Background: an optimization exercise with open tools, aiming at a short achievable clock period, few clock cycles and low power. Do not read the settings as production practice.
RTL that was checked went through simulation tests only; none was proved equivalent to the original.
Some runs may be left out. An edit can pass the tests and still lose a function that they never use.
Only the layout flow was run in runs 6 to 8; the RTL was not checked for function there.
Power figures rest on the tool's default switching activity, not on a simulated workload.

<file path="config.mk">
export PLATFORM = sky130hd
export DESIGN_NAME = mips
export DESIGN_NICKNAME = mips
export VERILOG_FILES = /design/flow/design.v
export SDC_FILE = /design/flow/constraint.sdc
export NUM_CORES = 4
export LEC_CHECK = 0
export CAP_MARGIN = 20
export CORE_MARGIN = 2
export CORE_UTILIZATION = 40
export SLEW_MARGIN = 20
</file>
<file path="constraint.sdc">
create_clock -name core_clock -period 10.0 [get_ports {clk}]
set_input_delay 2.0000 -clock core_clock [delete_from_list [all_inputs] [get_ports {clk}]]
set_output_delay 2.0000 -clock core_clock [all_outputs]
set_load 0.01 [all_outputs]
</file>
<file path="design.v">
module mips(input  logic       clk, reset,
            input  logic [7:0] memdata,
            output logic [7:0] adr,
            output logic       memread, memwrite,
            output logic [7:0] writedata);
  localparam logic [2:0] S_F3 = 3'd0,   
                         S_F0 = 3'd1,   
                         S_F2 = 3'd2,   
                         S_F1 = 3'd3,   
                         S_X  = 3'd4,   
                         S_L  = 3'd5,   
                         S_W  = 3'd6;   
  logic [2:0] state;
  logic [5:0] pc;           
  logic [2:0] kind;         
  logic [7:0] t;            
  logic [2:0] rs, rt;
  logic [7:0] rf [7:1];
  logic is_j, is_r, is_beq, is_sb;
  assign is_j   = kind[1] & kind[0];
  assign is_r   = ~kind[2] & ~kind[0];
  assign is_beq = ~kind[1] & kind[0];
  assign is_sb  = kind[2] & kind[1];
  logic [2:0] nkind;        
  assign nkind = {memdata[7], memdata[5] | memdata[3], memdata[4] | memdata[3]};
  logic [7:0] ra, rb;
  assign ra = (rs == 3'd0) ? 8'd0 : rf[rs];
  assign rb = (rt == 3'd0) ? 8'd0 : rf[rt];
  logic       sub;
  logic [7:0] bsrc, sum, aluout;
  assign sub  = (state == S_F1) & t[1];
  assign bsrc = (state == S_F1) ? (rb ^ {8{sub}}) : t;
  assign sum  = ra + bsrc + {7'd0, sub};
  always_comb
    if (t[2]) aluout = t[0] ? (ra | rb) : (ra & rb);
    else if (t[3]) aluout = {7'd0, sum[7]};
    else aluout = sum;
  logic       eq;
  assign eq = (ra == rb);
  logic [5:0] pc1, target;
  assign pc1    = pc + 6'd1;
  assign target = pc + t[5:0];
  assign memread   = 1'b1;
  assign writedata = t;
  logic       we;
  logic [2:0] wa;
  logic [7:0] wd;
  always_comb begin
    we = 1'b0; wa = rt; wd = memdata;
    if (state == S_F1) begin we = 1'b1; wa = memdata[5:3]; wd = aluout; end
    if (state == S_L)  begin we = 1'b1; wa = rt;           wd = memdata; end
  end
  always_ff @(posedge clk)
    for (int i = 1; i < 8; i++)
      if (we && wa == i[2:0]) rf[i] <= wd;
  always_ff @(posedge clk) begin
    if (reset) begin
      state    <= S_F3;
      pc       <= 6'd0;
      adr      <= 8'h03;
      memwrite <= 1'b0;
    end else begin
      memwrite <= 1'b0;
      case (state)
        S_F3: begin
          kind  <= nkind;
          adr   <= {pc, 2'b00};
          state <= S_F0;
        end
        S_F0: begin
          t <= memdata;
          if (is_j) begin
            pc    <= memdata[5:0];
            adr   <= {memdata[5:0], 2'b11};
            state <= S_F3;
          end else begin
            adr   <= {pc, 2'b10};
            state <= S_F2;
          end
        end
        S_F2: begin
          rs <= memdata[7:5];
          rt <= memdata[2:0];
          if (is_r) begin
            adr   <= {pc, 2'b01};
            state <= S_F1;
          end else begin
            pc    <= pc1;
            adr   <= {pc1, 2'b11};
            state <= S_X;
          end
        end
        S_F1: begin
          pc    <= pc1;
          adr   <= {pc1, 2'b11};
          state <= S_F3;
        end
        S_X: begin
          kind <= nkind;
          if (is_beq) begin
            if (eq) begin
              pc    <= target;
              adr   <= {target, 2'b11};
              state <= S_F3;
            end else begin
              adr   <= {pc, 2'b00};
              state <= S_F0;
            end
          end else begin
            adr <= sum;
            if (is_sb) begin
              t        <= rb;
              memwrite <= 1'b1;
              state    <= S_W;
            end else
              state <= S_L;
          end
        end
        default: begin   
          adr   <= {pc, 2'b00};
          state <= S_F0;
        end
      endcase
    end
  end
endmodule
</file>
<file path="run.sh">
#!/bin/bash
# synth_recipe.tcl (not shown) runs the flow's synth.tcl, then flattens the netlist and writes it again
# the make line also repeats each setting of config.mk as NAME=value (left out here)
make -C /OpenROAD-flow-scripts/flow DESIGN_CONFIG=/design/flow/config.mk WORK_HOME=/design/flow/orfs CLKGATE_MAP_FILE= SYNTH_SCRIPT=/design/flow/synth_recipe.tcl finish
</file>
Fig. 1: run 1, wiring by layer
Bar = 20 µm. Two of the layers only.
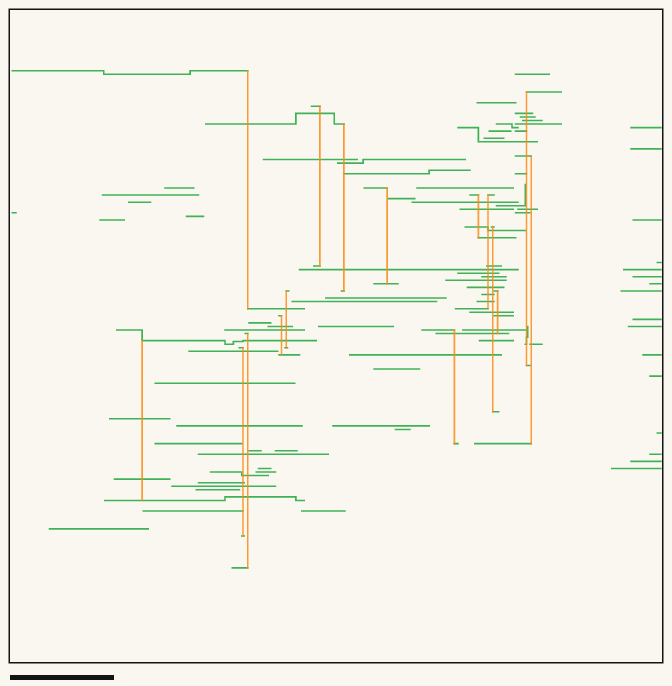
layer	colour	wire length
met4	orange	459 µm
met3	green	1080 µm

Fig. 2: run 1, clock wires, drivers and flops
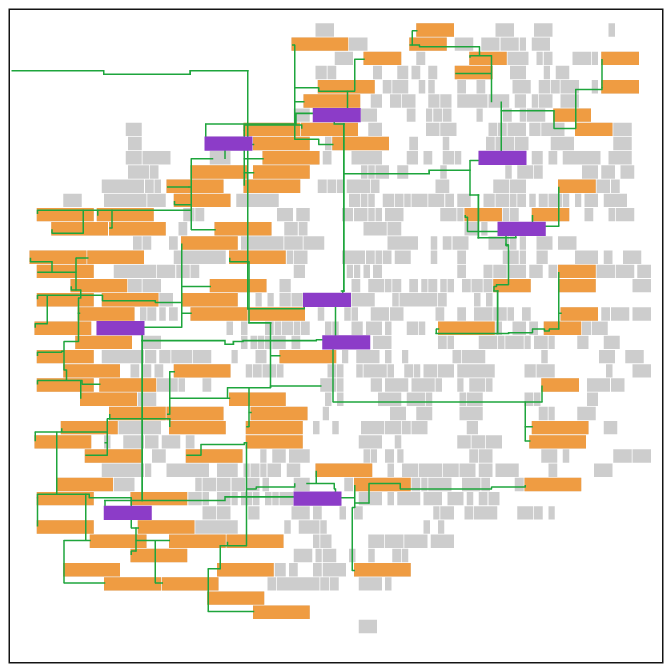
[clock wires] green | length: 1280 µm
[cells driving clock nets] purple | count: 9
[flip-flops] orange | count: 91
routed clock nets	10

Fig. 3: run 1, logic cells by family
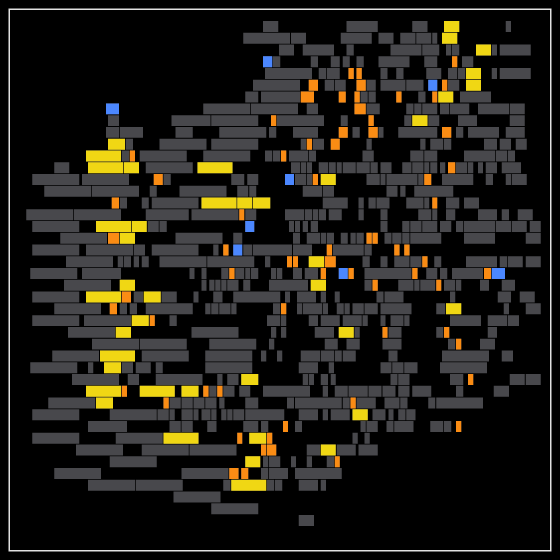
family	colour	cells
multiplexers	yellow	41
AND and OR gates	blue	8
NAND gates	orange	68

==> reports/metrics.csv, run 1 <==
stage,metric,value,unit
timing,Final Hold Viols,0,
power,Power Internal,0.648,mW
status,status,no timing/DRC/antenna violations,
layout,"commonest non-fill, non-tap cell in the layout",edfxtp_1,
power,Leakage,2.42,nW
synth,Synth area leaders,"edfxtp_1 (38%), dfxtp_1 (6.2%), ha_1 (6.0%)",
synth,"Avg Cell Area, Syn",10.1,µm²
timing,Slew HR,34.3,%
worst_setup_path,worst reg2reg setup slack,5.33,ns
layout,Area growth syn-to-layout,11.7,%
detailed_routing,via density per instance,5.97,
synth,Cells after Synth,579,
placed_design,DPL Wire Length,11200,µm
detailed_routing,met1 WL,7120,µm
timing,Worst Tran Pin Value,0.982,ns
worst_setup_path,Setup CP Type,reg2reg,
clock_tree,total CTS buffers,9,
layout,Layout Nets,627,
global_routing,met1 GRT Util,29.1,%
timing,Worst Slack Setup Final,5.33,ns
timing,fmax,214,MHz
timing,fin crit period,4.67,ns
worst_setup_path,CP max FO,20,
power,combinational share of power,13.5,%
synth,Main synth FF type,edfxtp_1,
timing,Tcrit/Tclk final,46.7,%
detailed_routing,final WL,16000,µm
clock_tree,TritonCTS clock tree,built,
synth,post-synthesis sequential area ratio,43.7,%
global_routing,gr busiest metal,met2,
global_routing,GRT met2 Usage,32.1,%
layout,fill count,1349,
clock_tree,"Reg clk slew, reported paths",0.07,ns
synth,ys async rst share,0,%
Testbench counts for the RTL of run 1, summed over its fixed seeds: cycles 137,961.
-- run 1: sequential cells by signal (all words and copies together) (netlist names) --
| register | flops |
|---|---|
| t | 8 |
| pc | 6 |
| state | 3 |
| rf | 56 |
| rs | 3 |
| adr | 8 |
| memwrite | 1 |
| rt | 3 |
| kind | 3 |
-- run 1: final timing paths --
kind | from | end | cells past startpoint
min | pc[2] | pc[2] | 2
max reg2reg | rt[2] | rf[4][7] | 12
min reg2reg | pc[2] | pc[2] | 2
max | rt[2] | rf[4][7] | 12
-- run 1: critical path: stages (launching register included) --
cell and delay, ns:
edfxtp_1 0.90, mux4_2 0.61, o21ai_1 0.42, nor2_1 0.10, xor2_1 0.25, ha_1 0.29
nor2b_1 0.13, o21a_1 0.18, a311o_1 0.39, a31oi_2 0.30, xnor2_2 0.15, xnor2_1 0.14
o21ai_1 0.52
-- run 1: area by class of cell --
type	instances	area, µm²	share of cell area (%)
clock buffer	9	225	3.45
sequential	91	2550	39.1
clock inverter	7	63.8	0.978
inverter	30	113	1.73
tap	184	230	3.53
multi-input combinational	422	3020	46.2
timing repair buffer	32	325	4.99
==> run 2: changes to the inputs <==
--- a/config.mk
+++ b/config.mk
@@ -10,2 +10,4 @@
 export CORE_UTILIZATION = 40
+export CTS_CLUSTER_DIAMETER = 500
+export CTS_CLUSTER_SIZE = 100
 export SLEW_MARGIN = 20
==> run 2 against run 1 <==
Via count stayed put. Core utilization stayed put. Non-clock buffer count stayed put. Synthesized area stayed put. Largest cell class unchanged. Highest routed layer unchanged.
==> reports/metrics.csv, run 2 <==
stage,metric,value,unit,change
synth,Yosys cell types,60,,unchanged
synth,Synth area leaders,"edfxtp_1 (38%), dfxtp_1 (6.2%), ha_1 (6.0%)",,unchanged
layout,Multi-In Gates,422,,unchanged
layout,inverter count,30,,unchanged
layout,Top Registers,"rf (56), adr (8), t (8)",,unchanged
status,status,no timing/DRC/antenna violations,,unchanged
synth,synth warn,10,,unchanged
worst_setup_path,CP cell instances,mux4_2 -> o21ai_1 -> nor2_1 -> xor2_1 -> ha_1 -> nor2b_1 -> o21a_1 -> a311o_1 -> a31oi_2 -> xnor2_2 -> xnor2_1 -> o21ai_1,,unchanged
placed_design,DPL Wire Length,11200,µm,unchanged
layout,Area growth syn-to-layout,11.7,%,unchanged
layout,"commonest non-fill, non-tap cell in the layout",edfxtp_1,,unchanged
layout,max FFs per register,56,,unchanged
clock_tree,total CTS buffers,9,,unchanged
timing,Worst Slack Setup Final,5.33,ns,unchanged
layout,fraction of area in multi-input gates,46.2,%,unchanged
layout,nonclk buf count,32,,unchanged
timing,Slew HR,34.3,%,unchanged
synth,"Avg Cell Area, Syn",10.1,µm²,unchanged
synth,ys async rst share,0,%,unchanged
timing,Layout Skew,0.0115,ns,unchanged
layout,Top class by area,multi-input gates,,unchanged
layout,fraction of cell area in non-clock buffers,4.99,%,unchanged
worst_setup_path,CP dominant cell by count,o21ai_1,,unchanged
worst_setup_path,CP max FO,20,,unchanged
clock_tree,TritonCTS clock tree,built,,unchanged
worst_setup_path,Setup CP Type,reg2reg,,unchanged
layout,Clock-cell share,4.43,%,unchanged
layout,FFs & Latches,91,,unchanged
timing,Worst Tran Pin Value,0.982,ns,unchanged
detailed_routing,final WL,16000,µm,unchanged
die,DIE AREA,0.0156,mm²,unchanged
placed_design,PortBufs,26,,unchanged
worst_setup_path,"CP delay by family, top",compound AO/OA/AOI/OAI gates,,unchanged
power,Leakage,2.42,nW,unchanged
worst_setup_path,WP buf/inv,0,,unchanged
power,Power Internal,0.648,mW,unchanged
global_routing,global-route wire length before repair,25200,µm,unchanged
clock_tree,"Reg clk slew, reported paths",0.07,ns,about the same
layout,Multi-input gate area,0.00302,mm²,unchanged
layout,sequential cell area share,39.1,%,unchanged
timing,Tcrit/Tclk final,46.7,%,unchanged
global_routing,largest net degree at the start of global routing,33,,unchanged
detailed_routing,via density per instance,5.97,,unchanged
layout,sequential cell area,0.00255,mm²,unchanged
synth,post-synthesis sequential area ratio,43.7,%,unchanged
synth,Main synth FF type,edfxtp_1,,unchanged
die,tap cells,184,,unchanged
synth,Cells after Synth,579,,unchanged
layout,fill count,1349,,unchanged
timing,setup TNS,0,ns,unchanged
timing,fin crit period,4.67,ns,unchanged
power,combinational share of power,13.5,%,about the same
die,initial core utilization,40.5,%,unchanged
worst_setup_path,Critical-path top delay cell,edfxtp_1,,unchanged
die,width of the die,125,µm,unchanged
clock_tree,# hold bufs at CTS,0,,unchanged
detailed_routing,DRT Pass-1 Iters,5,,unchanged
layout,Layout Nets,627,,unchanged
run 2: cell counts after synthesis:
Identical to the previous run, type by type.
run 2: path summary, 6_finish.rpt:
kind	slack, ns	cells past startpoint	end	start
setup / recovery	5.33	12	rf[4][7]	rt[2]
hold / removal	0.61	2	pc[2]	pc[2]
setup reg to reg	5.33	12	rf[4][7]	rt[2]
hold reg to reg	0.61	2	pc[2]	pc[2]
run 2: logic make-up (layout without fill, tap and decap cells):
family | count (synthesis) | in the layout | synth area share [%]
and+or+nand+nor | 169 | 169 | 13.7
AOI/OAI and AO/OA | 158 | 158 | 17.7
DFF | 91 | 91 | 43.7
buffers and inverters | 66 | 78 | 4.71
muxes | 41 | 41 | 9.57
adders and majority gates | 31 | 31 | 7.02
xor gates and xnor gates | 22 | 22 | 3.55
other | 1 | 1 | 0.0642
run 2: layer usage:
| layer | vias up | global-route usage (%) | part of all wire (%) |
|---|---|---|---|
| li1 | 2148 | - | - |
| met5 | - | 0 | 0 |
| met3 | 36 | 4.25 | 6.8 |
| met1 | 2232 | 29.1 | 45 |
| met2 | 208 | 32.1 | 46 |
| met4 | 0 | 7.65 | 2.9 |
Fig. 4: run 2, sizing map
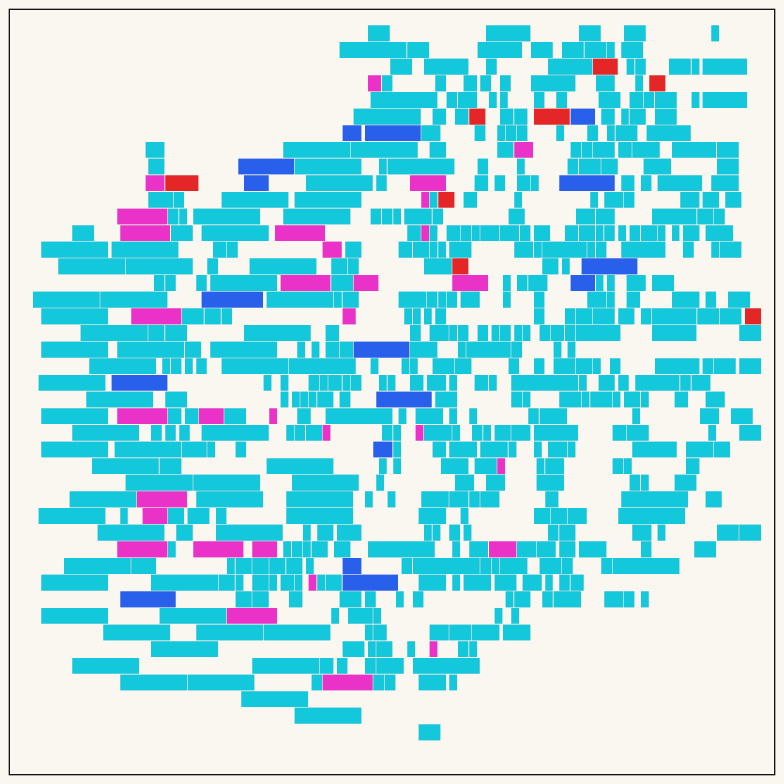
size	colour	cells	share
drive 3 to 4	red	8	1.4%
drive 1 or less	cyan	536	91%
drive 2	magenta	31	5.2%
drive 6 and up	blue	16	2.7%

Fig. 5: run 2, congestion heat map
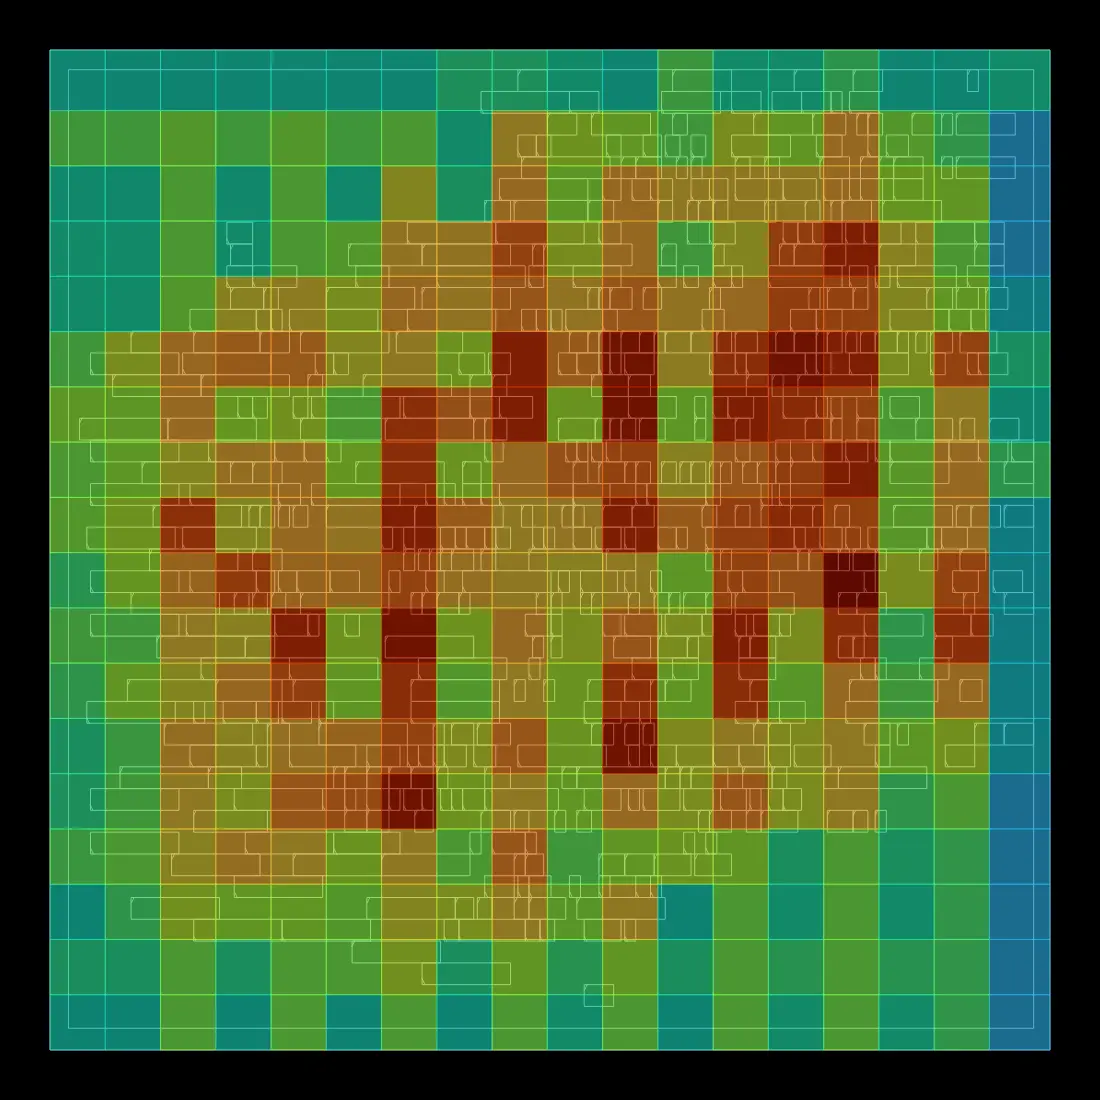
met1 GRT Util: 29.1%
Tot GR Track Use: 20.8%

==> run 3: changes to the inputs <==
--- a/config.mk
+++ b/config.mk
@@ -9,3 +9,4 @@
 export CORE_MARGIN = 2
-export CORE_UTILIZATION = 40
+export CORE_UTILIZATION = 70
+export CTS_BUF_LIST = sky130_fd_sc_hd__clkbuf_8
 export CTS_CLUSTER_DIAMETER = 500
==> run 3 against run 2 <==
Sequential share of layout area increased by 1.1 points. Die area decreased by 42%. Wire length decreased by 1.3%. Clock-buffer cell count unchanged. Largest cell class unchanged.
==> reports/metrics.csv, run 3 <==
stage,metric,value,unit,change
status,status,no timing/DRC/antenna violations,,unchanged
worst_setup_path,"CP delay by family, top",compound AO/OA/AOI/OAI gates,,unchanged
worst_setup_path,CP max FO,19,,was 20
worst_setup_path,Setup CP Type,reg2reg,,unchanged
global_routing,met3 Resource Use GR,5.45,%,was 4.25%
layout,Top Registers,"rf (56), adr (8), t (8)",,unchanged
worst_setup_path,worst reg2reg path endpoint,rf[4][0],,was rf[4][7]
worst_setup_path,CP max stage delay,0.92,ns,was 0.90 ns
detailed_routing,DRT Pass-1 Iters,5,,unchanged
global_routing,GRT met2 Usage,61.8,%,was 32.1%
worst_setup_path,CP cell instances,inv_2 -> nor2_1 -> a22oi_1 -> a211oi_1 -> nor2_1 -> xor2_1 -> o21ai_1 -> ha_1 -> a21oi_1 -> nor2b_1 -> a311o_1 -> a31oi_2 -> xnor2_2 -> xnor2_1 -> o21ai_1,,was mux4_2 -> o21ai_1 -> nor2_1 -> xor2_1 -> ha_1 -> nor2b_1 -> o21a_1 -> a311o_1 -> a31oi_2 -> xnor2_2 -> xnor2_1 -> o21ai_1
synth,ys async rst share,0,%,unchanged
worst_setup_path,FF-to-FF Start,rt[1],,was rt[2]
power,Leakage,2.38,nW,was 2.42 nW
detailed_routing,via density per instance,6.86,,was 5.97
timing,setup TNS,0,ns,unchanged
layout,FFs & Latches,91,,unchanged
timing,Worst Slack Setup Final,5.44,ns,was 5.33 ns
layout,Reg with most FFs,rf,,unchanged
layout,fraction of area in multi-input gates,47.6,%,was 46.2%
layout,"commonest non-fill, non-tap cell in the layout",edfxtp_1,,unchanged
detailed_routing,Met2 Wirelength,7860,µm,was 7320 µm
layout,fraction of cell area in non-clock buffers,4.81,%,was 4.99%
die,DIE AREA,0.00909,mm²,was 0.0156 mm²
global_routing,met1 GRT Util,44.6,%,was 29.1%
worst_hold_path,hold_sp,pc[5],,was pc[2]
synth,"Avg Cell Area, Syn",10.1,µm²,unchanged
worst_hold_path,cell count of the worst hold path,2,,unchanged
timing,fmax,219,MHz,was 214 MHz
worst_setup_path,Critical-path top delay cell,edfxtp_1,,unchanged
global_routing,largest net degree at the start of global routing,33,,unchanged
global_routing,global-route wire length before repair,24400,µm,was 25200 µm
timing,fin crit period,4.56,ns,was 4.67 ns
die,tap cells,105,,was 184
clock_tree,"Reg clk slew, reported paths",0.10,ns,was 0.07 ns
layout,inverter count,30,,unchanged
clock_tree,total CTS buffers,9,,unchanged
-- run 3: cell counts after synthesis --
No cell type changed its count.
-- run 3: cells by family (layout without fill, tap and decap cells) --
logic type,count (synthesis),count (layout),synth area share (%)
flip-flops,91,91,43.7
other,1,1,0.0642
XOR/XNOR,22,22,3.55
buffers and inverters,66,77,4.71
AO/OA/AOI/OAI,158,158,17.7
AND/OR/NAND/NOR,169,169,13.7
multiplexers,41,41,9.57
adder cells (fa/ha/maj),31,31,7.02
-- run 3: worst max path at each step --
| stage | from | end | slack [ns] | cells past startpoint |
|---|---|---|---|---|
| after floorplan | rt[1] | rf[1][6] | 6.50 | 16 |
| after global placement | rt[0] | rf[7][0] | 5.73 | 11 |
| after detailed placement | rt[2] | rf[6][0] | 5.58 | 12 |
| after CTS | rt[1] | rf[4][0] | 5.54 | 15 |
| after global routing | rt[1] | rf[1][0] | 5.22 | 15 |
| final | rt[1] | rf[4][0] | 5.44 | 15 |
-- run 3: power breakdown --
part	internal, mW	switching [mW]	total, mW
sequential	0.419	0.0168	0.436
clock	0.143	0.142	0.285
combinational	0.0525	0.0706	0.123
total	0.615	0.230	0.845
Fig. 6: run 3, wiring by layer
Bar = 20 µm. Two of the layers only.
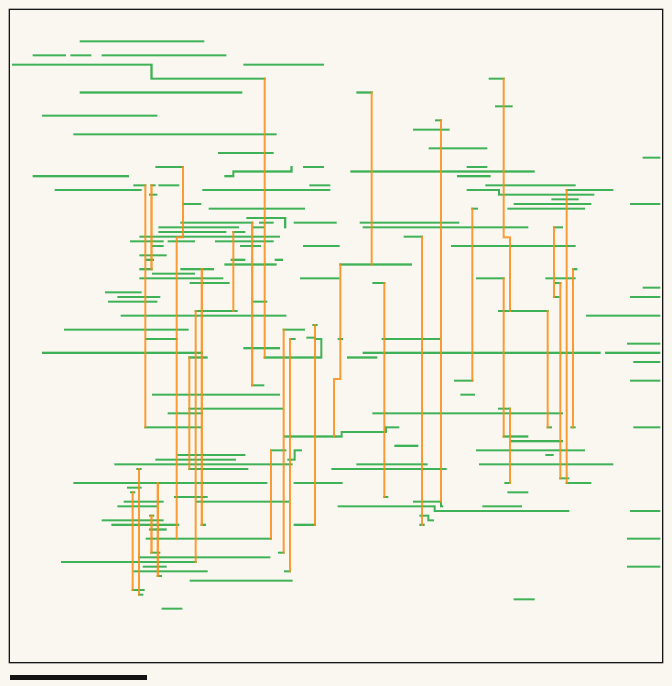
layer	colour	wire length
met4	orange	826 µm
met3	green	1320 µm

Fig. 7: run 3, clock wires, drivers and flops
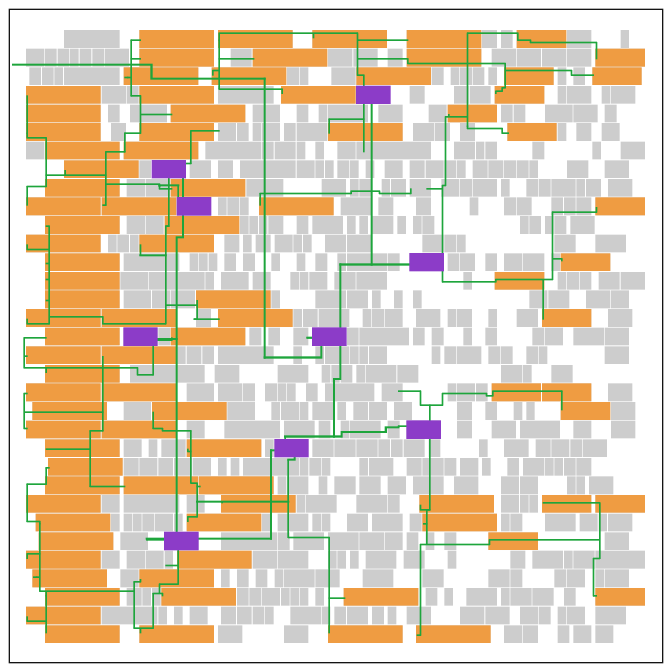
[clock wires] green | length: 1100 µm
[flip-flops] orange | count: 91
[cells driving clock nets] purple | count: 9
flops lie	widely spread

Fig. 8: run 3, congestion heat map
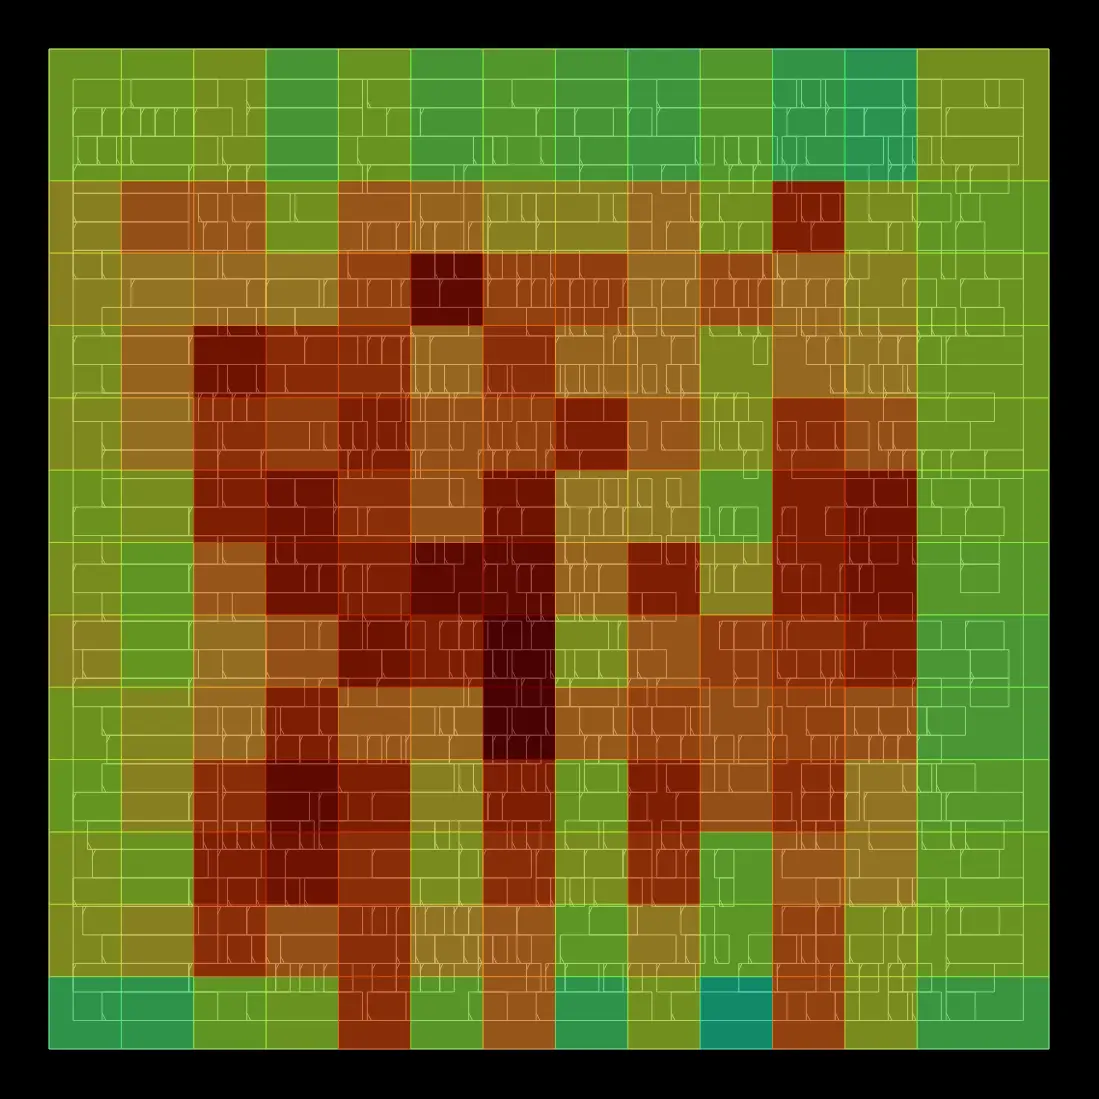
Tot GR Track Use: 36.6%
post-layout util: 78.0%
gr busiest metal: met2

==> run 4: changes to the inputs <==
==> flow/run.sh (new file) <==
#!/bin/bash
set -euo pipefail
export CTS_ARGS="-sink_clustering_enable -repair_clock_nets -dont_use_dummy_load -buf_list sky130_fd_sc_hd__clkbuf_8"
bash standard.sh SETUP_SLACK_MARGIN=6.5 finish > standard_make.log 2>&1
==> standard.sh (new file) <==
#!/bin/bash
# synth_recipe.tcl (not shown) runs the flow's synth.tcl, then flattens the netlist and writes it again
# the make line also repeats each setting of config.mk as NAME=value (left out here)
make -C /OpenROAD-flow-scripts/flow DESIGN_CONFIG=/design/flow/config.mk WORK_HOME=/design/flow/orfs CLKGATE_MAP_FILE= SYNTH_SCRIPT=/design/flow/synth_recipe.tcl "${@:-finish}"
--- a/config.mk
+++ b/config.mk
@@ -9,6 +9,3 @@
 export CORE_MARGIN = 2
-export CORE_UTILIZATION = 70
-export CTS_BUF_LIST = sky130_fd_sc_hd__clkbuf_8
-export CTS_CLUSTER_DIAMETER = 500
-export CTS_CLUSTER_SIZE = 100
+export CORE_UTILIZATION = 60
 export SLEW_MARGIN = 20
removed: run.sh
==> run 4 against run 3 <==
Synthesized cell count did not move. Die area rose by 16%. Critical path type unchanged. Worst setup slack improved by 0.94 ns. Total power fell by 7.8%. First-iteration DRC count fell by 23%. Non-clock buffer count rose by 40. Clock-buffer cell count did not move. Clock power fell by about 30%. Synthesized area did not move. Clock skew barely moved. Combinational power rose by 19%.
==> reports/metrics.csv, run 4 <==
stage,metric,value,unit,change
power,switching power,0.214,mW,was 0.230 mW
layout,"commonest non-fill, non-tap cell in the layout",edfxtp_1,,unchanged
power,Clock power frac,25.7,%,was 33.8%
worst_setup_path,worst reg2reg setup slack,6.37,ns,was 5.44 ns
synth,Cells after Synth,579,,unchanged
synth,mux cell area share after synthesis,9.57,%,unchanged
worst_setup_path,WP buf/inv,2,,was 1
layout,Top Registers,"rf (56), adr (8), t (8)",,unchanged
timing,Worst Slack Setup Final,6.37,ns,was 5.44 ns
timing,Worst Tran Pin Value,0.970,ns,was 0.985 ns
worst_setup_path,Critical-path top delay cell,edfxtp_1,,unchanged
timing,Final Hold Viols,0,,unchanged
timing,fmax,276,MHz,was 219 MHz
timing,Slew HR,35.2,%,was 34.2%
clock_tree,# hold bufs at CTS,0,,unchanged
timing,Tcrit/Tclk final,36.3,%,was 45.6%
synth,Main synth FF type,edfxtp_1,,unchanged
global_routing,Tot GR Track Use,32.4,%,was 36.6%
synth,Synth area leaders,"edfxtp_1 (38%), dfxtp_1 (6.2%), ha_1 (6.0%)",,unchanged
timing,setup TNS,0,ns,unchanged
timing,Layout Skew,0.0169,ns,was 0.0165 ns
synth,largest family of logic cells by synthesized area,compound AO/OA/AOI/OAI gates,,unchanged
synth,post-synthesis sequential area ratio,43.7,%,unchanged
worst_setup_path,CP cell instances,buf_6 -> mux2_4 -> a221o_1 -> o21ai_4 -> nor2_2 -> xor2_2 -> ha_1 -> nor2b_1 -> o21a_1 -> a311o_1 -> a31oi_4 -> xnor2_2 -> xnor2_2 -> buf_6 -> o21ai_4,,was inv_2 -> nor2_1 -> a22oi_1 -> a211oi_1 -> nor2_1 -> xor2_1 -> o21ai_1 -> ha_1 -> a21oi_1 -> nor2b_1 -> a311o_1 -> a31oi_2 -> xnor2_2 -> xnor2_1 -> o21ai_1
synth,"Avg Cell Area, Syn",10.1,µm²,unchanged
clock_tree,TritonCTS clock tree,built,,unchanged
die,initial core utilization,60.9,%,was 71.8%
detailed_routing,final WL,16700,µm,was 15800 µm
power,Reg power frac,55.6,%,was 51.6%
layout,post-layout util,72.6,%,was 78.0%
layout,Reg with most FFs,rf,,unchanged
power,P_clk,0.200,mW,was 0.285 mW
timing,fin crit period,3.63,ns,was 4.56 ns
synth,Post-Synth Simple-Gate Area,13.7,%,unchanged
synth,Adder-Cell Fraction of Synth Area,7.02,%,unchanged
die,DIE AREA,0.0105,mm²,was 0.00909 mm²
power,largest power group,sequential cells,,unchanged
power,combinational share of power,18.7,%,was 14.6%
status,status,no timing/DRC/antenna violations,,unchanged
placed_design,DPL Wire Length,10700,µm,was 11300 µm
worst_setup_path,"CP delay by family, top",compound AO/OA/AOI/OAI gates,,unchanged
## run 4: timing repair
action	in CTS	in global routing
gates resized for setup	34	47
setup buffers	35	8
pin swaps	12	14
setup endpoints to repair	134	126
## run 4: routing by layer
layer | wire length [µm] | global-route usage, % | share of wire, %
met1 | 6440 | 41.6 | 39
met2 | 8300 | 53.6 | 50
met3 | 1350 | 5.63 | 8.1
met4 | 617 | 15.1 | 3.7
met5 | 0 | 0 | 0
## run 4: tightest hold or removal path, cell delays in order (launching register included)
cell and delay [ns]:
dfxtp_1 0.40, nor2_1 0.13, a211oi_1 0.05
## run 4: final timing paths
path	startpoint	end	depth (start not counted)
hold reg to reg	pc[2]	pc[2]	2
setup reg to reg	rt[1]	rf[4][0]	15
hold / removal	pc[2]	pc[2]	2
setup / recovery	rt[1]	rf[4][0]	15
## run 4: final cells by class
class | instances | area, µm²
clock buffer | 9 | 124
fill | 672 | 2630
inverter | 30 | 115
multi-input combinational | 422 | 3330
sequential | 91 | 2560
tap | 133 | 166
timing repair buffer | 71 | 672
Fig. 9: run 4, clock wires, drivers and flops
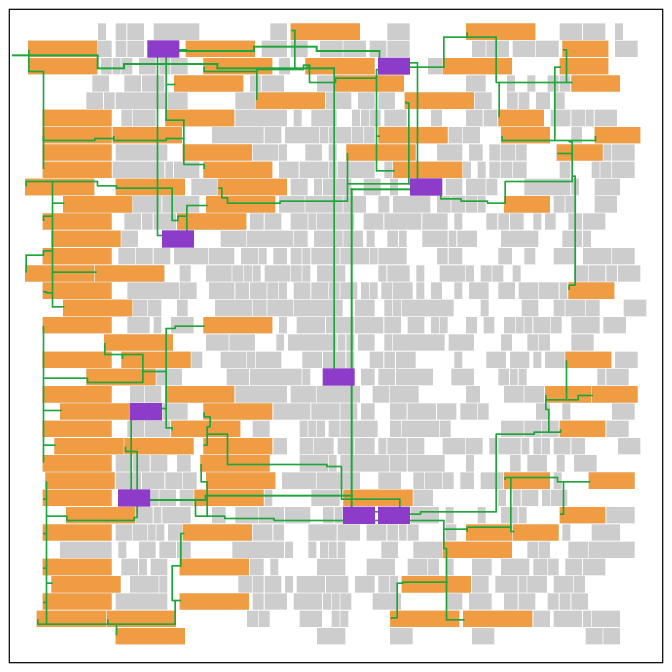
[clock wires] green | length: 1150 µm
[flip-flops] orange | count: 91
[cells driving clock nets] purple | count: 9
routed clock nets	10

Fig. 10: run 4, sizing map
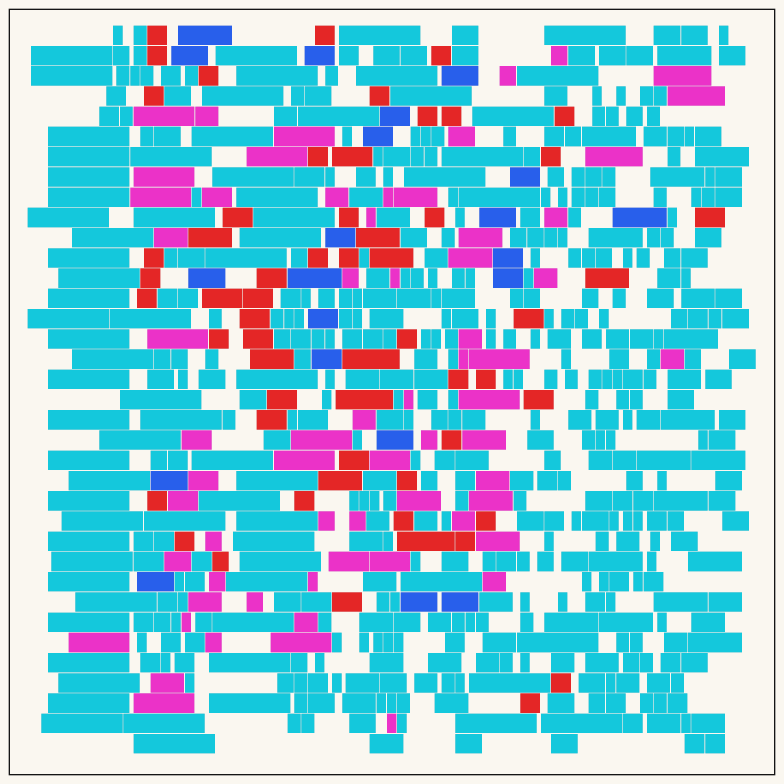
size	colour	cells	share
drive 1 or less	cyan	481	77%
drive 6 and up	blue	21	3.4%
drive 2	magenta	64	10%
drive 3 to 4	red	57	9.1%

Fig. 11: run 4, logic cells by family
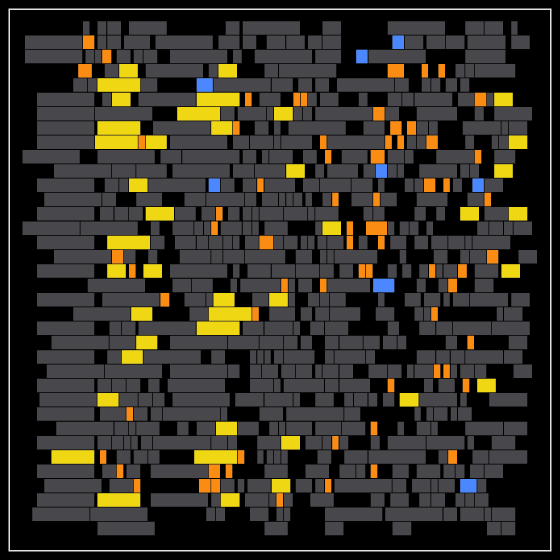
family	colour	cells
AND and OR gates	blue	8
NAND gates	orange	68
multiplexers	yellow	41

==> run 5: changes to the inputs <==
==> flow/run.sh (replaced) <==
#!/bin/bash
set -euo pipefail
export CTS_ARGS="-sink_clustering_enable -repair_clock_nets -dont_use_dummy_load -buf_list sky130_fd_sc_hd__clkbuf_8"
bash standard.sh SETUP_SLACK_MARGIN=7.5 finish > standard_make.log 2>&1
==> run 5 against run 4 <==
Largest cell class unchanged. Clock power is essentially flat. Synthesized cell count unchanged. Sequential cell count did not move. Worst hold slack lost 0.0087 ns. Total power grew 2.9%. Sequential share of layout area fell by 3.2 points. Cell area up 9.6%. Clock-buffer cell count unchanged. Clock skew rose by 0.017 ns. Synthesized area unchanged. Sequential power about the same. Wire length rose by 11%.
==> reports/metrics.csv, run 5 <==
stage,metric,value,unit,change
status,status,no timing/DRC/antenna violations,,unchanged
placed_design,PortBufs,26,,unchanged
die,width of the die,103,µm,unchanged
worst_setup_path,FF-to-FF Start,rt[2],,was rt[1]
detailed_routing,met1 WL,6740,µm,was 6440 µm
synth,ys async rst share,0,%,unchanged
layout,Layout Nets,705,,was 666
global_routing,gr busiest metal,met2,,unchanged
worst_setup_path,Reg2Reg Depth,16,,was 15
synth,largest family of logic cells by synthesized area,compound AO/OA/AOI/OAI gates,,unchanged
detailed_routing,via density per instance,6.50,,was 6.55
timing,Tcrit/Tclk final,36.6,%,was 36.3%
synth,Main synth FF type,edfxtp_1,,unchanged
worst_hold_path,hold_sp,pc[5],,was pc[2]
detailed_routing,final WL,18600,µm,was 16700 µm
timing,fin crit period,3.66,ns,was 3.63 ns
die,initial core utilization,60.9,%,unchanged
placed_design,DPL Wire Length,11100,µm,was 10700 µm
worst_setup_path,worst reg2reg path endpoint,rf[1][0],,was rf[4][0]
layout,sequential cell area,0.00256,mm²,about the same
worst_hold_path,cell count of the worst hold path,2,,unchanged
layout,"commonest non-fill, non-tap cell in the layout",edfxtp_1,,unchanged
timing,setup TNS,0,ns,unchanged
layout,Top Registers,"rf (56), adr (8), t (8)",,unchanged
worst_setup_path,CP max FO,7,,unchanged
synth,Compound-Gate Fraction of Synth Area,17.7,%,unchanged
timing,fmax,273,MHz,was 276 MHz
## run 5: cell types whose count changed in the layout (fill, tap and decap cells not counted), sizes merged
cell / delta
bufbuf: +1
clkdlybuf4s50: -25
dlygate4sd2: +4
buf: +59
## run 5: where the power goes
group | internal, mW | total [mW] | switching (mW)
combinational | 0.0734 | 0.164 | 0.0903
sequential | 0.420 | 0.435 | 0.0153
clock | 0.0809 | 0.202 | 0.121
total | 0.574 | 0.801 | 0.227
## run 5: critical path, stage by stage (launching register included)
cell and delay (ns):
edfxtp_1 0.57, buf_6 0.21, buf_4 0.14, nor2_4 0.13
a221o_1 0.24, o21ai_4 0.09, nor2_2 0.13, xor2_2 0.22
ha_1 0.26, nor2b_1 0.13, o21a_1 0.18, a311o_1 0.34
a31oi_4 0.20, xnor2_2 0.15, xnor2_2 0.14, buf_6 0.15
o21ai_4 0.08
## run 5: layout make-up
class                           count  share of cell area [%]
Clock buffer                        9                    1.62
Inverter                           30                    1.54
Multi-Input combinational cell    422                    46.9
Sequential cell                    91                    33.5
Tap cell                          133                    2.18
Timing Repair Buffer              110                    14.2
Fig. 12: run 5, wiring by layer
Bar = 20 µm. Two of the layers only.
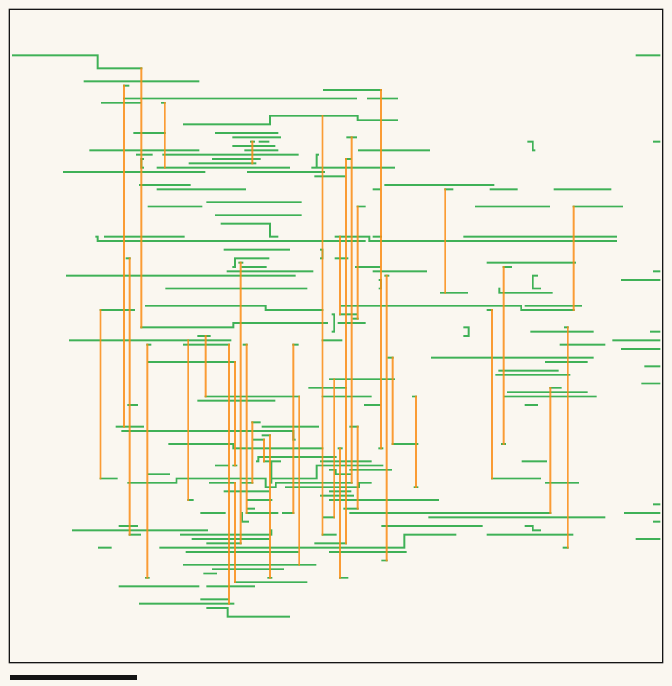
layer	colour	wire length
met4	orange	1020 µm
met3	green	1680 µm

Fig. 13: run 5, congestion heat map
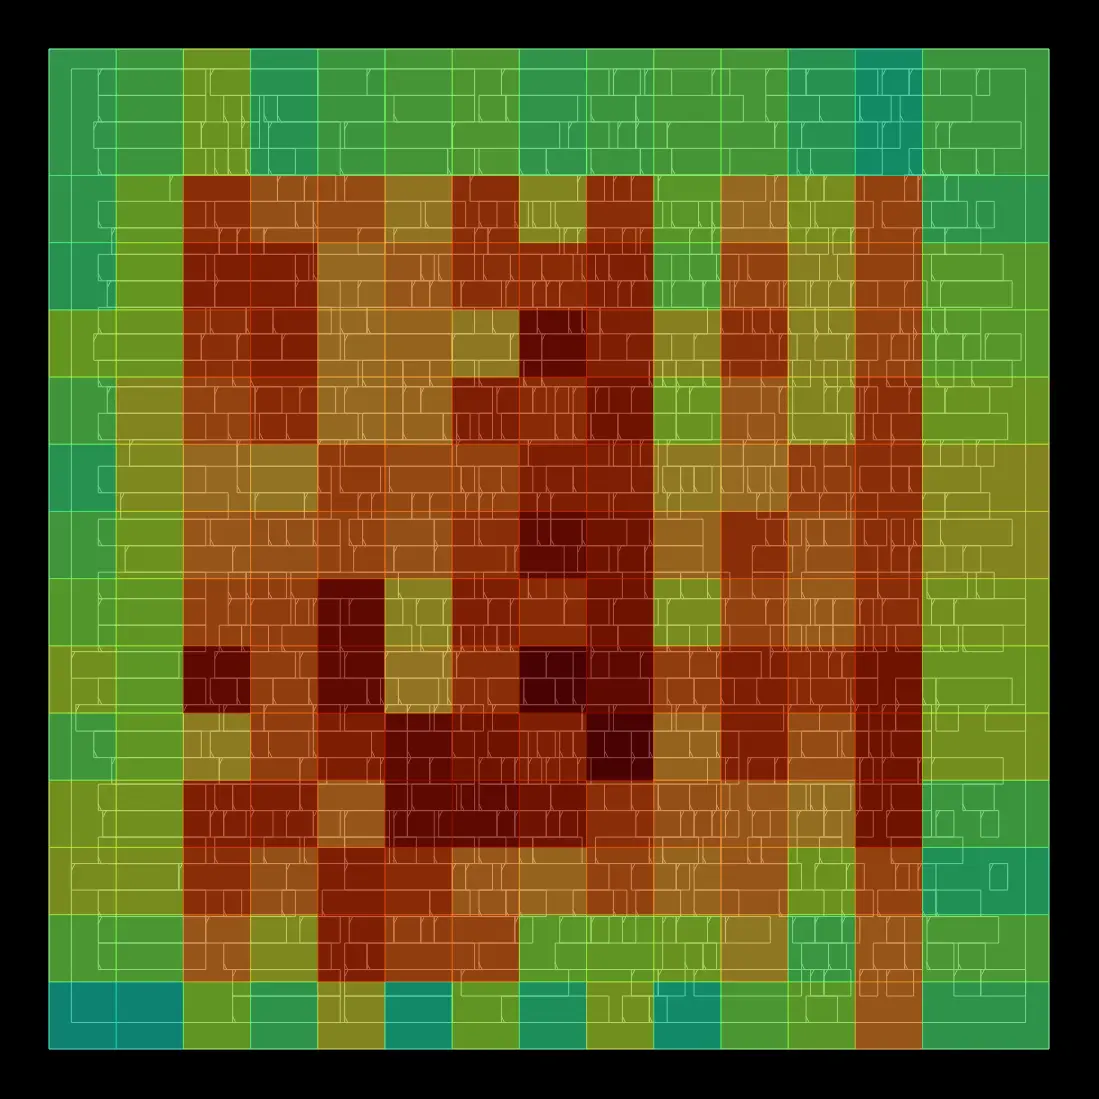
Tot GR Track Use: 34.2%
met3 Resource Use GR: 5.63%
met1 GRT Util: 41.5%
GRT met2 Usage: 58.0%

Fig. 14: run 5, logic cells by family
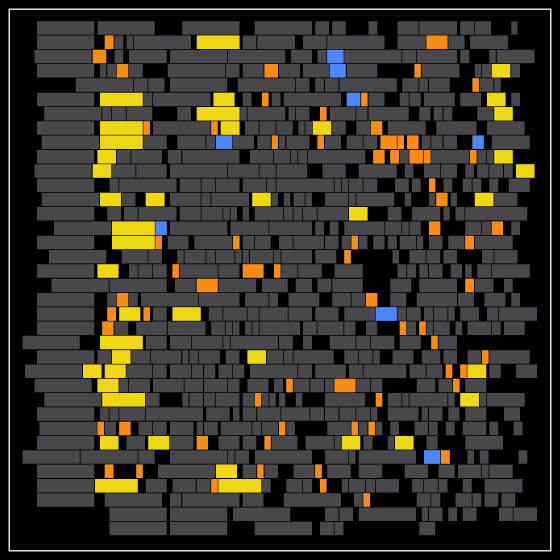
family	colour	cells
AND and OR gates	blue	8
multiplexers	yellow	41
NAND gates	orange	68

==> run 6: changes to the inputs <==
--- a/design.v
+++ b/design.v
@@ -28,2 +28,18 @@
   assign rb = (rt == 3'd0) ? 8'd0 : rf[rt];
+  function automatic logic [7:0] add8(input logic [7:0] a, b, input logic cin);
+    logic [7:0] p, g, gg, pp, gn, pn;
+    p = a ^ b;
+    g = a & b;
+    gg = {g[7:1], g[0] | (p[0] & cin)};
+    pp = p;
+    for (int d = 1; d < 8; d = d * 2) begin
+      gn = gg; pn = pp;
+      for (int i = d; i < 8; i++) begin
+        gn[i] = gg[i] | (pp[i] & gg[i-d]);
+        pn[i] = pp[i] & pp[i-d];
+      end
+      gg = gn; pp = pn;
+    end
+    add8 = p ^ {gg[6:0], cin};
+  endfunction
   logic       sub;
@@ -32,3 +48,3 @@
   assign bsrc = (state == S_F1) ? (rb ^ {8{sub}}) : t;
-  assign sum  = ra + bsrc + {7'd0, sub};
+  assign sum  = add8(ra, bsrc, sub);
   always_comb
==> flow/run.sh (replaced) <==
#!/bin/bash
set -euo pipefail
export CTS_ARGS="-sink_clustering_enable -repair_clock_nets -dont_use_dummy_load -buf_list sky130_fd_sc_hd__clkbuf_8"
bash standard.sh SETUP_SLACK_MARGIN=7.2 finish > standard_make.log 2>&1
==> run 6 against run 5 <==
Final cell count is 6.7% lower. Clock skew is 0.014 ns lower. Worst setup slack worse by 0.044 ns. Register-to-register slack worse by 0.04 ns. Synthesized cell count is 4.5% lower. Clock power hardly changed. First-iteration DRC count is 29% lower. Highest routed layer unchanged. Clock-buffer cell count stayed put. Still clean. Sequential power is 3% lower. Sequential share of layout area is 1.6 points higher.
==> reports/metrics.csv, run 6 <==
stage,metric,value,unit,change
layout,Area growth syn-to-layout,28.7,%,was 30.6%
synth,Post-Synth Simple-Gate Area,12.9,%,was 13.7%
worst_setup_path,CP max FO,11,,was 7
power,Seq. pwr,0.423,mW,was 0.435 mW
placed_design,DPL Wire Length,10500,µm,was 11100 µm
worst_setup_path,CP max stage delay,0.51,ns,was 0.57 ns
timing,Layout Skew,0.0197,ns,was 0.0335 ns
power,largest power group,sequential cells,,unchanged
synth,Adder-Cell Fraction of Synth Area,7.25,%,was 7.02%
status,status,no timing/DRC/antenna violations,,unchanged
timing,Tcrit/Tclk final,37.0,%,was 36.6%
timing,Final Hold Viols,0,,unchanged
synth,Main synth FF type,edfxtp_1,,unchanged
synth,Synth area leaders,"edfxtp_1 (39%), dfxtp_1 (6.4%), ha_1 (6.2%)",,"was edfxtp_1 (38%), dfxtp_1 (6.2%), ha_1 (6.0%)"
synth,XOR/XNOR Fraction of Synth Area,3.09,%,was 3.55%
worst_setup_path,Critical-path top delay cell,mux4_2,,was edfxtp_1
detailed_routing,via density per instance,6.76,,was 6.50
clock_tree,total setup buffers inserted after CTS,47,,was 52
synth,Compound-Gate Fraction of Synth Area,18.8,%,was 17.7%
timing,Worst Tran Pin Value,0.868,ns,was 0.931 ns
synth,Yosys cell types,69,,was 60
clock_tree,# hold bufs at CTS,0,,unchanged
layout,Top Registers,"rf (56), adr (8), t (8)",,unchanged
global_routing,gr busiest metal,met2,,unchanged
layout,Layout Nets,674,,was 705
detailed_routing,DRT Pass-1 Iters,6,,was 5
power,switching part of the total,26.2,%,was 28.3%
clock_tree,total CTS buffers,9,,unchanged
detailed_routing,final WL,17600,µm,was 18600 µm
global_routing,largest net degree at the start of global routing,33,,unchanged
layout,Reg with most FFs,rf,,unchanged
worst_setup_path,CP dominant cell by count,xnor2_2,,
die,DIE AREA,0.0102,mm²,was 0.0105 mm²
synth,"Avg Cell Area, Syn",10.2,µm²,was 10.1 µm²
timing,Worst Slack Setup Final,6.30,ns,was 6.34 ns
placed_design,PortBufs,26,,unchanged
power,Comb group,0.111,mW,was 0.164 mW
clock_tree,"Gates resized, CTS repair",145,,was 155
worst_setup_path,worst reg2reg setup slack,6.30,ns,was 6.34 ns
power,Power Internal,0.544,mW,was 0.574 mW
global_routing,global-route wire length before repair,26100,µm,was 26200 µm
synth,synth warn,10,,unchanged
power,Clock power frac,27.5,%,was 25.2%
power,switching power,0.193,mW,was 0.227 mW
clock_tree,TritonCTS clock tree,built,,unchanged
timing,setup TNS,0,ns,unchanged
synth,Cells after Synth,553,,was 579
worst_setup_path,Setup CP Type,reg2reg,,unchanged
global_routing,GRT met2 Usage,57.5,%,was 58.0%
die,initial core utilization,61.6,%,was 60.9%
layout,max FFs per register,56,,unchanged
worst_setup_path,CP cell instances,buf_12 -> mux4_2 -> a21oi_2 -> xor2_1 -> o21ai_0 -> ha_1 -> o21a_1 -> o211ai_1 -> o21ai_1 -> xnor2_2 -> xnor2_2 -> buf_6 -> o21ai_4,,was buf_6 -> buf_4 -> nor2_4 -> a221o_1 -> o21ai_4 -> nor2_2 -> xor2_2 -> ha_1 -> nor2b_1 -> o21a_1 -> a311o_1 -> a31oi_4 -> xnor2_2 -> xnor2_2 -> buf_6 -> o21ai_4
layout,"commonest non-fill, non-tap cell in the layout",edfxtp_1,,unchanged
synth,mux cell area share after synthesis,8.38,%,was 9.57%
synth,largest family of logic cells by synthesized area,compound AO/OA/AOI/OAI gates,,unchanged
die,width of the die,101,µm,was 103 µm
-- run 6: through the flow --
stage                     cell area [µm²]  utilization [%]
final                                7290             79.2
after global routing                 7290             79.2
after CTS                            6880             74.9
after detailed placement             6090             66.2
after global placement               6090             66.2
after floorplan                      5860                -
-- run 6: critical path: cells and delay by family, from the launching register on --
kind | cells | cell delay, ns
AOI/OAI and AO/OA | 6 | 1.17
xor gates and xnor gates | 3 | 0.57
muxes | 1 | 0.51
DFF | 1 | 0.42
adders and majority gates | 1 | 0.41
buffers and inverters | 2 | 0.34
-- run 6: metal layers --
metal / wire length (µm) / part of all wire, % / vias up
li1: - / - / 2216
met1: 6730 / 38 / 2392
met2: 8380 / 48 / 319
met3: 1430 / 8.1 / 92
met4: 1080 / 6.1 / 0
met5: 0 / 0 / -
-- run 6: worst paths after layout --
check             startpoint       end  cells past startpoint
setup / recovery       rt[0]  rf[6][0]                     13
hold / removal         pc[5]     pc[5]                      2
setup reg to reg       rt[0]  rf[6][0]                     13
hold reg to reg        pc[5]     pc[5]                      2
-- run 6: layout make-up --
cell class	instances	area, µm²
inverters	29	109
clock buffers	9	124
repair buffers	98	948
well taps	111	139
flip-flops and latches	91	2560
fillers	535	1910
multi-input cells	404	3410
Fig. 15: run 6, sizing map
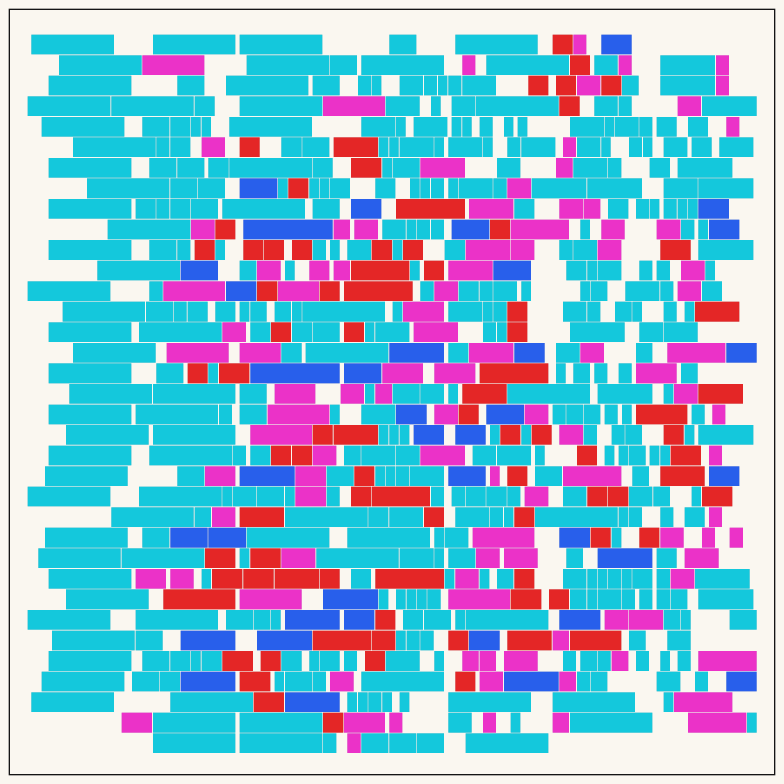
size	colour	cells	share
drive 3 to 4	red	83	13%
drive 2	magenta	101	16%
drive 1 or less	cyan	410	65%
drive 6 and up	blue	37	5.9%

Fig. 16: run 6, logic cells by family
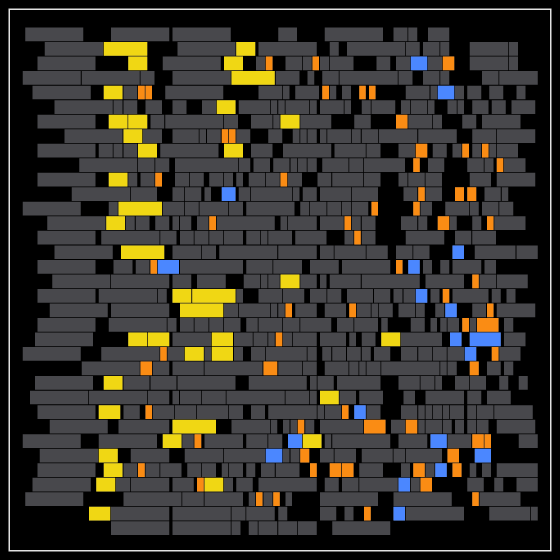
family	colour	cells
NAND gates	orange	65
multiplexers	yellow	38
AND and OR gates	blue	19

Fig. 17: run 6, congestion heat map
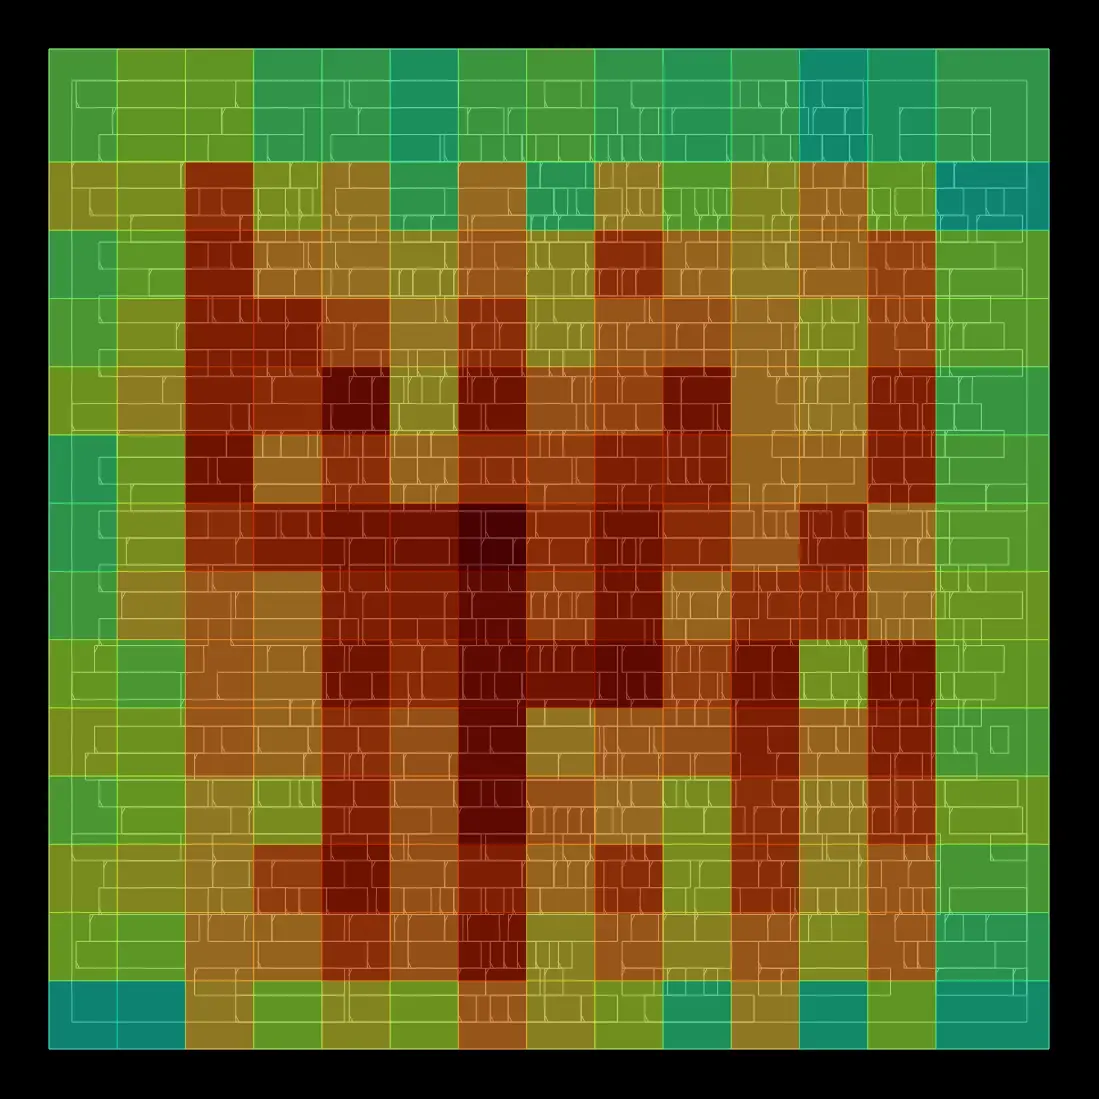
Tot GR Track Use: 34.4%
met1 GRT Util: 43.4%
met3 Resource Use GR: 5.45%

==> run 7: changes to the inputs <==
--- a/design.v
+++ b/design.v
@@ -68,5 +68,8 @@
   end
+  logic [7:1] wsel;
+  always_comb
+    for (int i = 1; i < 8; i++) wsel[i] = we & (wa == i[2:0]);
   always_ff @(posedge clk)
     for (int i = 1; i < 8; i++)
-      if (we && wa == i[2:0]) rf[i] <= wd;
+      rf[i] <= (wd & {8{wsel[i]}}) | (rf[i] & {8{~wsel[i]}});
   always_ff @(posedge clk) begin
==> run 7 against run 6 <==
Still clean. Sequential cell count unchanged. Critical path depth up 1. Cell area down 1.5%. Non-clock buffer count down 14.
==> reports/metrics.csv, run 7 <==
stage,metric,value,unit,change
status,status,no timing/DRC/antenna violations,,unchanged
synth,post-synthesis sequential area ratio,43.8,%,was 45.1%
layout,cell area after layout,0.00718,mm²,was 0.00729 mm²
worst_setup_path,Setup CP Type,reg2reg,,unchanged
detailed_routing,Met2 Wirelength,8890,µm,was 8380 µm
die,width of the die,103,µm,was 101 µm
synth,synth warn,10,,unchanged
die,DIE AREA,0.0105,mm²,was 0.0102 mm²
clock_tree,total setup buffers inserted after CTS,43,,was 47
layout,inverter count,32,,was 29
detailed_routing,met1 WL,6660,µm,was 6730 µm
layout,Multi-input gate area,0.00342,mm²,was 0.00341 mm²
synth,Cells after Synth,580,,was 553
worst_setup_path,WP buf/inv,1,,was 2
layout,sequential cell area,0.00256,mm²,about the same
placed_design,Placement Cell Area,0.00623,mm²,was 0.00609 mm²
worst_setup_path,FF-to-FF Start,rt[1],,was rt[0]
synth,Main synth FF type,edfxtp_1,,unchanged
timing,fin crit period,3.80,ns,was 3.70 ns
timing,Slew HR,33.3,%,was 42.1%
layout,Area growth syn-to-layout,23.3,%,was 28.7%
timing,setup TNS,0,ns,unchanged
clock_tree,"Reg clk slew, reported paths",0.08,ns,was 0.09 ns
global_routing,met1 GRT Util,41.6,%,was 43.4%
placed_design,DPL Wire Length,11200,µm,was 10500 µm
global_routing,gr busiest metal,met2,,unchanged
layout,CLK BUF,9,,unchanged
global_routing,largest net degree at the start of global routing,33,,unchanged
worst_setup_path,CP max stage delay,0.47,ns,was 0.51 ns
layout,"commonest non-fill, non-tap cell in the layout",edfxtp_1,,unchanged
layout,fraction of cell area in non-clock buffers,11.1,%,was 13.0%
worst_setup_path,CP cell instances,buf_12 -> mux2_2 -> a221o_1 -> o21ai_4 -> xor2_1 -> o21ai_2 -> fa_2 -> fa_2 -> a21o_1 -> a21oi_2 -> o21ai_1 -> xor2_1 -> a221oi_2 -> nor2_4,,was buf_12 -> mux4_2 -> a21oi_2 -> xor2_1 -> o21ai_0 -> ha_1 -> o21a_1 -> o211ai_1 -> o21ai_1 -> xnor2_2 -> xnor2_2 -> buf_6 -> o21ai_4
layout,Layout Nets,679,,was 674
detailed_routing,DRT Pass-1 Iters,5,,was 6
worst_setup_path,Critical-path top delay cell,edfxtp_1,,was mux4_2
synth,ys async rst share,0,%,unchanged
global_routing,global-route wire length before repair,26300,µm,was 26100 µm
placed_design,PortBufs,26,,unchanged
layout,Top class by area,multi-input gates,,unchanged
timing,Tcrit/Tclk final,38.0,%,was 37.0%
timing,Worst Slack Setup Final,6.20,ns,was 6.30 ns
synth,Yosys cell types,56,,was 69
timing,Layout Skew,0.0209,ns,was 0.0197 ns
global_routing,met3 Resource Use GR,7.86,%,was 5.45%
layout,fill count,620,,was 535
-- run 7: cell types whose count changed in the layout (fill, tap and decap cells not counted), sizes merged, moves of 4 or more --
cell	before	now
a21oi	46	34
a22oi	13	4
buf	91	77
inv	28	32
mux2	5	10
mux2i	26	19
nor3	8	18
o21ai	44	49
xor2	10	14
-- run 7: final timing paths --
kind / endpoint / slack [ns] / depth (start not counted)
max: register / 6.20 / 14
max reg2reg: register / 6.20 / 14
min reg2reg: pc[5] / 0.58 / 2
min: pc[5] / 0.58 / 2
-- run 7: cells by family (layout without fill, tap and decap cells) --
family | Yosys count | in the layout | share of synthesized area, %
AO/OA/AOI/OAI | 166 | 166 | 18.9
XOR/XNOR | 24 | 24 | 3.61
adder cells (fa/ha/maj) | 31 | 31 | 7.05
buffers and inverters | 69 | 125 | 4.77
flip-flops | 91 | 91 | 43.8
multiplexers | 38 | 38 | 8.68
other | 1 | 1 | 0.0644
AND/OR/NAND/NOR | 160 | 160 | 13.1
-- run 7: power breakdown --
| part | internal (mW) | switching [mW] |
|---|---|---|
| logic | 0.0632 | 0.0932 |
| clock network | 0.0807 | 0.116 |
| registers | 0.420 | 0.0160 |
| total | 0.564 | 0.225 |
Fig. 18: run 7, logic cells by family
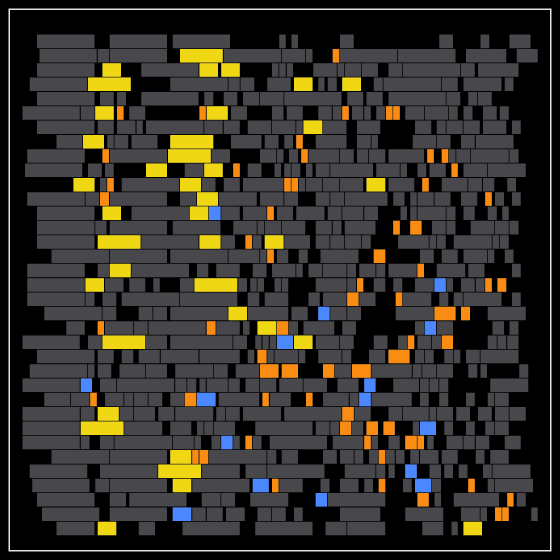
family	colour	cells
NAND gates	orange	66
AND and OR gates	blue	16
multiplexers	yellow	38

Fig. 19: run 7, clock wires, drivers and flops
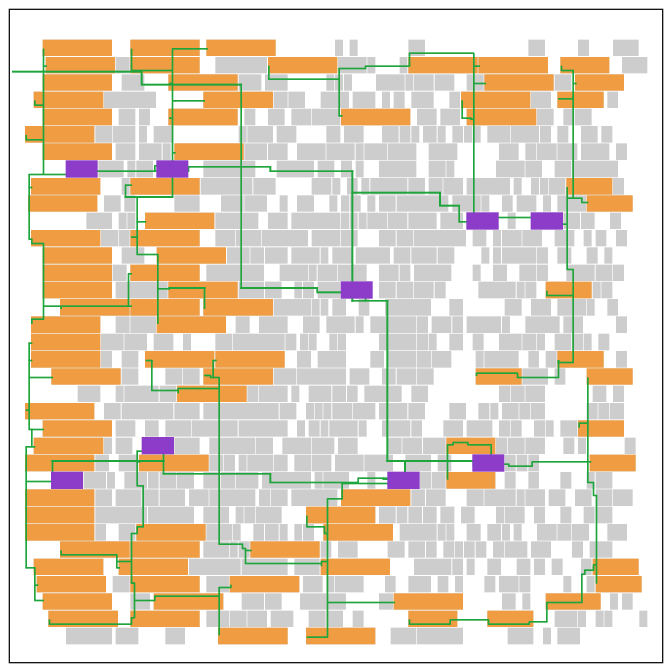
[flip-flops] orange | count: 91
[cells driving clock nets] purple | count: 9
[clock wires] green | length: 1050 µm
routed clock nets	10
flops lie	widely spread

Fig. 20: run 7, sizing map
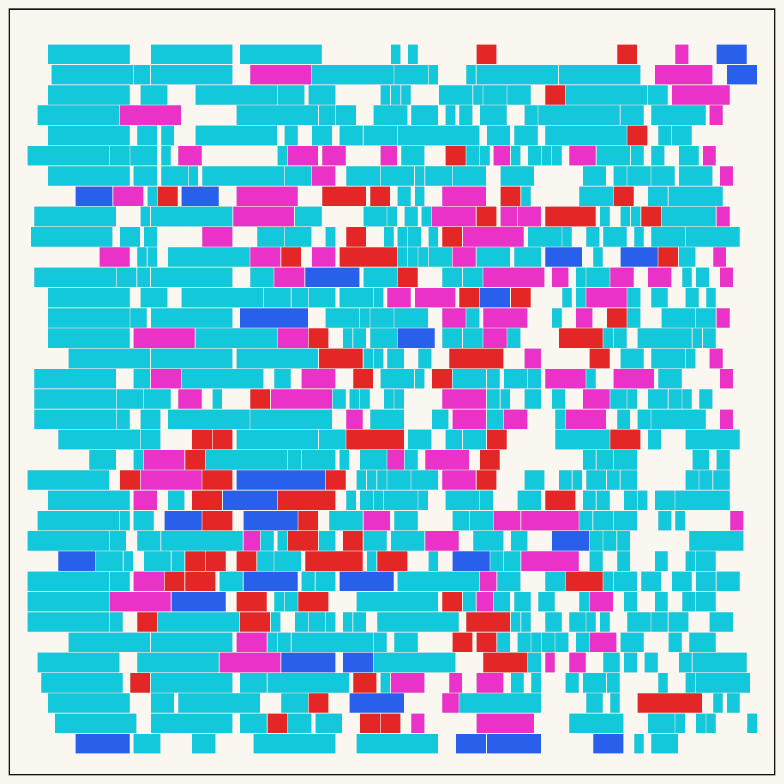
size	colour	cells	share
drive 1 or less	cyan	446	70%
drive 3 to 4	red	72	11%
drive 6 and up	blue	27	4.2%
drive 2	magenta	91	14%

--- run 8 (changed files replaced; the others as in run 7) ---
removed: flow/run.sh
removed: standard.sh
==> design.v <==
module mips(input  logic       clk, reset,
            input  logic [7:0] memdata,
            output logic [7:0] adr,
            output logic       memread, memwrite,
            output logic [7:0] writedata);
  logic       alusrca, iord, memtoreg, hit, cachewrite, morc, morw, pcen, regdst;
  logic       regwrite, zero;
  logic [2:0] alucontrol;
  logic [1:0] alusrcb;
  logic [5:0] funct;
  logic [3:0] irwrite;
  logic [7:0] cachedata, dpdata, cacheout;
  logic [5:0] op;
  logic [1:0] pcsrc;
  cache cache_0(.address(adr), .clk(clk), .reset(reset), .data_in(cachedata),
                .we(cachewrite), .data_out(cacheout), .hit(hit));
  controller_plabased controll_0(clk, reset, hit, op, funct, zero, memread, memwrite,
                    cachewrite, morc, morw,
                    alusrca, memtoreg, iord, pcen, regwrite, regdst,
                    pcsrc, alusrcb, alucontrol, irwrite);
  datapath0 #(8, 3)
            dp(clk, reset, dpdata, alusrca, memtoreg, iord, pcen,
               regwrite, regdst, pcsrc, alusrcb, irwrite, alucontrol,
               zero, op, funct, adr, writedata);
  mux2 #(8) cachemux(memdata, writedata, morw, cachedata);
  mux2 #(8) dpmux(memdata, cacheout, morc, dpdata);
endmodule
module controller_plabased(input  logic       clk, reset, hit,
                           input  logic [5:0] op,
                           input  logic [5:0] funct,
                           input  logic       zero,
                           output logic       memread, memwrite, cachewrite, morc, morw, alusrca,
                           output logic       memtoreg, iord, pcen,
                           output logic       regwrite, regdst,
                           output logic [1:0] pcsrc, alusrcb,
                           output logic [2:0] alucontrol,
                           output logic [3:0] irwrite);
  logic            pcwrite, branch;
  logic     [1:0]  aluop;
  logic     [10:0] in;
  logic            cw, cr;
  logic     [26:0] out;
  logic     [4:0]  state;
  logic     [4:0]  nextstate;
  always_ff @(posedge clk)
     if(reset) state <= 5'b00000;
     else      state <= nextstate;
  assign in = {op,state};
  assign {aluop, branch, pcwrite, irwrite, alusrcb, pcsrc, regdst, regwrite,
          iord, memtoreg, alusrca, memwrite, memread, nextstate, cw, cr, morw} = out;
  assign cachewrite = cw | (cr & ~hit);
  assign morc       = cr & hit;
  aludec  ac(aluop, funct, alucontrol);
  assign pcen = pcwrite | (branch & zero);  
  always_comb
    casez(in)
      11'b??????00000: out = 27'b000000000000000000010000000;
      11'b??????10000: out = 27'b000100010100000000100001010;
      11'b??????00001: out = 27'b000000000000000000010001000;
      11'b??????10001: out = 27'b000100100100000000100010010;
      11'b??????00010: out = 27'b000000000000000000010010000;
      11'b??????10010: out = 27'b000101000100000000100011010;
      11'b??????00011: out = 27'b000000000000000000010011000;
      11'b??????10011: out = 27'b000110000100000000100100010;
      11'b10000000100: out = 27'b000000001100000000000101000;
      11'b10100000100: out = 27'b000000001100000000000101000;
      11'b00000000100: out = 27'b000000001100000000001001000;
      11'b00010000100: out = 27'b000000001100000000001011000;
      11'b00001000100: out = 27'b000000001100000000001100000;
      11'b10000000101: out = 27'b000000001000000010000110000;
      11'b10100000101: out = 27'b000000001000000010001000000;
      11'b??????00110: out = 27'b000000001000000010010110000;
      11'b??????10110: out = 27'b000000000000001000100111010;
      11'b??????00111: out = 27'b000000000000010100000000000;
      11'b??????01000: out = 27'b000000000000001001000000101;
      11'b??????01001: out = 27'b100000000000000010001010000;
      11'b??????01010: out = 27'b000000000000110000000000000;
      11'b??????01011: out = 27'b011000000001000010000000000;
      11'b??????01100: out = 27'b000100000010000000000000000;
      default:          out = 27'b000000000000000000000000000;
    endcase
endmodule
module aludec(input  logic [1:0] aluop,
              input  logic [5:0] funct,
              output logic [2:0] alucontrol);
  localparam logic [5:0] ADD = 6'b100000,
                         SUB = 6'b100010,
                         AND = 6'b100100,
                         OR  = 6'b100101,
                         SLT = 6'b101010;
  always_comb
    case (aluop)
      2'b00: alucontrol = 3'b010;   
      2'b01: alucontrol = 3'b110;   
      default: case(funct)       
                 ADD: alucontrol = 3'b010;
                 SUB: alucontrol = 3'b110;
                 AND: alucontrol = 3'b000;
                 OR:  alucontrol = 3'b001;
                 SLT: alucontrol = 3'b111;
                 default:   alucontrol = 3'b101;  
               endcase
    endcase
endmodule
module datapath0 #(parameter WIDTH = 8, REGBITS = 3)
                 (input  logic             clk, reset,
                  input  logic [WIDTH-1:0] memdata,
                  input  logic             alusrca, memtoreg, iord,
                  input  logic             pcen, regwrite, regdst,
                  input  logic [1:0]       pcsrc, alusrcb,
                  input  logic [3:0]       irwrite,
                  input  logic [2:0]       alucontrol,
                  output logic             zero,
                  output logic [5:0]       op,
                  output logic [5:0]       funct,
                  output logic [WIDTH-1:0] adr, writedata);
  logic [REGBITS-1:0] ra1, ra2, wa;
  logic [WIDTH-1:0]   pc, nextpc, data, rd1, rd2, wd, a, srca,
                      srcb, aluresult, aluout, immx4;
  logic [31:0]        instr;
  localparam logic [WIDTH-1:0] CONST_ONE = 1;
  assign op = instr[31:26];
  assign funct = instr[5:0];
  assign immx4 = {instr[WIDTH-3:0],2'b00};
  assign ra1 = instr[REGBITS+20:21];
  assign ra2 = instr[REGBITS+15:16];
  mux2       #(REGBITS) regmux(instr[REGBITS+15:16],
                               instr[REGBITS+10:11], regdst, wa);
  flopen     #(8)      ir0(clk, irwrite[0], memdata[7:0], instr[7:0]);
  flopen     #(8)      ir1(clk, irwrite[1], memdata[7:0], instr[15:8]);
  flopen     #(8)      ir2(clk, irwrite[2], memdata[7:0], instr[23:16]);
  flopen     #(8)      ir3(clk, irwrite[3], memdata[7:0], instr[31:24]);
  flopenr    #(WIDTH)  pcreg(clk, reset, pcen, nextpc, pc);
  flop       #(WIDTH)  datareg(clk, memdata, data);
  flop       #(WIDTH)  areg(clk, rd1, a);
  flop       #(WIDTH)  wrdreg(clk, rd2, writedata);
  flop       #(WIDTH)  resreg(clk, aluresult, aluout);
  mux2       #(WIDTH)  adrmux(pc, aluout, iord, adr);
  mux2       #(WIDTH)  src1mux(pc, a, alusrca, srca);
  mux4       #(WIDTH)  src2mux(writedata, CONST_ONE, instr[WIDTH-1:0],
                               immx4, alusrcb, srcb);
  mux3       #(WIDTH)  pcmux(aluresult, aluout, immx4,
                             pcsrc, nextpc);
  mux2       #(WIDTH)  wdmux(aluout, data, memtoreg, wd);
  regfile    #(WIDTH,REGBITS) rf(clk, regwrite, ra1, ra2,
                                 wa, wd, rd1, rd2);
  alu        #(WIDTH) alunit(srca, srcb, alucontrol, aluresult, zero);
endmodule
module alu #(parameter WIDTH = 8)
            (input  logic [WIDTH-1:0] a, b,
             input  logic [2:0]       alucontrol,
             output logic [WIDTH-1:0] result,
             output logic             zero);
  logic [WIDTH-1:0] b2, andresult, orresult, sumresult, sltresult;
  andN    andblock(a, b, andresult);
  orN     orblock(a, b, orresult);
  condinv binv(b, alucontrol[2], b2);
  adder   addblock(a, b2, alucontrol[2], sumresult);
  assign sltresult = {{(WIDTH-1){1'b0}}, sumresult[WIDTH-1]};
  mux4 resultmux(andresult, orresult, sumresult, sltresult, alucontrol[1:0], result);
  zerodetect #(WIDTH) zd(result, zero);
endmodule
module regfile #(parameter WIDTH = 8, REGBITS = 3)
                (input  logic               clk,
                 input  logic               regwrite,
                 input  logic [REGBITS-1:0] ra1, ra2, wa,
                 input  logic [WIDTH-1:0]   wd,
                 output logic [WIDTH-1:0]   rd1, rd2);
   logic [WIDTH-1:0] RAM [2**REGBITS-1:0];
  always @(posedge clk)
    if (regwrite) RAM[wa] <= wd;
  assign rd1 = (ra1 != 0) ? RAM[ra1] : 0;
  assign rd2 = (ra2 != 0) ? RAM[ra2] : 0;
endmodule
module zerodetect #(parameter WIDTH = 8)
                   (input  logic [WIDTH-1:0] a,
                    output logic             y);
   assign y = (a==0);
endmodule
module flop #(parameter WIDTH = 8)
             (input  logic             clk,
              input  logic [WIDTH-1:0] d,
              output logic [WIDTH-1:0] q);
  always_ff @(posedge clk)
    q <= d;
endmodule
module flopen #(parameter WIDTH = 8)
               (input  logic             clk, en,
                input  logic [WIDTH-1:0] d,
                output logic [WIDTH-1:0] q);
  always_ff @(posedge clk)
    if (en) q <= d;
endmodule
module flopenr #(parameter WIDTH = 8)
                (input  logic             clk, reset, en,
                 input  logic [WIDTH-1:0] d,
                 output logic [WIDTH-1:0] q);
  always_ff @(posedge clk)
    if      (reset) q <= 0;
    else if (en)    q <= d;
endmodule
module mux2 #(parameter WIDTH = 8)
             (input  logic [WIDTH-1:0] d0, d1,
              input  logic             s,
              output logic [WIDTH-1:0] y);
  assign y = s ? d1 : d0;
endmodule
module mux3 #(parameter WIDTH = 8)
             (input  logic [WIDTH-1:0] d0, d1, d2,
              input  logic [1:0]       s,
              output logic [WIDTH-1:0] y);
  always_comb
    casez (s)
      2'b00:   y = d0;
      2'b01:   y = d1;
      default: y = d2;
    endcase
endmodule
module mux4 #(parameter WIDTH = 8)
             (input  logic [WIDTH-1:0] d0, d1, d2, d3,
              input  logic [1:0]       s,
              output logic [WIDTH-1:0] y);
  always_comb
    case (s)
      2'b00: y = d0;
      2'b01: y = d1;
      2'b10: y = d2;
      2'b11: y = d3;
    endcase
endmodule
module andN #(parameter WIDTH = 8)
             (input  logic [WIDTH-1:0] a, b,
              output logic [WIDTH-1:0] y);
  assign y = a & b;
endmodule
module orN #(parameter WIDTH = 8)
            (input  logic [WIDTH-1:0] a, b,
             output logic [WIDTH-1:0] y);
  assign y = a | b;
endmodule
module inv #(parameter WIDTH = 8)
            (input  logic [WIDTH-1:0] a,
             output logic [WIDTH-1:0] y);
  assign y = ~a;
endmodule
module condinv #(parameter WIDTH = 8)
                (input  logic [WIDTH-1:0] a,
                 input  logic             invert,
                 output logic [WIDTH-1:0] y);
  logic [WIDTH-1:0] ab;
  inv  inverter(a, ab);
  mux2 invmux(a, ab, invert, y);
endmodule
module adder #(parameter WIDTH = 8)
              (input  logic [WIDTH-1:0] a, b,
               input  logic             cin,
               output logic [WIDTH-1:0] y);
  assign y = a + b + cin;
endmodule
module cache(input  logic [7:0] address,
             input  logic       clk, reset,
             input  logic [7:0] data_in,
             input  logic       we,
             output logic [7:0] data_out,
             output logic       hit);
  logic [15:0] wl;
  logic [3:0]  tag_out;
  logic        valid_out, tag_match;
  decoder dec(address[3:0], wl);
  sram sram_0(clk, reset, we, wl, we, address[7:4], data_in, tag_out, data_out, valid_out);
  assign tag_match = (address[7:4] == tag_out);
  assign hit = valid_out & tag_match;
endmodule
module sram(clk, reset, we, wl, valid_in, tag_in, data_in, tag_out, data_out, valid_out);
	input logic clk;
	input logic reset;
	input logic we;
	input logic valid_in;
	input logic [15:0] wl;
	input logic [3:0] tag_in;
	input logic [7:0] data_in;
	output logic [3:0] tag_out;
	output logic [7:0] data_out;
	output logic valid_out;
	logic [7:0] ramD[15:0];
	logic [3:0] ramT[15:0];
	logic [15:0] ramV;
	logic [3:0] addr;
	encoder enc(wl, addr);
	always @ (posedge clk)
	begin
		if (we)
		begin
			ramT[addr] <= tag_in;
			ramD[addr] <= data_in;
		end
	end
	always @ (posedge clk)
	begin
		if (reset)
			ramV <= 16'b0;
		else if (we)
			ramV[addr] <= valid_in;
	end
	assign	tag_out = ramT[addr];
	assign	data_out = ramD[addr];
	assign 	valid_out = ramV[addr];
endmodule
module encoder(input logic [15:0] in, output logic [3:0] out);
	always_comb
	  casez (in)
		  16'b0000000000000001 : out = 0;
		  16'b0000000000000010 : out = 1;
		  16'b0000000000000100 : out = 2;
		  16'b0000000000001000 : out = 3;
		  16'b0000000000010000 : out = 4;
		  16'b0000000000100000 : out = 5;
		  16'b0000000001000000 : out = 6;
		  16'b0000000010000000 : out = 7;
		  16'b0000000100000000 : out = 8;
		  16'b0000001000000000 : out = 9;
		  16'b0000010000000000 : out = 10;
		  16'b0000100000000000 : out = 11;
		  16'b0001000000000000 : out = 12;
		  16'b0010000000000000 : out = 13;
		  16'b0100000000000000 : out = 14;
		  16'b1000000000000000 : out = 15;
	  default: out = 4'b0;
	  endcase
endmodule
module decoder(input logic [3:0] in, output logic [15:0] out);
	always_comb
	  case (in)
		  0 : out = 16'b0000000000000001;
		  1 : out = 16'b0000000000000010;
		  2 : out = 16'b0000000000000100;
		  3 : out = 16'b0000000000001000;
		  4 : out = 16'b0000000000010000;
		  5 : out = 16'b0000000000100000;
		  6 : out = 16'b0000000001000000;
		  7 : out = 16'b0000000010000000;
		  8 : out = 16'b0000000100000000;
		  9 : out = 16'b0000001000000000;
		  10 : out = 16'b0000010000000000;
		  11 : out = 16'b0000100000000000;
		  12 : out = 16'b0001000000000000;
		  13 : out = 16'b0010000000000000;
		  14 : out = 16'b0100000000000000;
		  15 : out = 16'b1000000000000000;
	  endcase
endmodule
==> run.sh <==
#!/bin/bash
# synth_recipe.tcl (not shown) runs the flow's synth.tcl, then flattens the netlist and writes it again
# the make line also repeats each setting of config.mk as NAME=value (left out here)
make -C /OpenROAD-flow-scripts/flow DESIGN_CONFIG=/design/flow/config.mk WORK_HOME=/design/flow/orfs CLKGATE_MAP_FILE= SYNTH_SCRIPT=/design/flow/synth_recipe.tcl finish
==> config.mk <==
export PLATFORM = sky130hd
export DESIGN_NAME = mips
export DESIGN_NICKNAME = mips
export VERILOG_FILES = /design/flow/design.v
export SDC_FILE = /design/flow/constraint.sdc
export NUM_CORES = 4
export LEC_CHECK = 0
export CAP_MARGIN = 20
export CORE_MARGIN = 2
export CORE_UTILIZATION = 40
export SLEW_MARGIN = 20
==> run 8 against run 7 <==
Still clean on timing, DRC and antenna. Wire length up 120%. Critical path depth stayed put. Via count increased by 94%. Die area rose to 3.8 times the previous value. Combinational power increased by 130%. Cell area increased by 140%. First-iteration DRC count increased to 2.6 times the previous value. Largest cell class is now registers.
==> reports/metrics.csv, run 8 <==
stage,metric,value,unit,change
worst_setup_path,CP Launch Point,controll_0.state[3],,was rt[1]
placed_design,PortBufs,27,,was 26
clock_tree,total CTS buffers,37,,was 9
worst_setup_path,Reg2Reg Depth,14,,unchanged
layout,nonclk buf count,43,,was 84
detailed_routing,DRT Pass-1 Iters,5,,unchanged
layout,Clock-cell share,6.50,%,was 1.73%
power,largest power group,sequential cells,,unchanged
placed_design,DPL Wire Length,26200,µm,was 11200 µm
layout,fill count,3376,,was 620
synth,post-synthesis sequential area ratio,61.0,%,was 43.8%
layout,Reg with most FFs,cache_0.sram_0.ramD,,
power,switching part of the total,25.2,%,was 28.5%
layout,fraction of area in multi-input gates,32.6,%,was 47.6%
layout,CLK BUF,47,,was 9
clock_tree,# hold bufs at CTS,0,,unchanged
synth,Cells after Synth,1155,,was 580
synth,"Avg Cell Area, Syn",13.4,µm²,was 10.0 µm²
power,Seq. pwr,1.61,mW,was 0.436 mW
clock_tree,"Reg clk slew, reported paths",0.06,ns,was 0.08 ns
clock_tree,TritonCTS clock tree,built,,unchanged
clock_tree,"Gates resized, CTS repair",0,,was 152
timing,fin crit period,5.65,ns,was 3.80 ns
placed_design,Placement Cell Area,0.0162,mm²,was 0.00623 mm²
die,width of the die,200,µm,was 103 µm
timing,Worst Tran Pin Value,1.10,ns,was 0.998 ns
layout,cell area after layout,0.0173,mm²,was 0.00718 mm²
die,initial core utilization,40.8,%,was 62.4%
worst_setup_path,Worst setup endpoint,cache_0.sram_0.ramD[13][2],,
status,status,no timing/DRC/antenna violations,,unchanged
power,Clock power frac,39.3,%,was 24.9%
detailed_routing,final WL,39200,µm,was 18100 µm
layout,sequential cell area,0.00942,mm²,was 0.00256 mm²
power,switching power,0.819,mW,was 0.225 mW
layout,sequential cell area share,54.4,%,was 35.7%
timing,Worst Slack Setup Final,4.35,ns,was 6.20 ns
layout,inverter count,28,,was 32
global_routing,met1 GRT Util,27.2,%,was 41.6%
global_routing,global-route wire length before repair,59400,µm,was 26300 µm
timing,Final Hold Viols,0,,unchanged
synth,Synth area leaders,"edfxtp_1 (53%), dfxtp_1 (7.9%), mux4_2 (7.6%)",,"was edfxtp_1 (38%), dfxtp_1 (6.2%), ha_1 (6.0%)"
global_routing,largest net degree at the start of global routing,43,,was 33
synth,synth warn,12,,was 10
-- run 8: changes by cell type after synthesis, moves of 17 or more --
cell,previous run,this run
and3_1,5,33
a22oi_1,4,36
nor2_1,44,69
dfxtp_1,18,61
ha_1,28,11
mux4_2,9,52
edfxtp_1,73,273
nand2_1,49,127
mux2_2,10,40
-- run 8: worst min path at each step --
stage | start | end | slack [ns] | depth (start not counted)
2_1_floorplan | cache_0.sram_0.ramV[0] | cache_0.sram_0.ramV[0] | 0.44 | 1
3_3_place_gp | cache_0.sram_0.ramV[0] | cache_0.sram_0.ramV[0] | 0.47 | 1
3_5_place_dp | cache_0.sram_0.ramV[0] | cache_0.sram_0.ramV[0] | 0.46 | 1
4_1_cts | cache_0.sram_0.ramV[0] | cache_0.sram_0.ramV[0] | 0.48 | 1
5_1_grt | cache_0.sram_0.ramV[0] | cache_0.sram_0.ramV[0] | 0.50 | 1
6_report | cache_0.sram_0.ramV[0] | cache_0.sram_0.ramV[0] | 0.48 | 1
-- run 8: cell families after synthesis --
family,synth area share [%]
XOR/XNOR,1.19
AND/OR/NAND/NOR,10.6
adder cells (fa/ha/maj),1.15
flip-flops,61.0
multiplexers,12.6
AO/OA/AOI/OAI,10.9
buffers and inverters,2.54
Fig. 21: run 8, congestion heat map
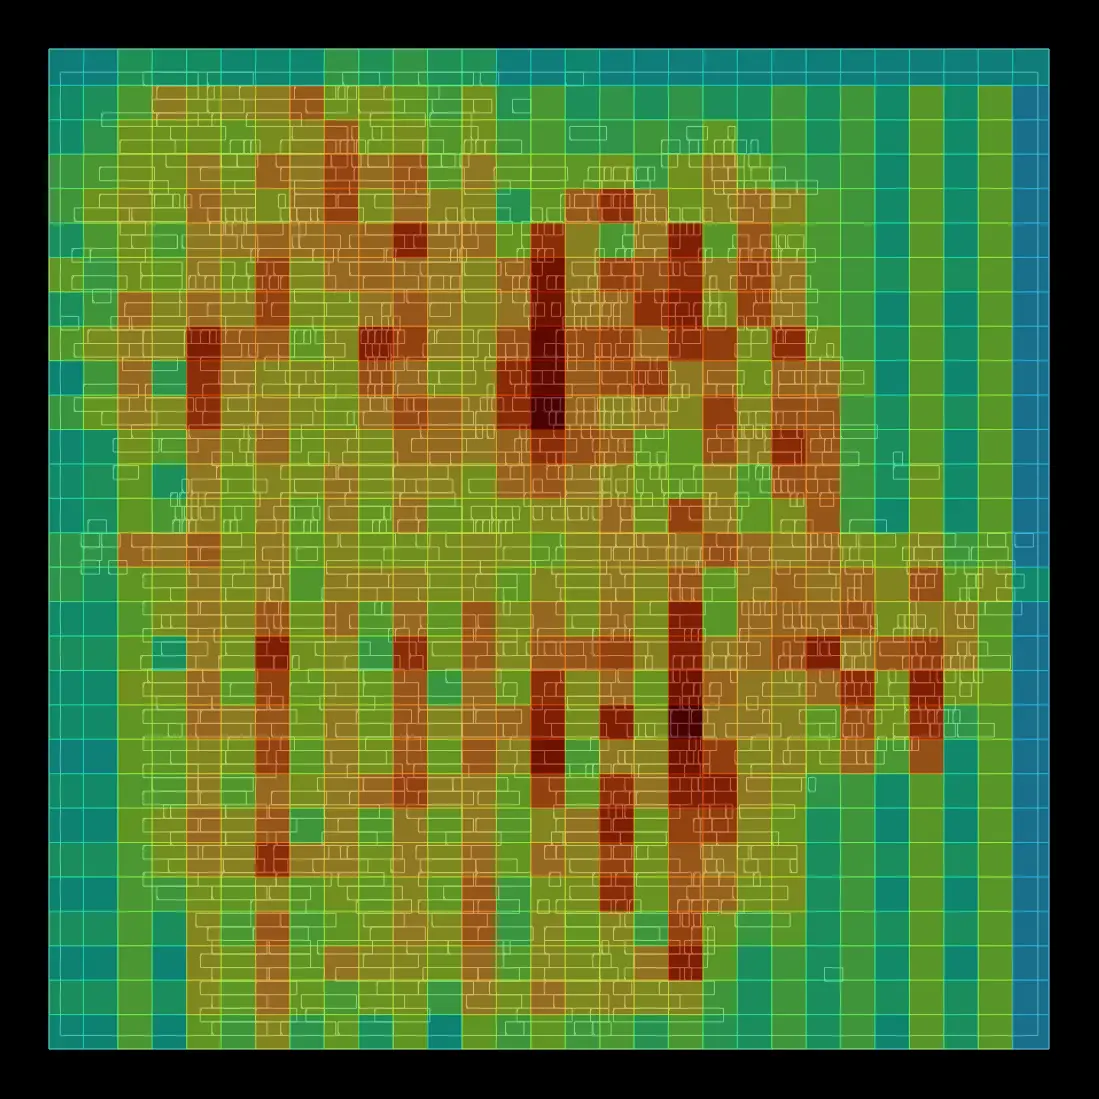
met3 Resource Use GR: 3.78%
Tot GR Track Use: 19.3%
post-layout util: 45.8%
GRT met2 Usage: 30.0%

Fig. 22: run 8, sizing map
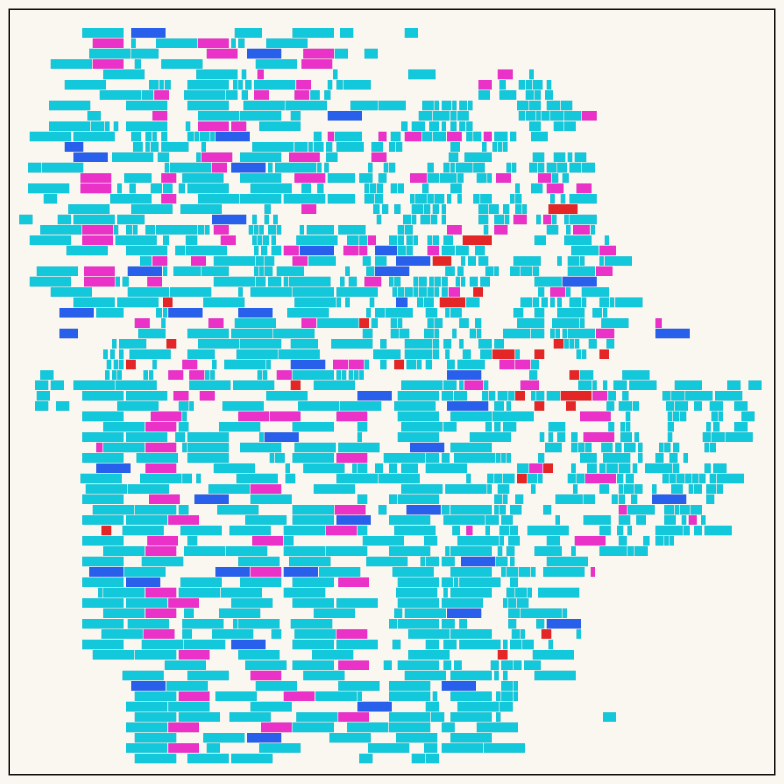
size	colour	cells	share
drive 2	magenta	122	10%
drive 6 and up	blue	43	3.6%
drive 3 to 4	red	25	2.1%
drive 1 or less	cyan	1009	84%

Fig. 23: run 8, logic cells by family
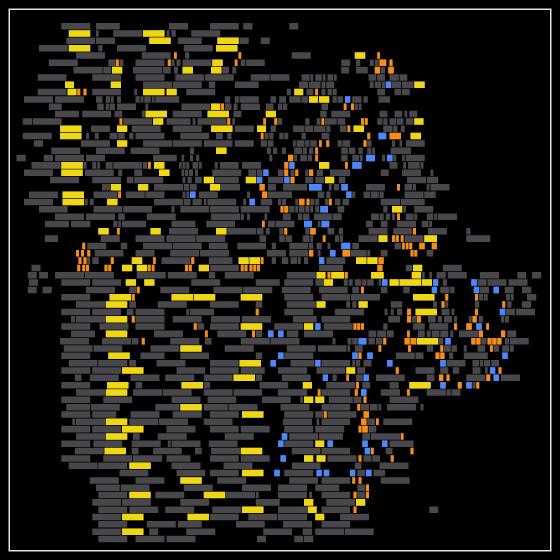
family	colour	cells
NAND gates	orange	169
multiplexers	yellow	124
AND and OR gates	blue	61


==> gallery <==
Wiring by layer.
Plate I
Bar = 20 µm. Two of the layers only.
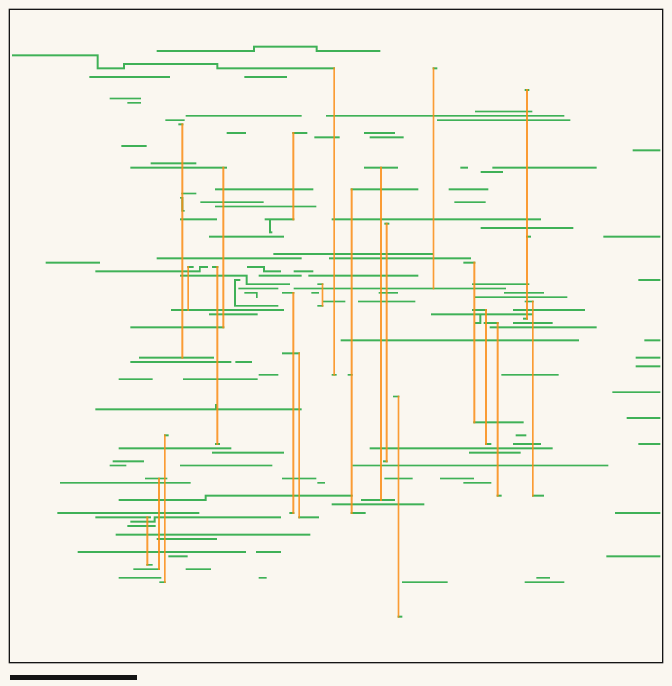
Plate II
Bar = 20 µm. Two of the layers only.
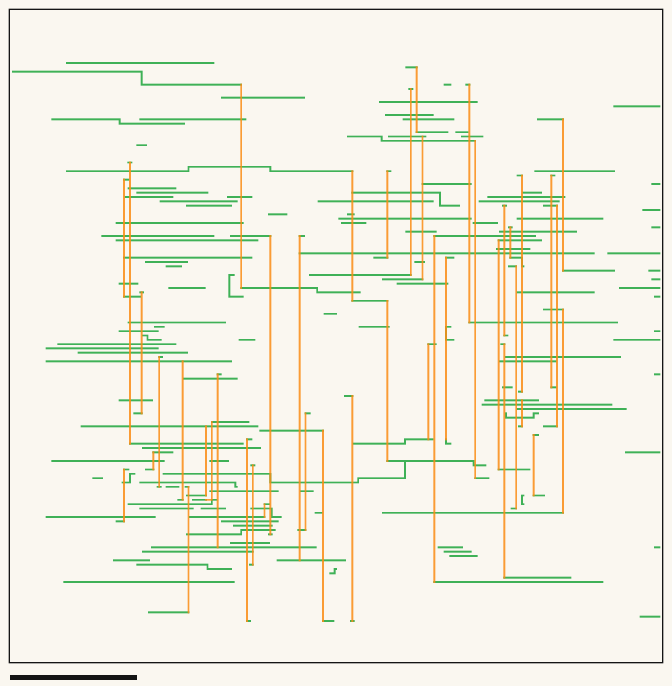
Plate III
Bar = 20 µm. Two of the layers only.
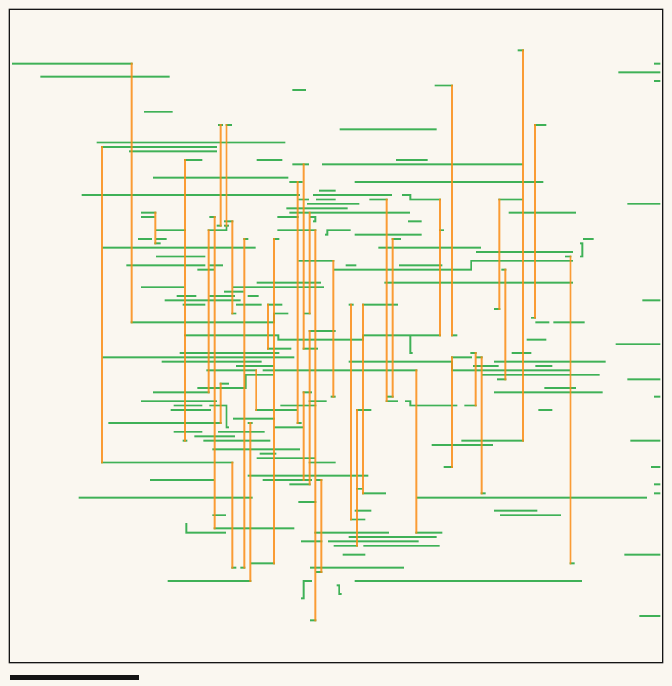
Plate IV
Bar = 50 µm. Two of the layers only.
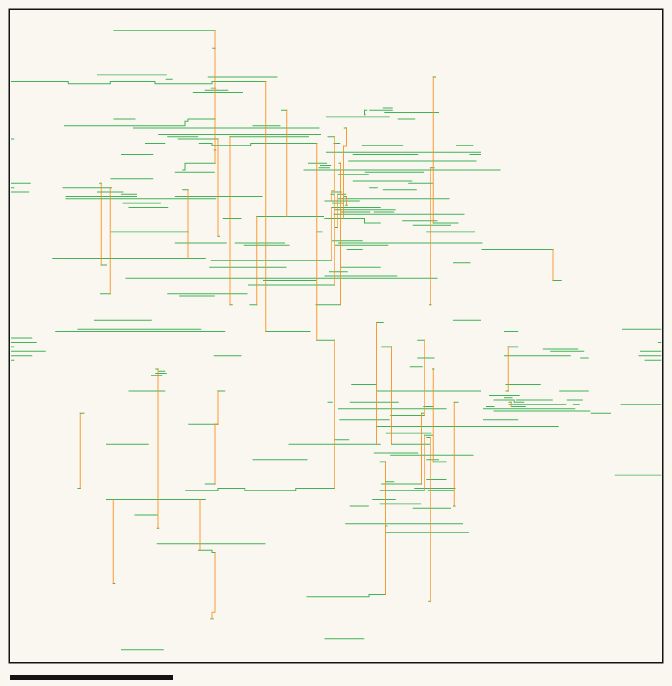
The one with the largest die is Plate IV.
The one with the most wire is Plate IV.
Plate I comes from run 4.
Plate II comes from run 7.
Plate III comes from run 6.
Plate IV comes from run 8.


==> layout pictures side by side <==
Clock wires, drivers and flops.
shot_01.png
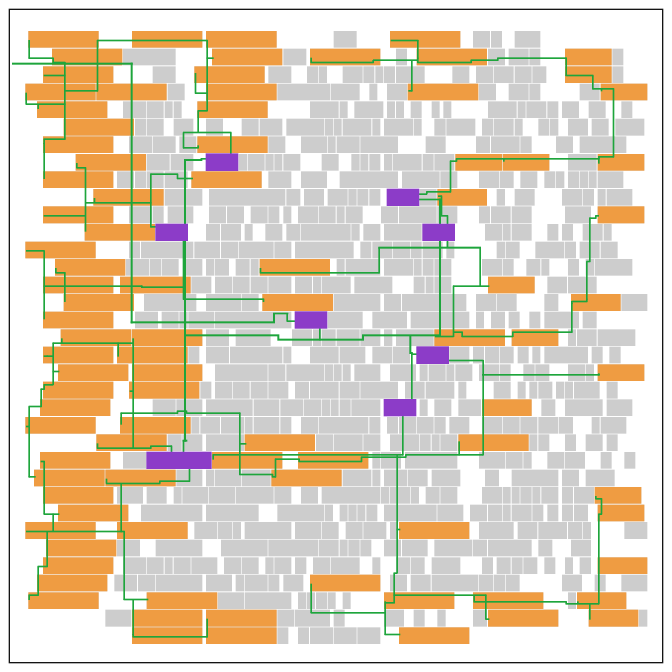
shot_02.png
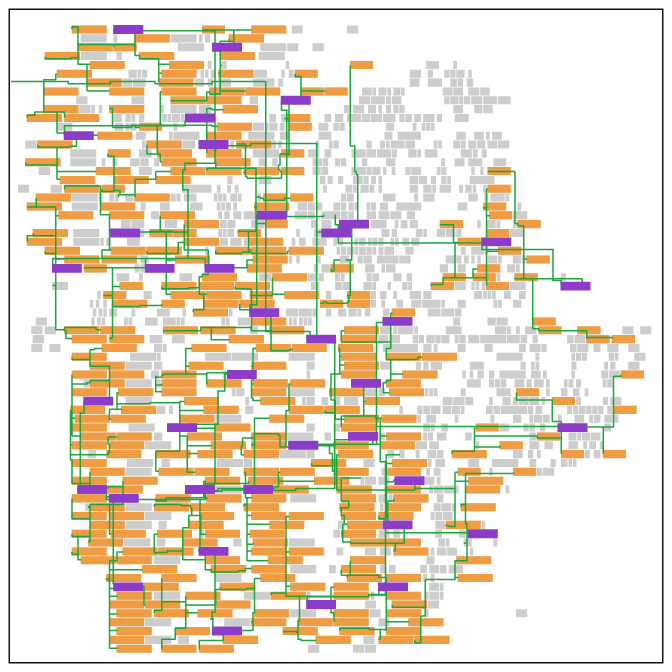
shot_03.png
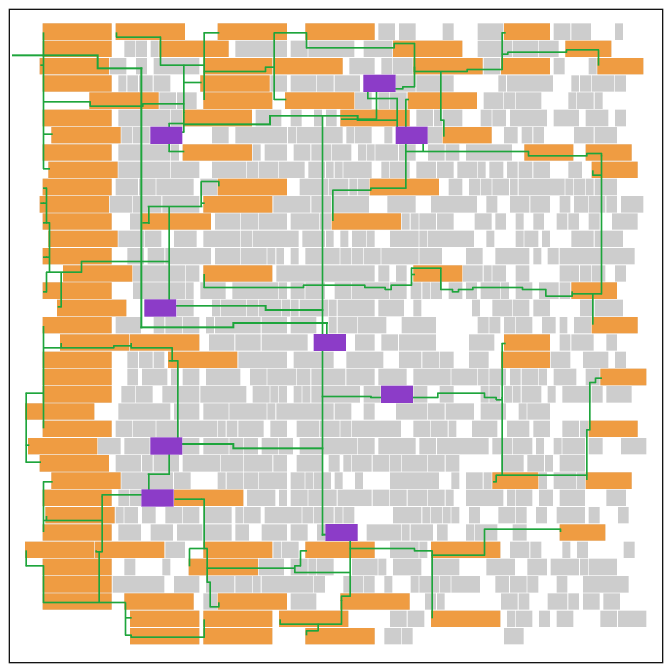
run 6 -> shot_01.png
run 5 -> shot_03.png
run 8 -> shot_02.png
Of these, most sequential cells: shot_02.png

Key to shot_01.png:
[cells driving clock nets] purple | count: 9
[clock wires] green | length: 1130 µm
[flip-flops] orange | count: 91
routed clock nets	10
flops lie	widely spread

## port drivers added, routing unchanged
Ports are ideal in the flow. The routed layouts listed here were re-timed in OpenROAD.
Step 1, drivers: a clkbuf_16 drives clk and a buf_2 each remaining input, both assumed.
Step 2 moves the port delays by t, midway between the first and last clock arrival at a register: inputs arrive t later, outputs are due t later. That takes back most of the time a late clock gives input paths.
a / b / c = ideal ports / drivers / drivers and shift; a / b = the first two.
run | t (ns) | setup WS [ns] | worst setup path at the end | clock arrival spread, ns | slew at the worst register clock pin (ns)
run 1 | 0.394 | 5.326 / 5.326 / 5.326 | register to register | 0.011 / 0.011 | 0.08 / 0.08
run 2 | 0.394 | 5.326 / 5.326 / 5.326 | register to register | 0.011 / 0.011 | 0.08 / 0.08
run 3 | 0.411 | 5.436 / 5.436 / 5.436 | register to register | 0.016 / 0.016 | 0.11 / 0.11
run 4 | 0.396 | 6.375 / 6.375 / 6.039 | input to register | 0.018 / 0.017 | 0.09 / 0.09
run 5 | 0.398 | 6.339 / 6.339 / 6.339 | register to register | 0.033 / 0.033 | 0.10 / 0.10
run 6 | 0.383 | 6.295 / 6.295 / 6.295 | register to register | 0.019 / 0.020 | 0.09 / 0.09
run 7 | 0.400 | 6.204 / 6.204 / 6.204 | register to register | 0.021 / 0.021 | 0.09 / 0.09
run 8 | 0.575 | 4.353 / 4.338 / 4.353 | register to register | 0.016 / 0.016 | 0.06 / 0.06
After both steps setup and hold are still met in every run listed. The setup slack of run 4, which loses most, moves by 0.000 ns with the drivers and by -0.336 ns with both steps.
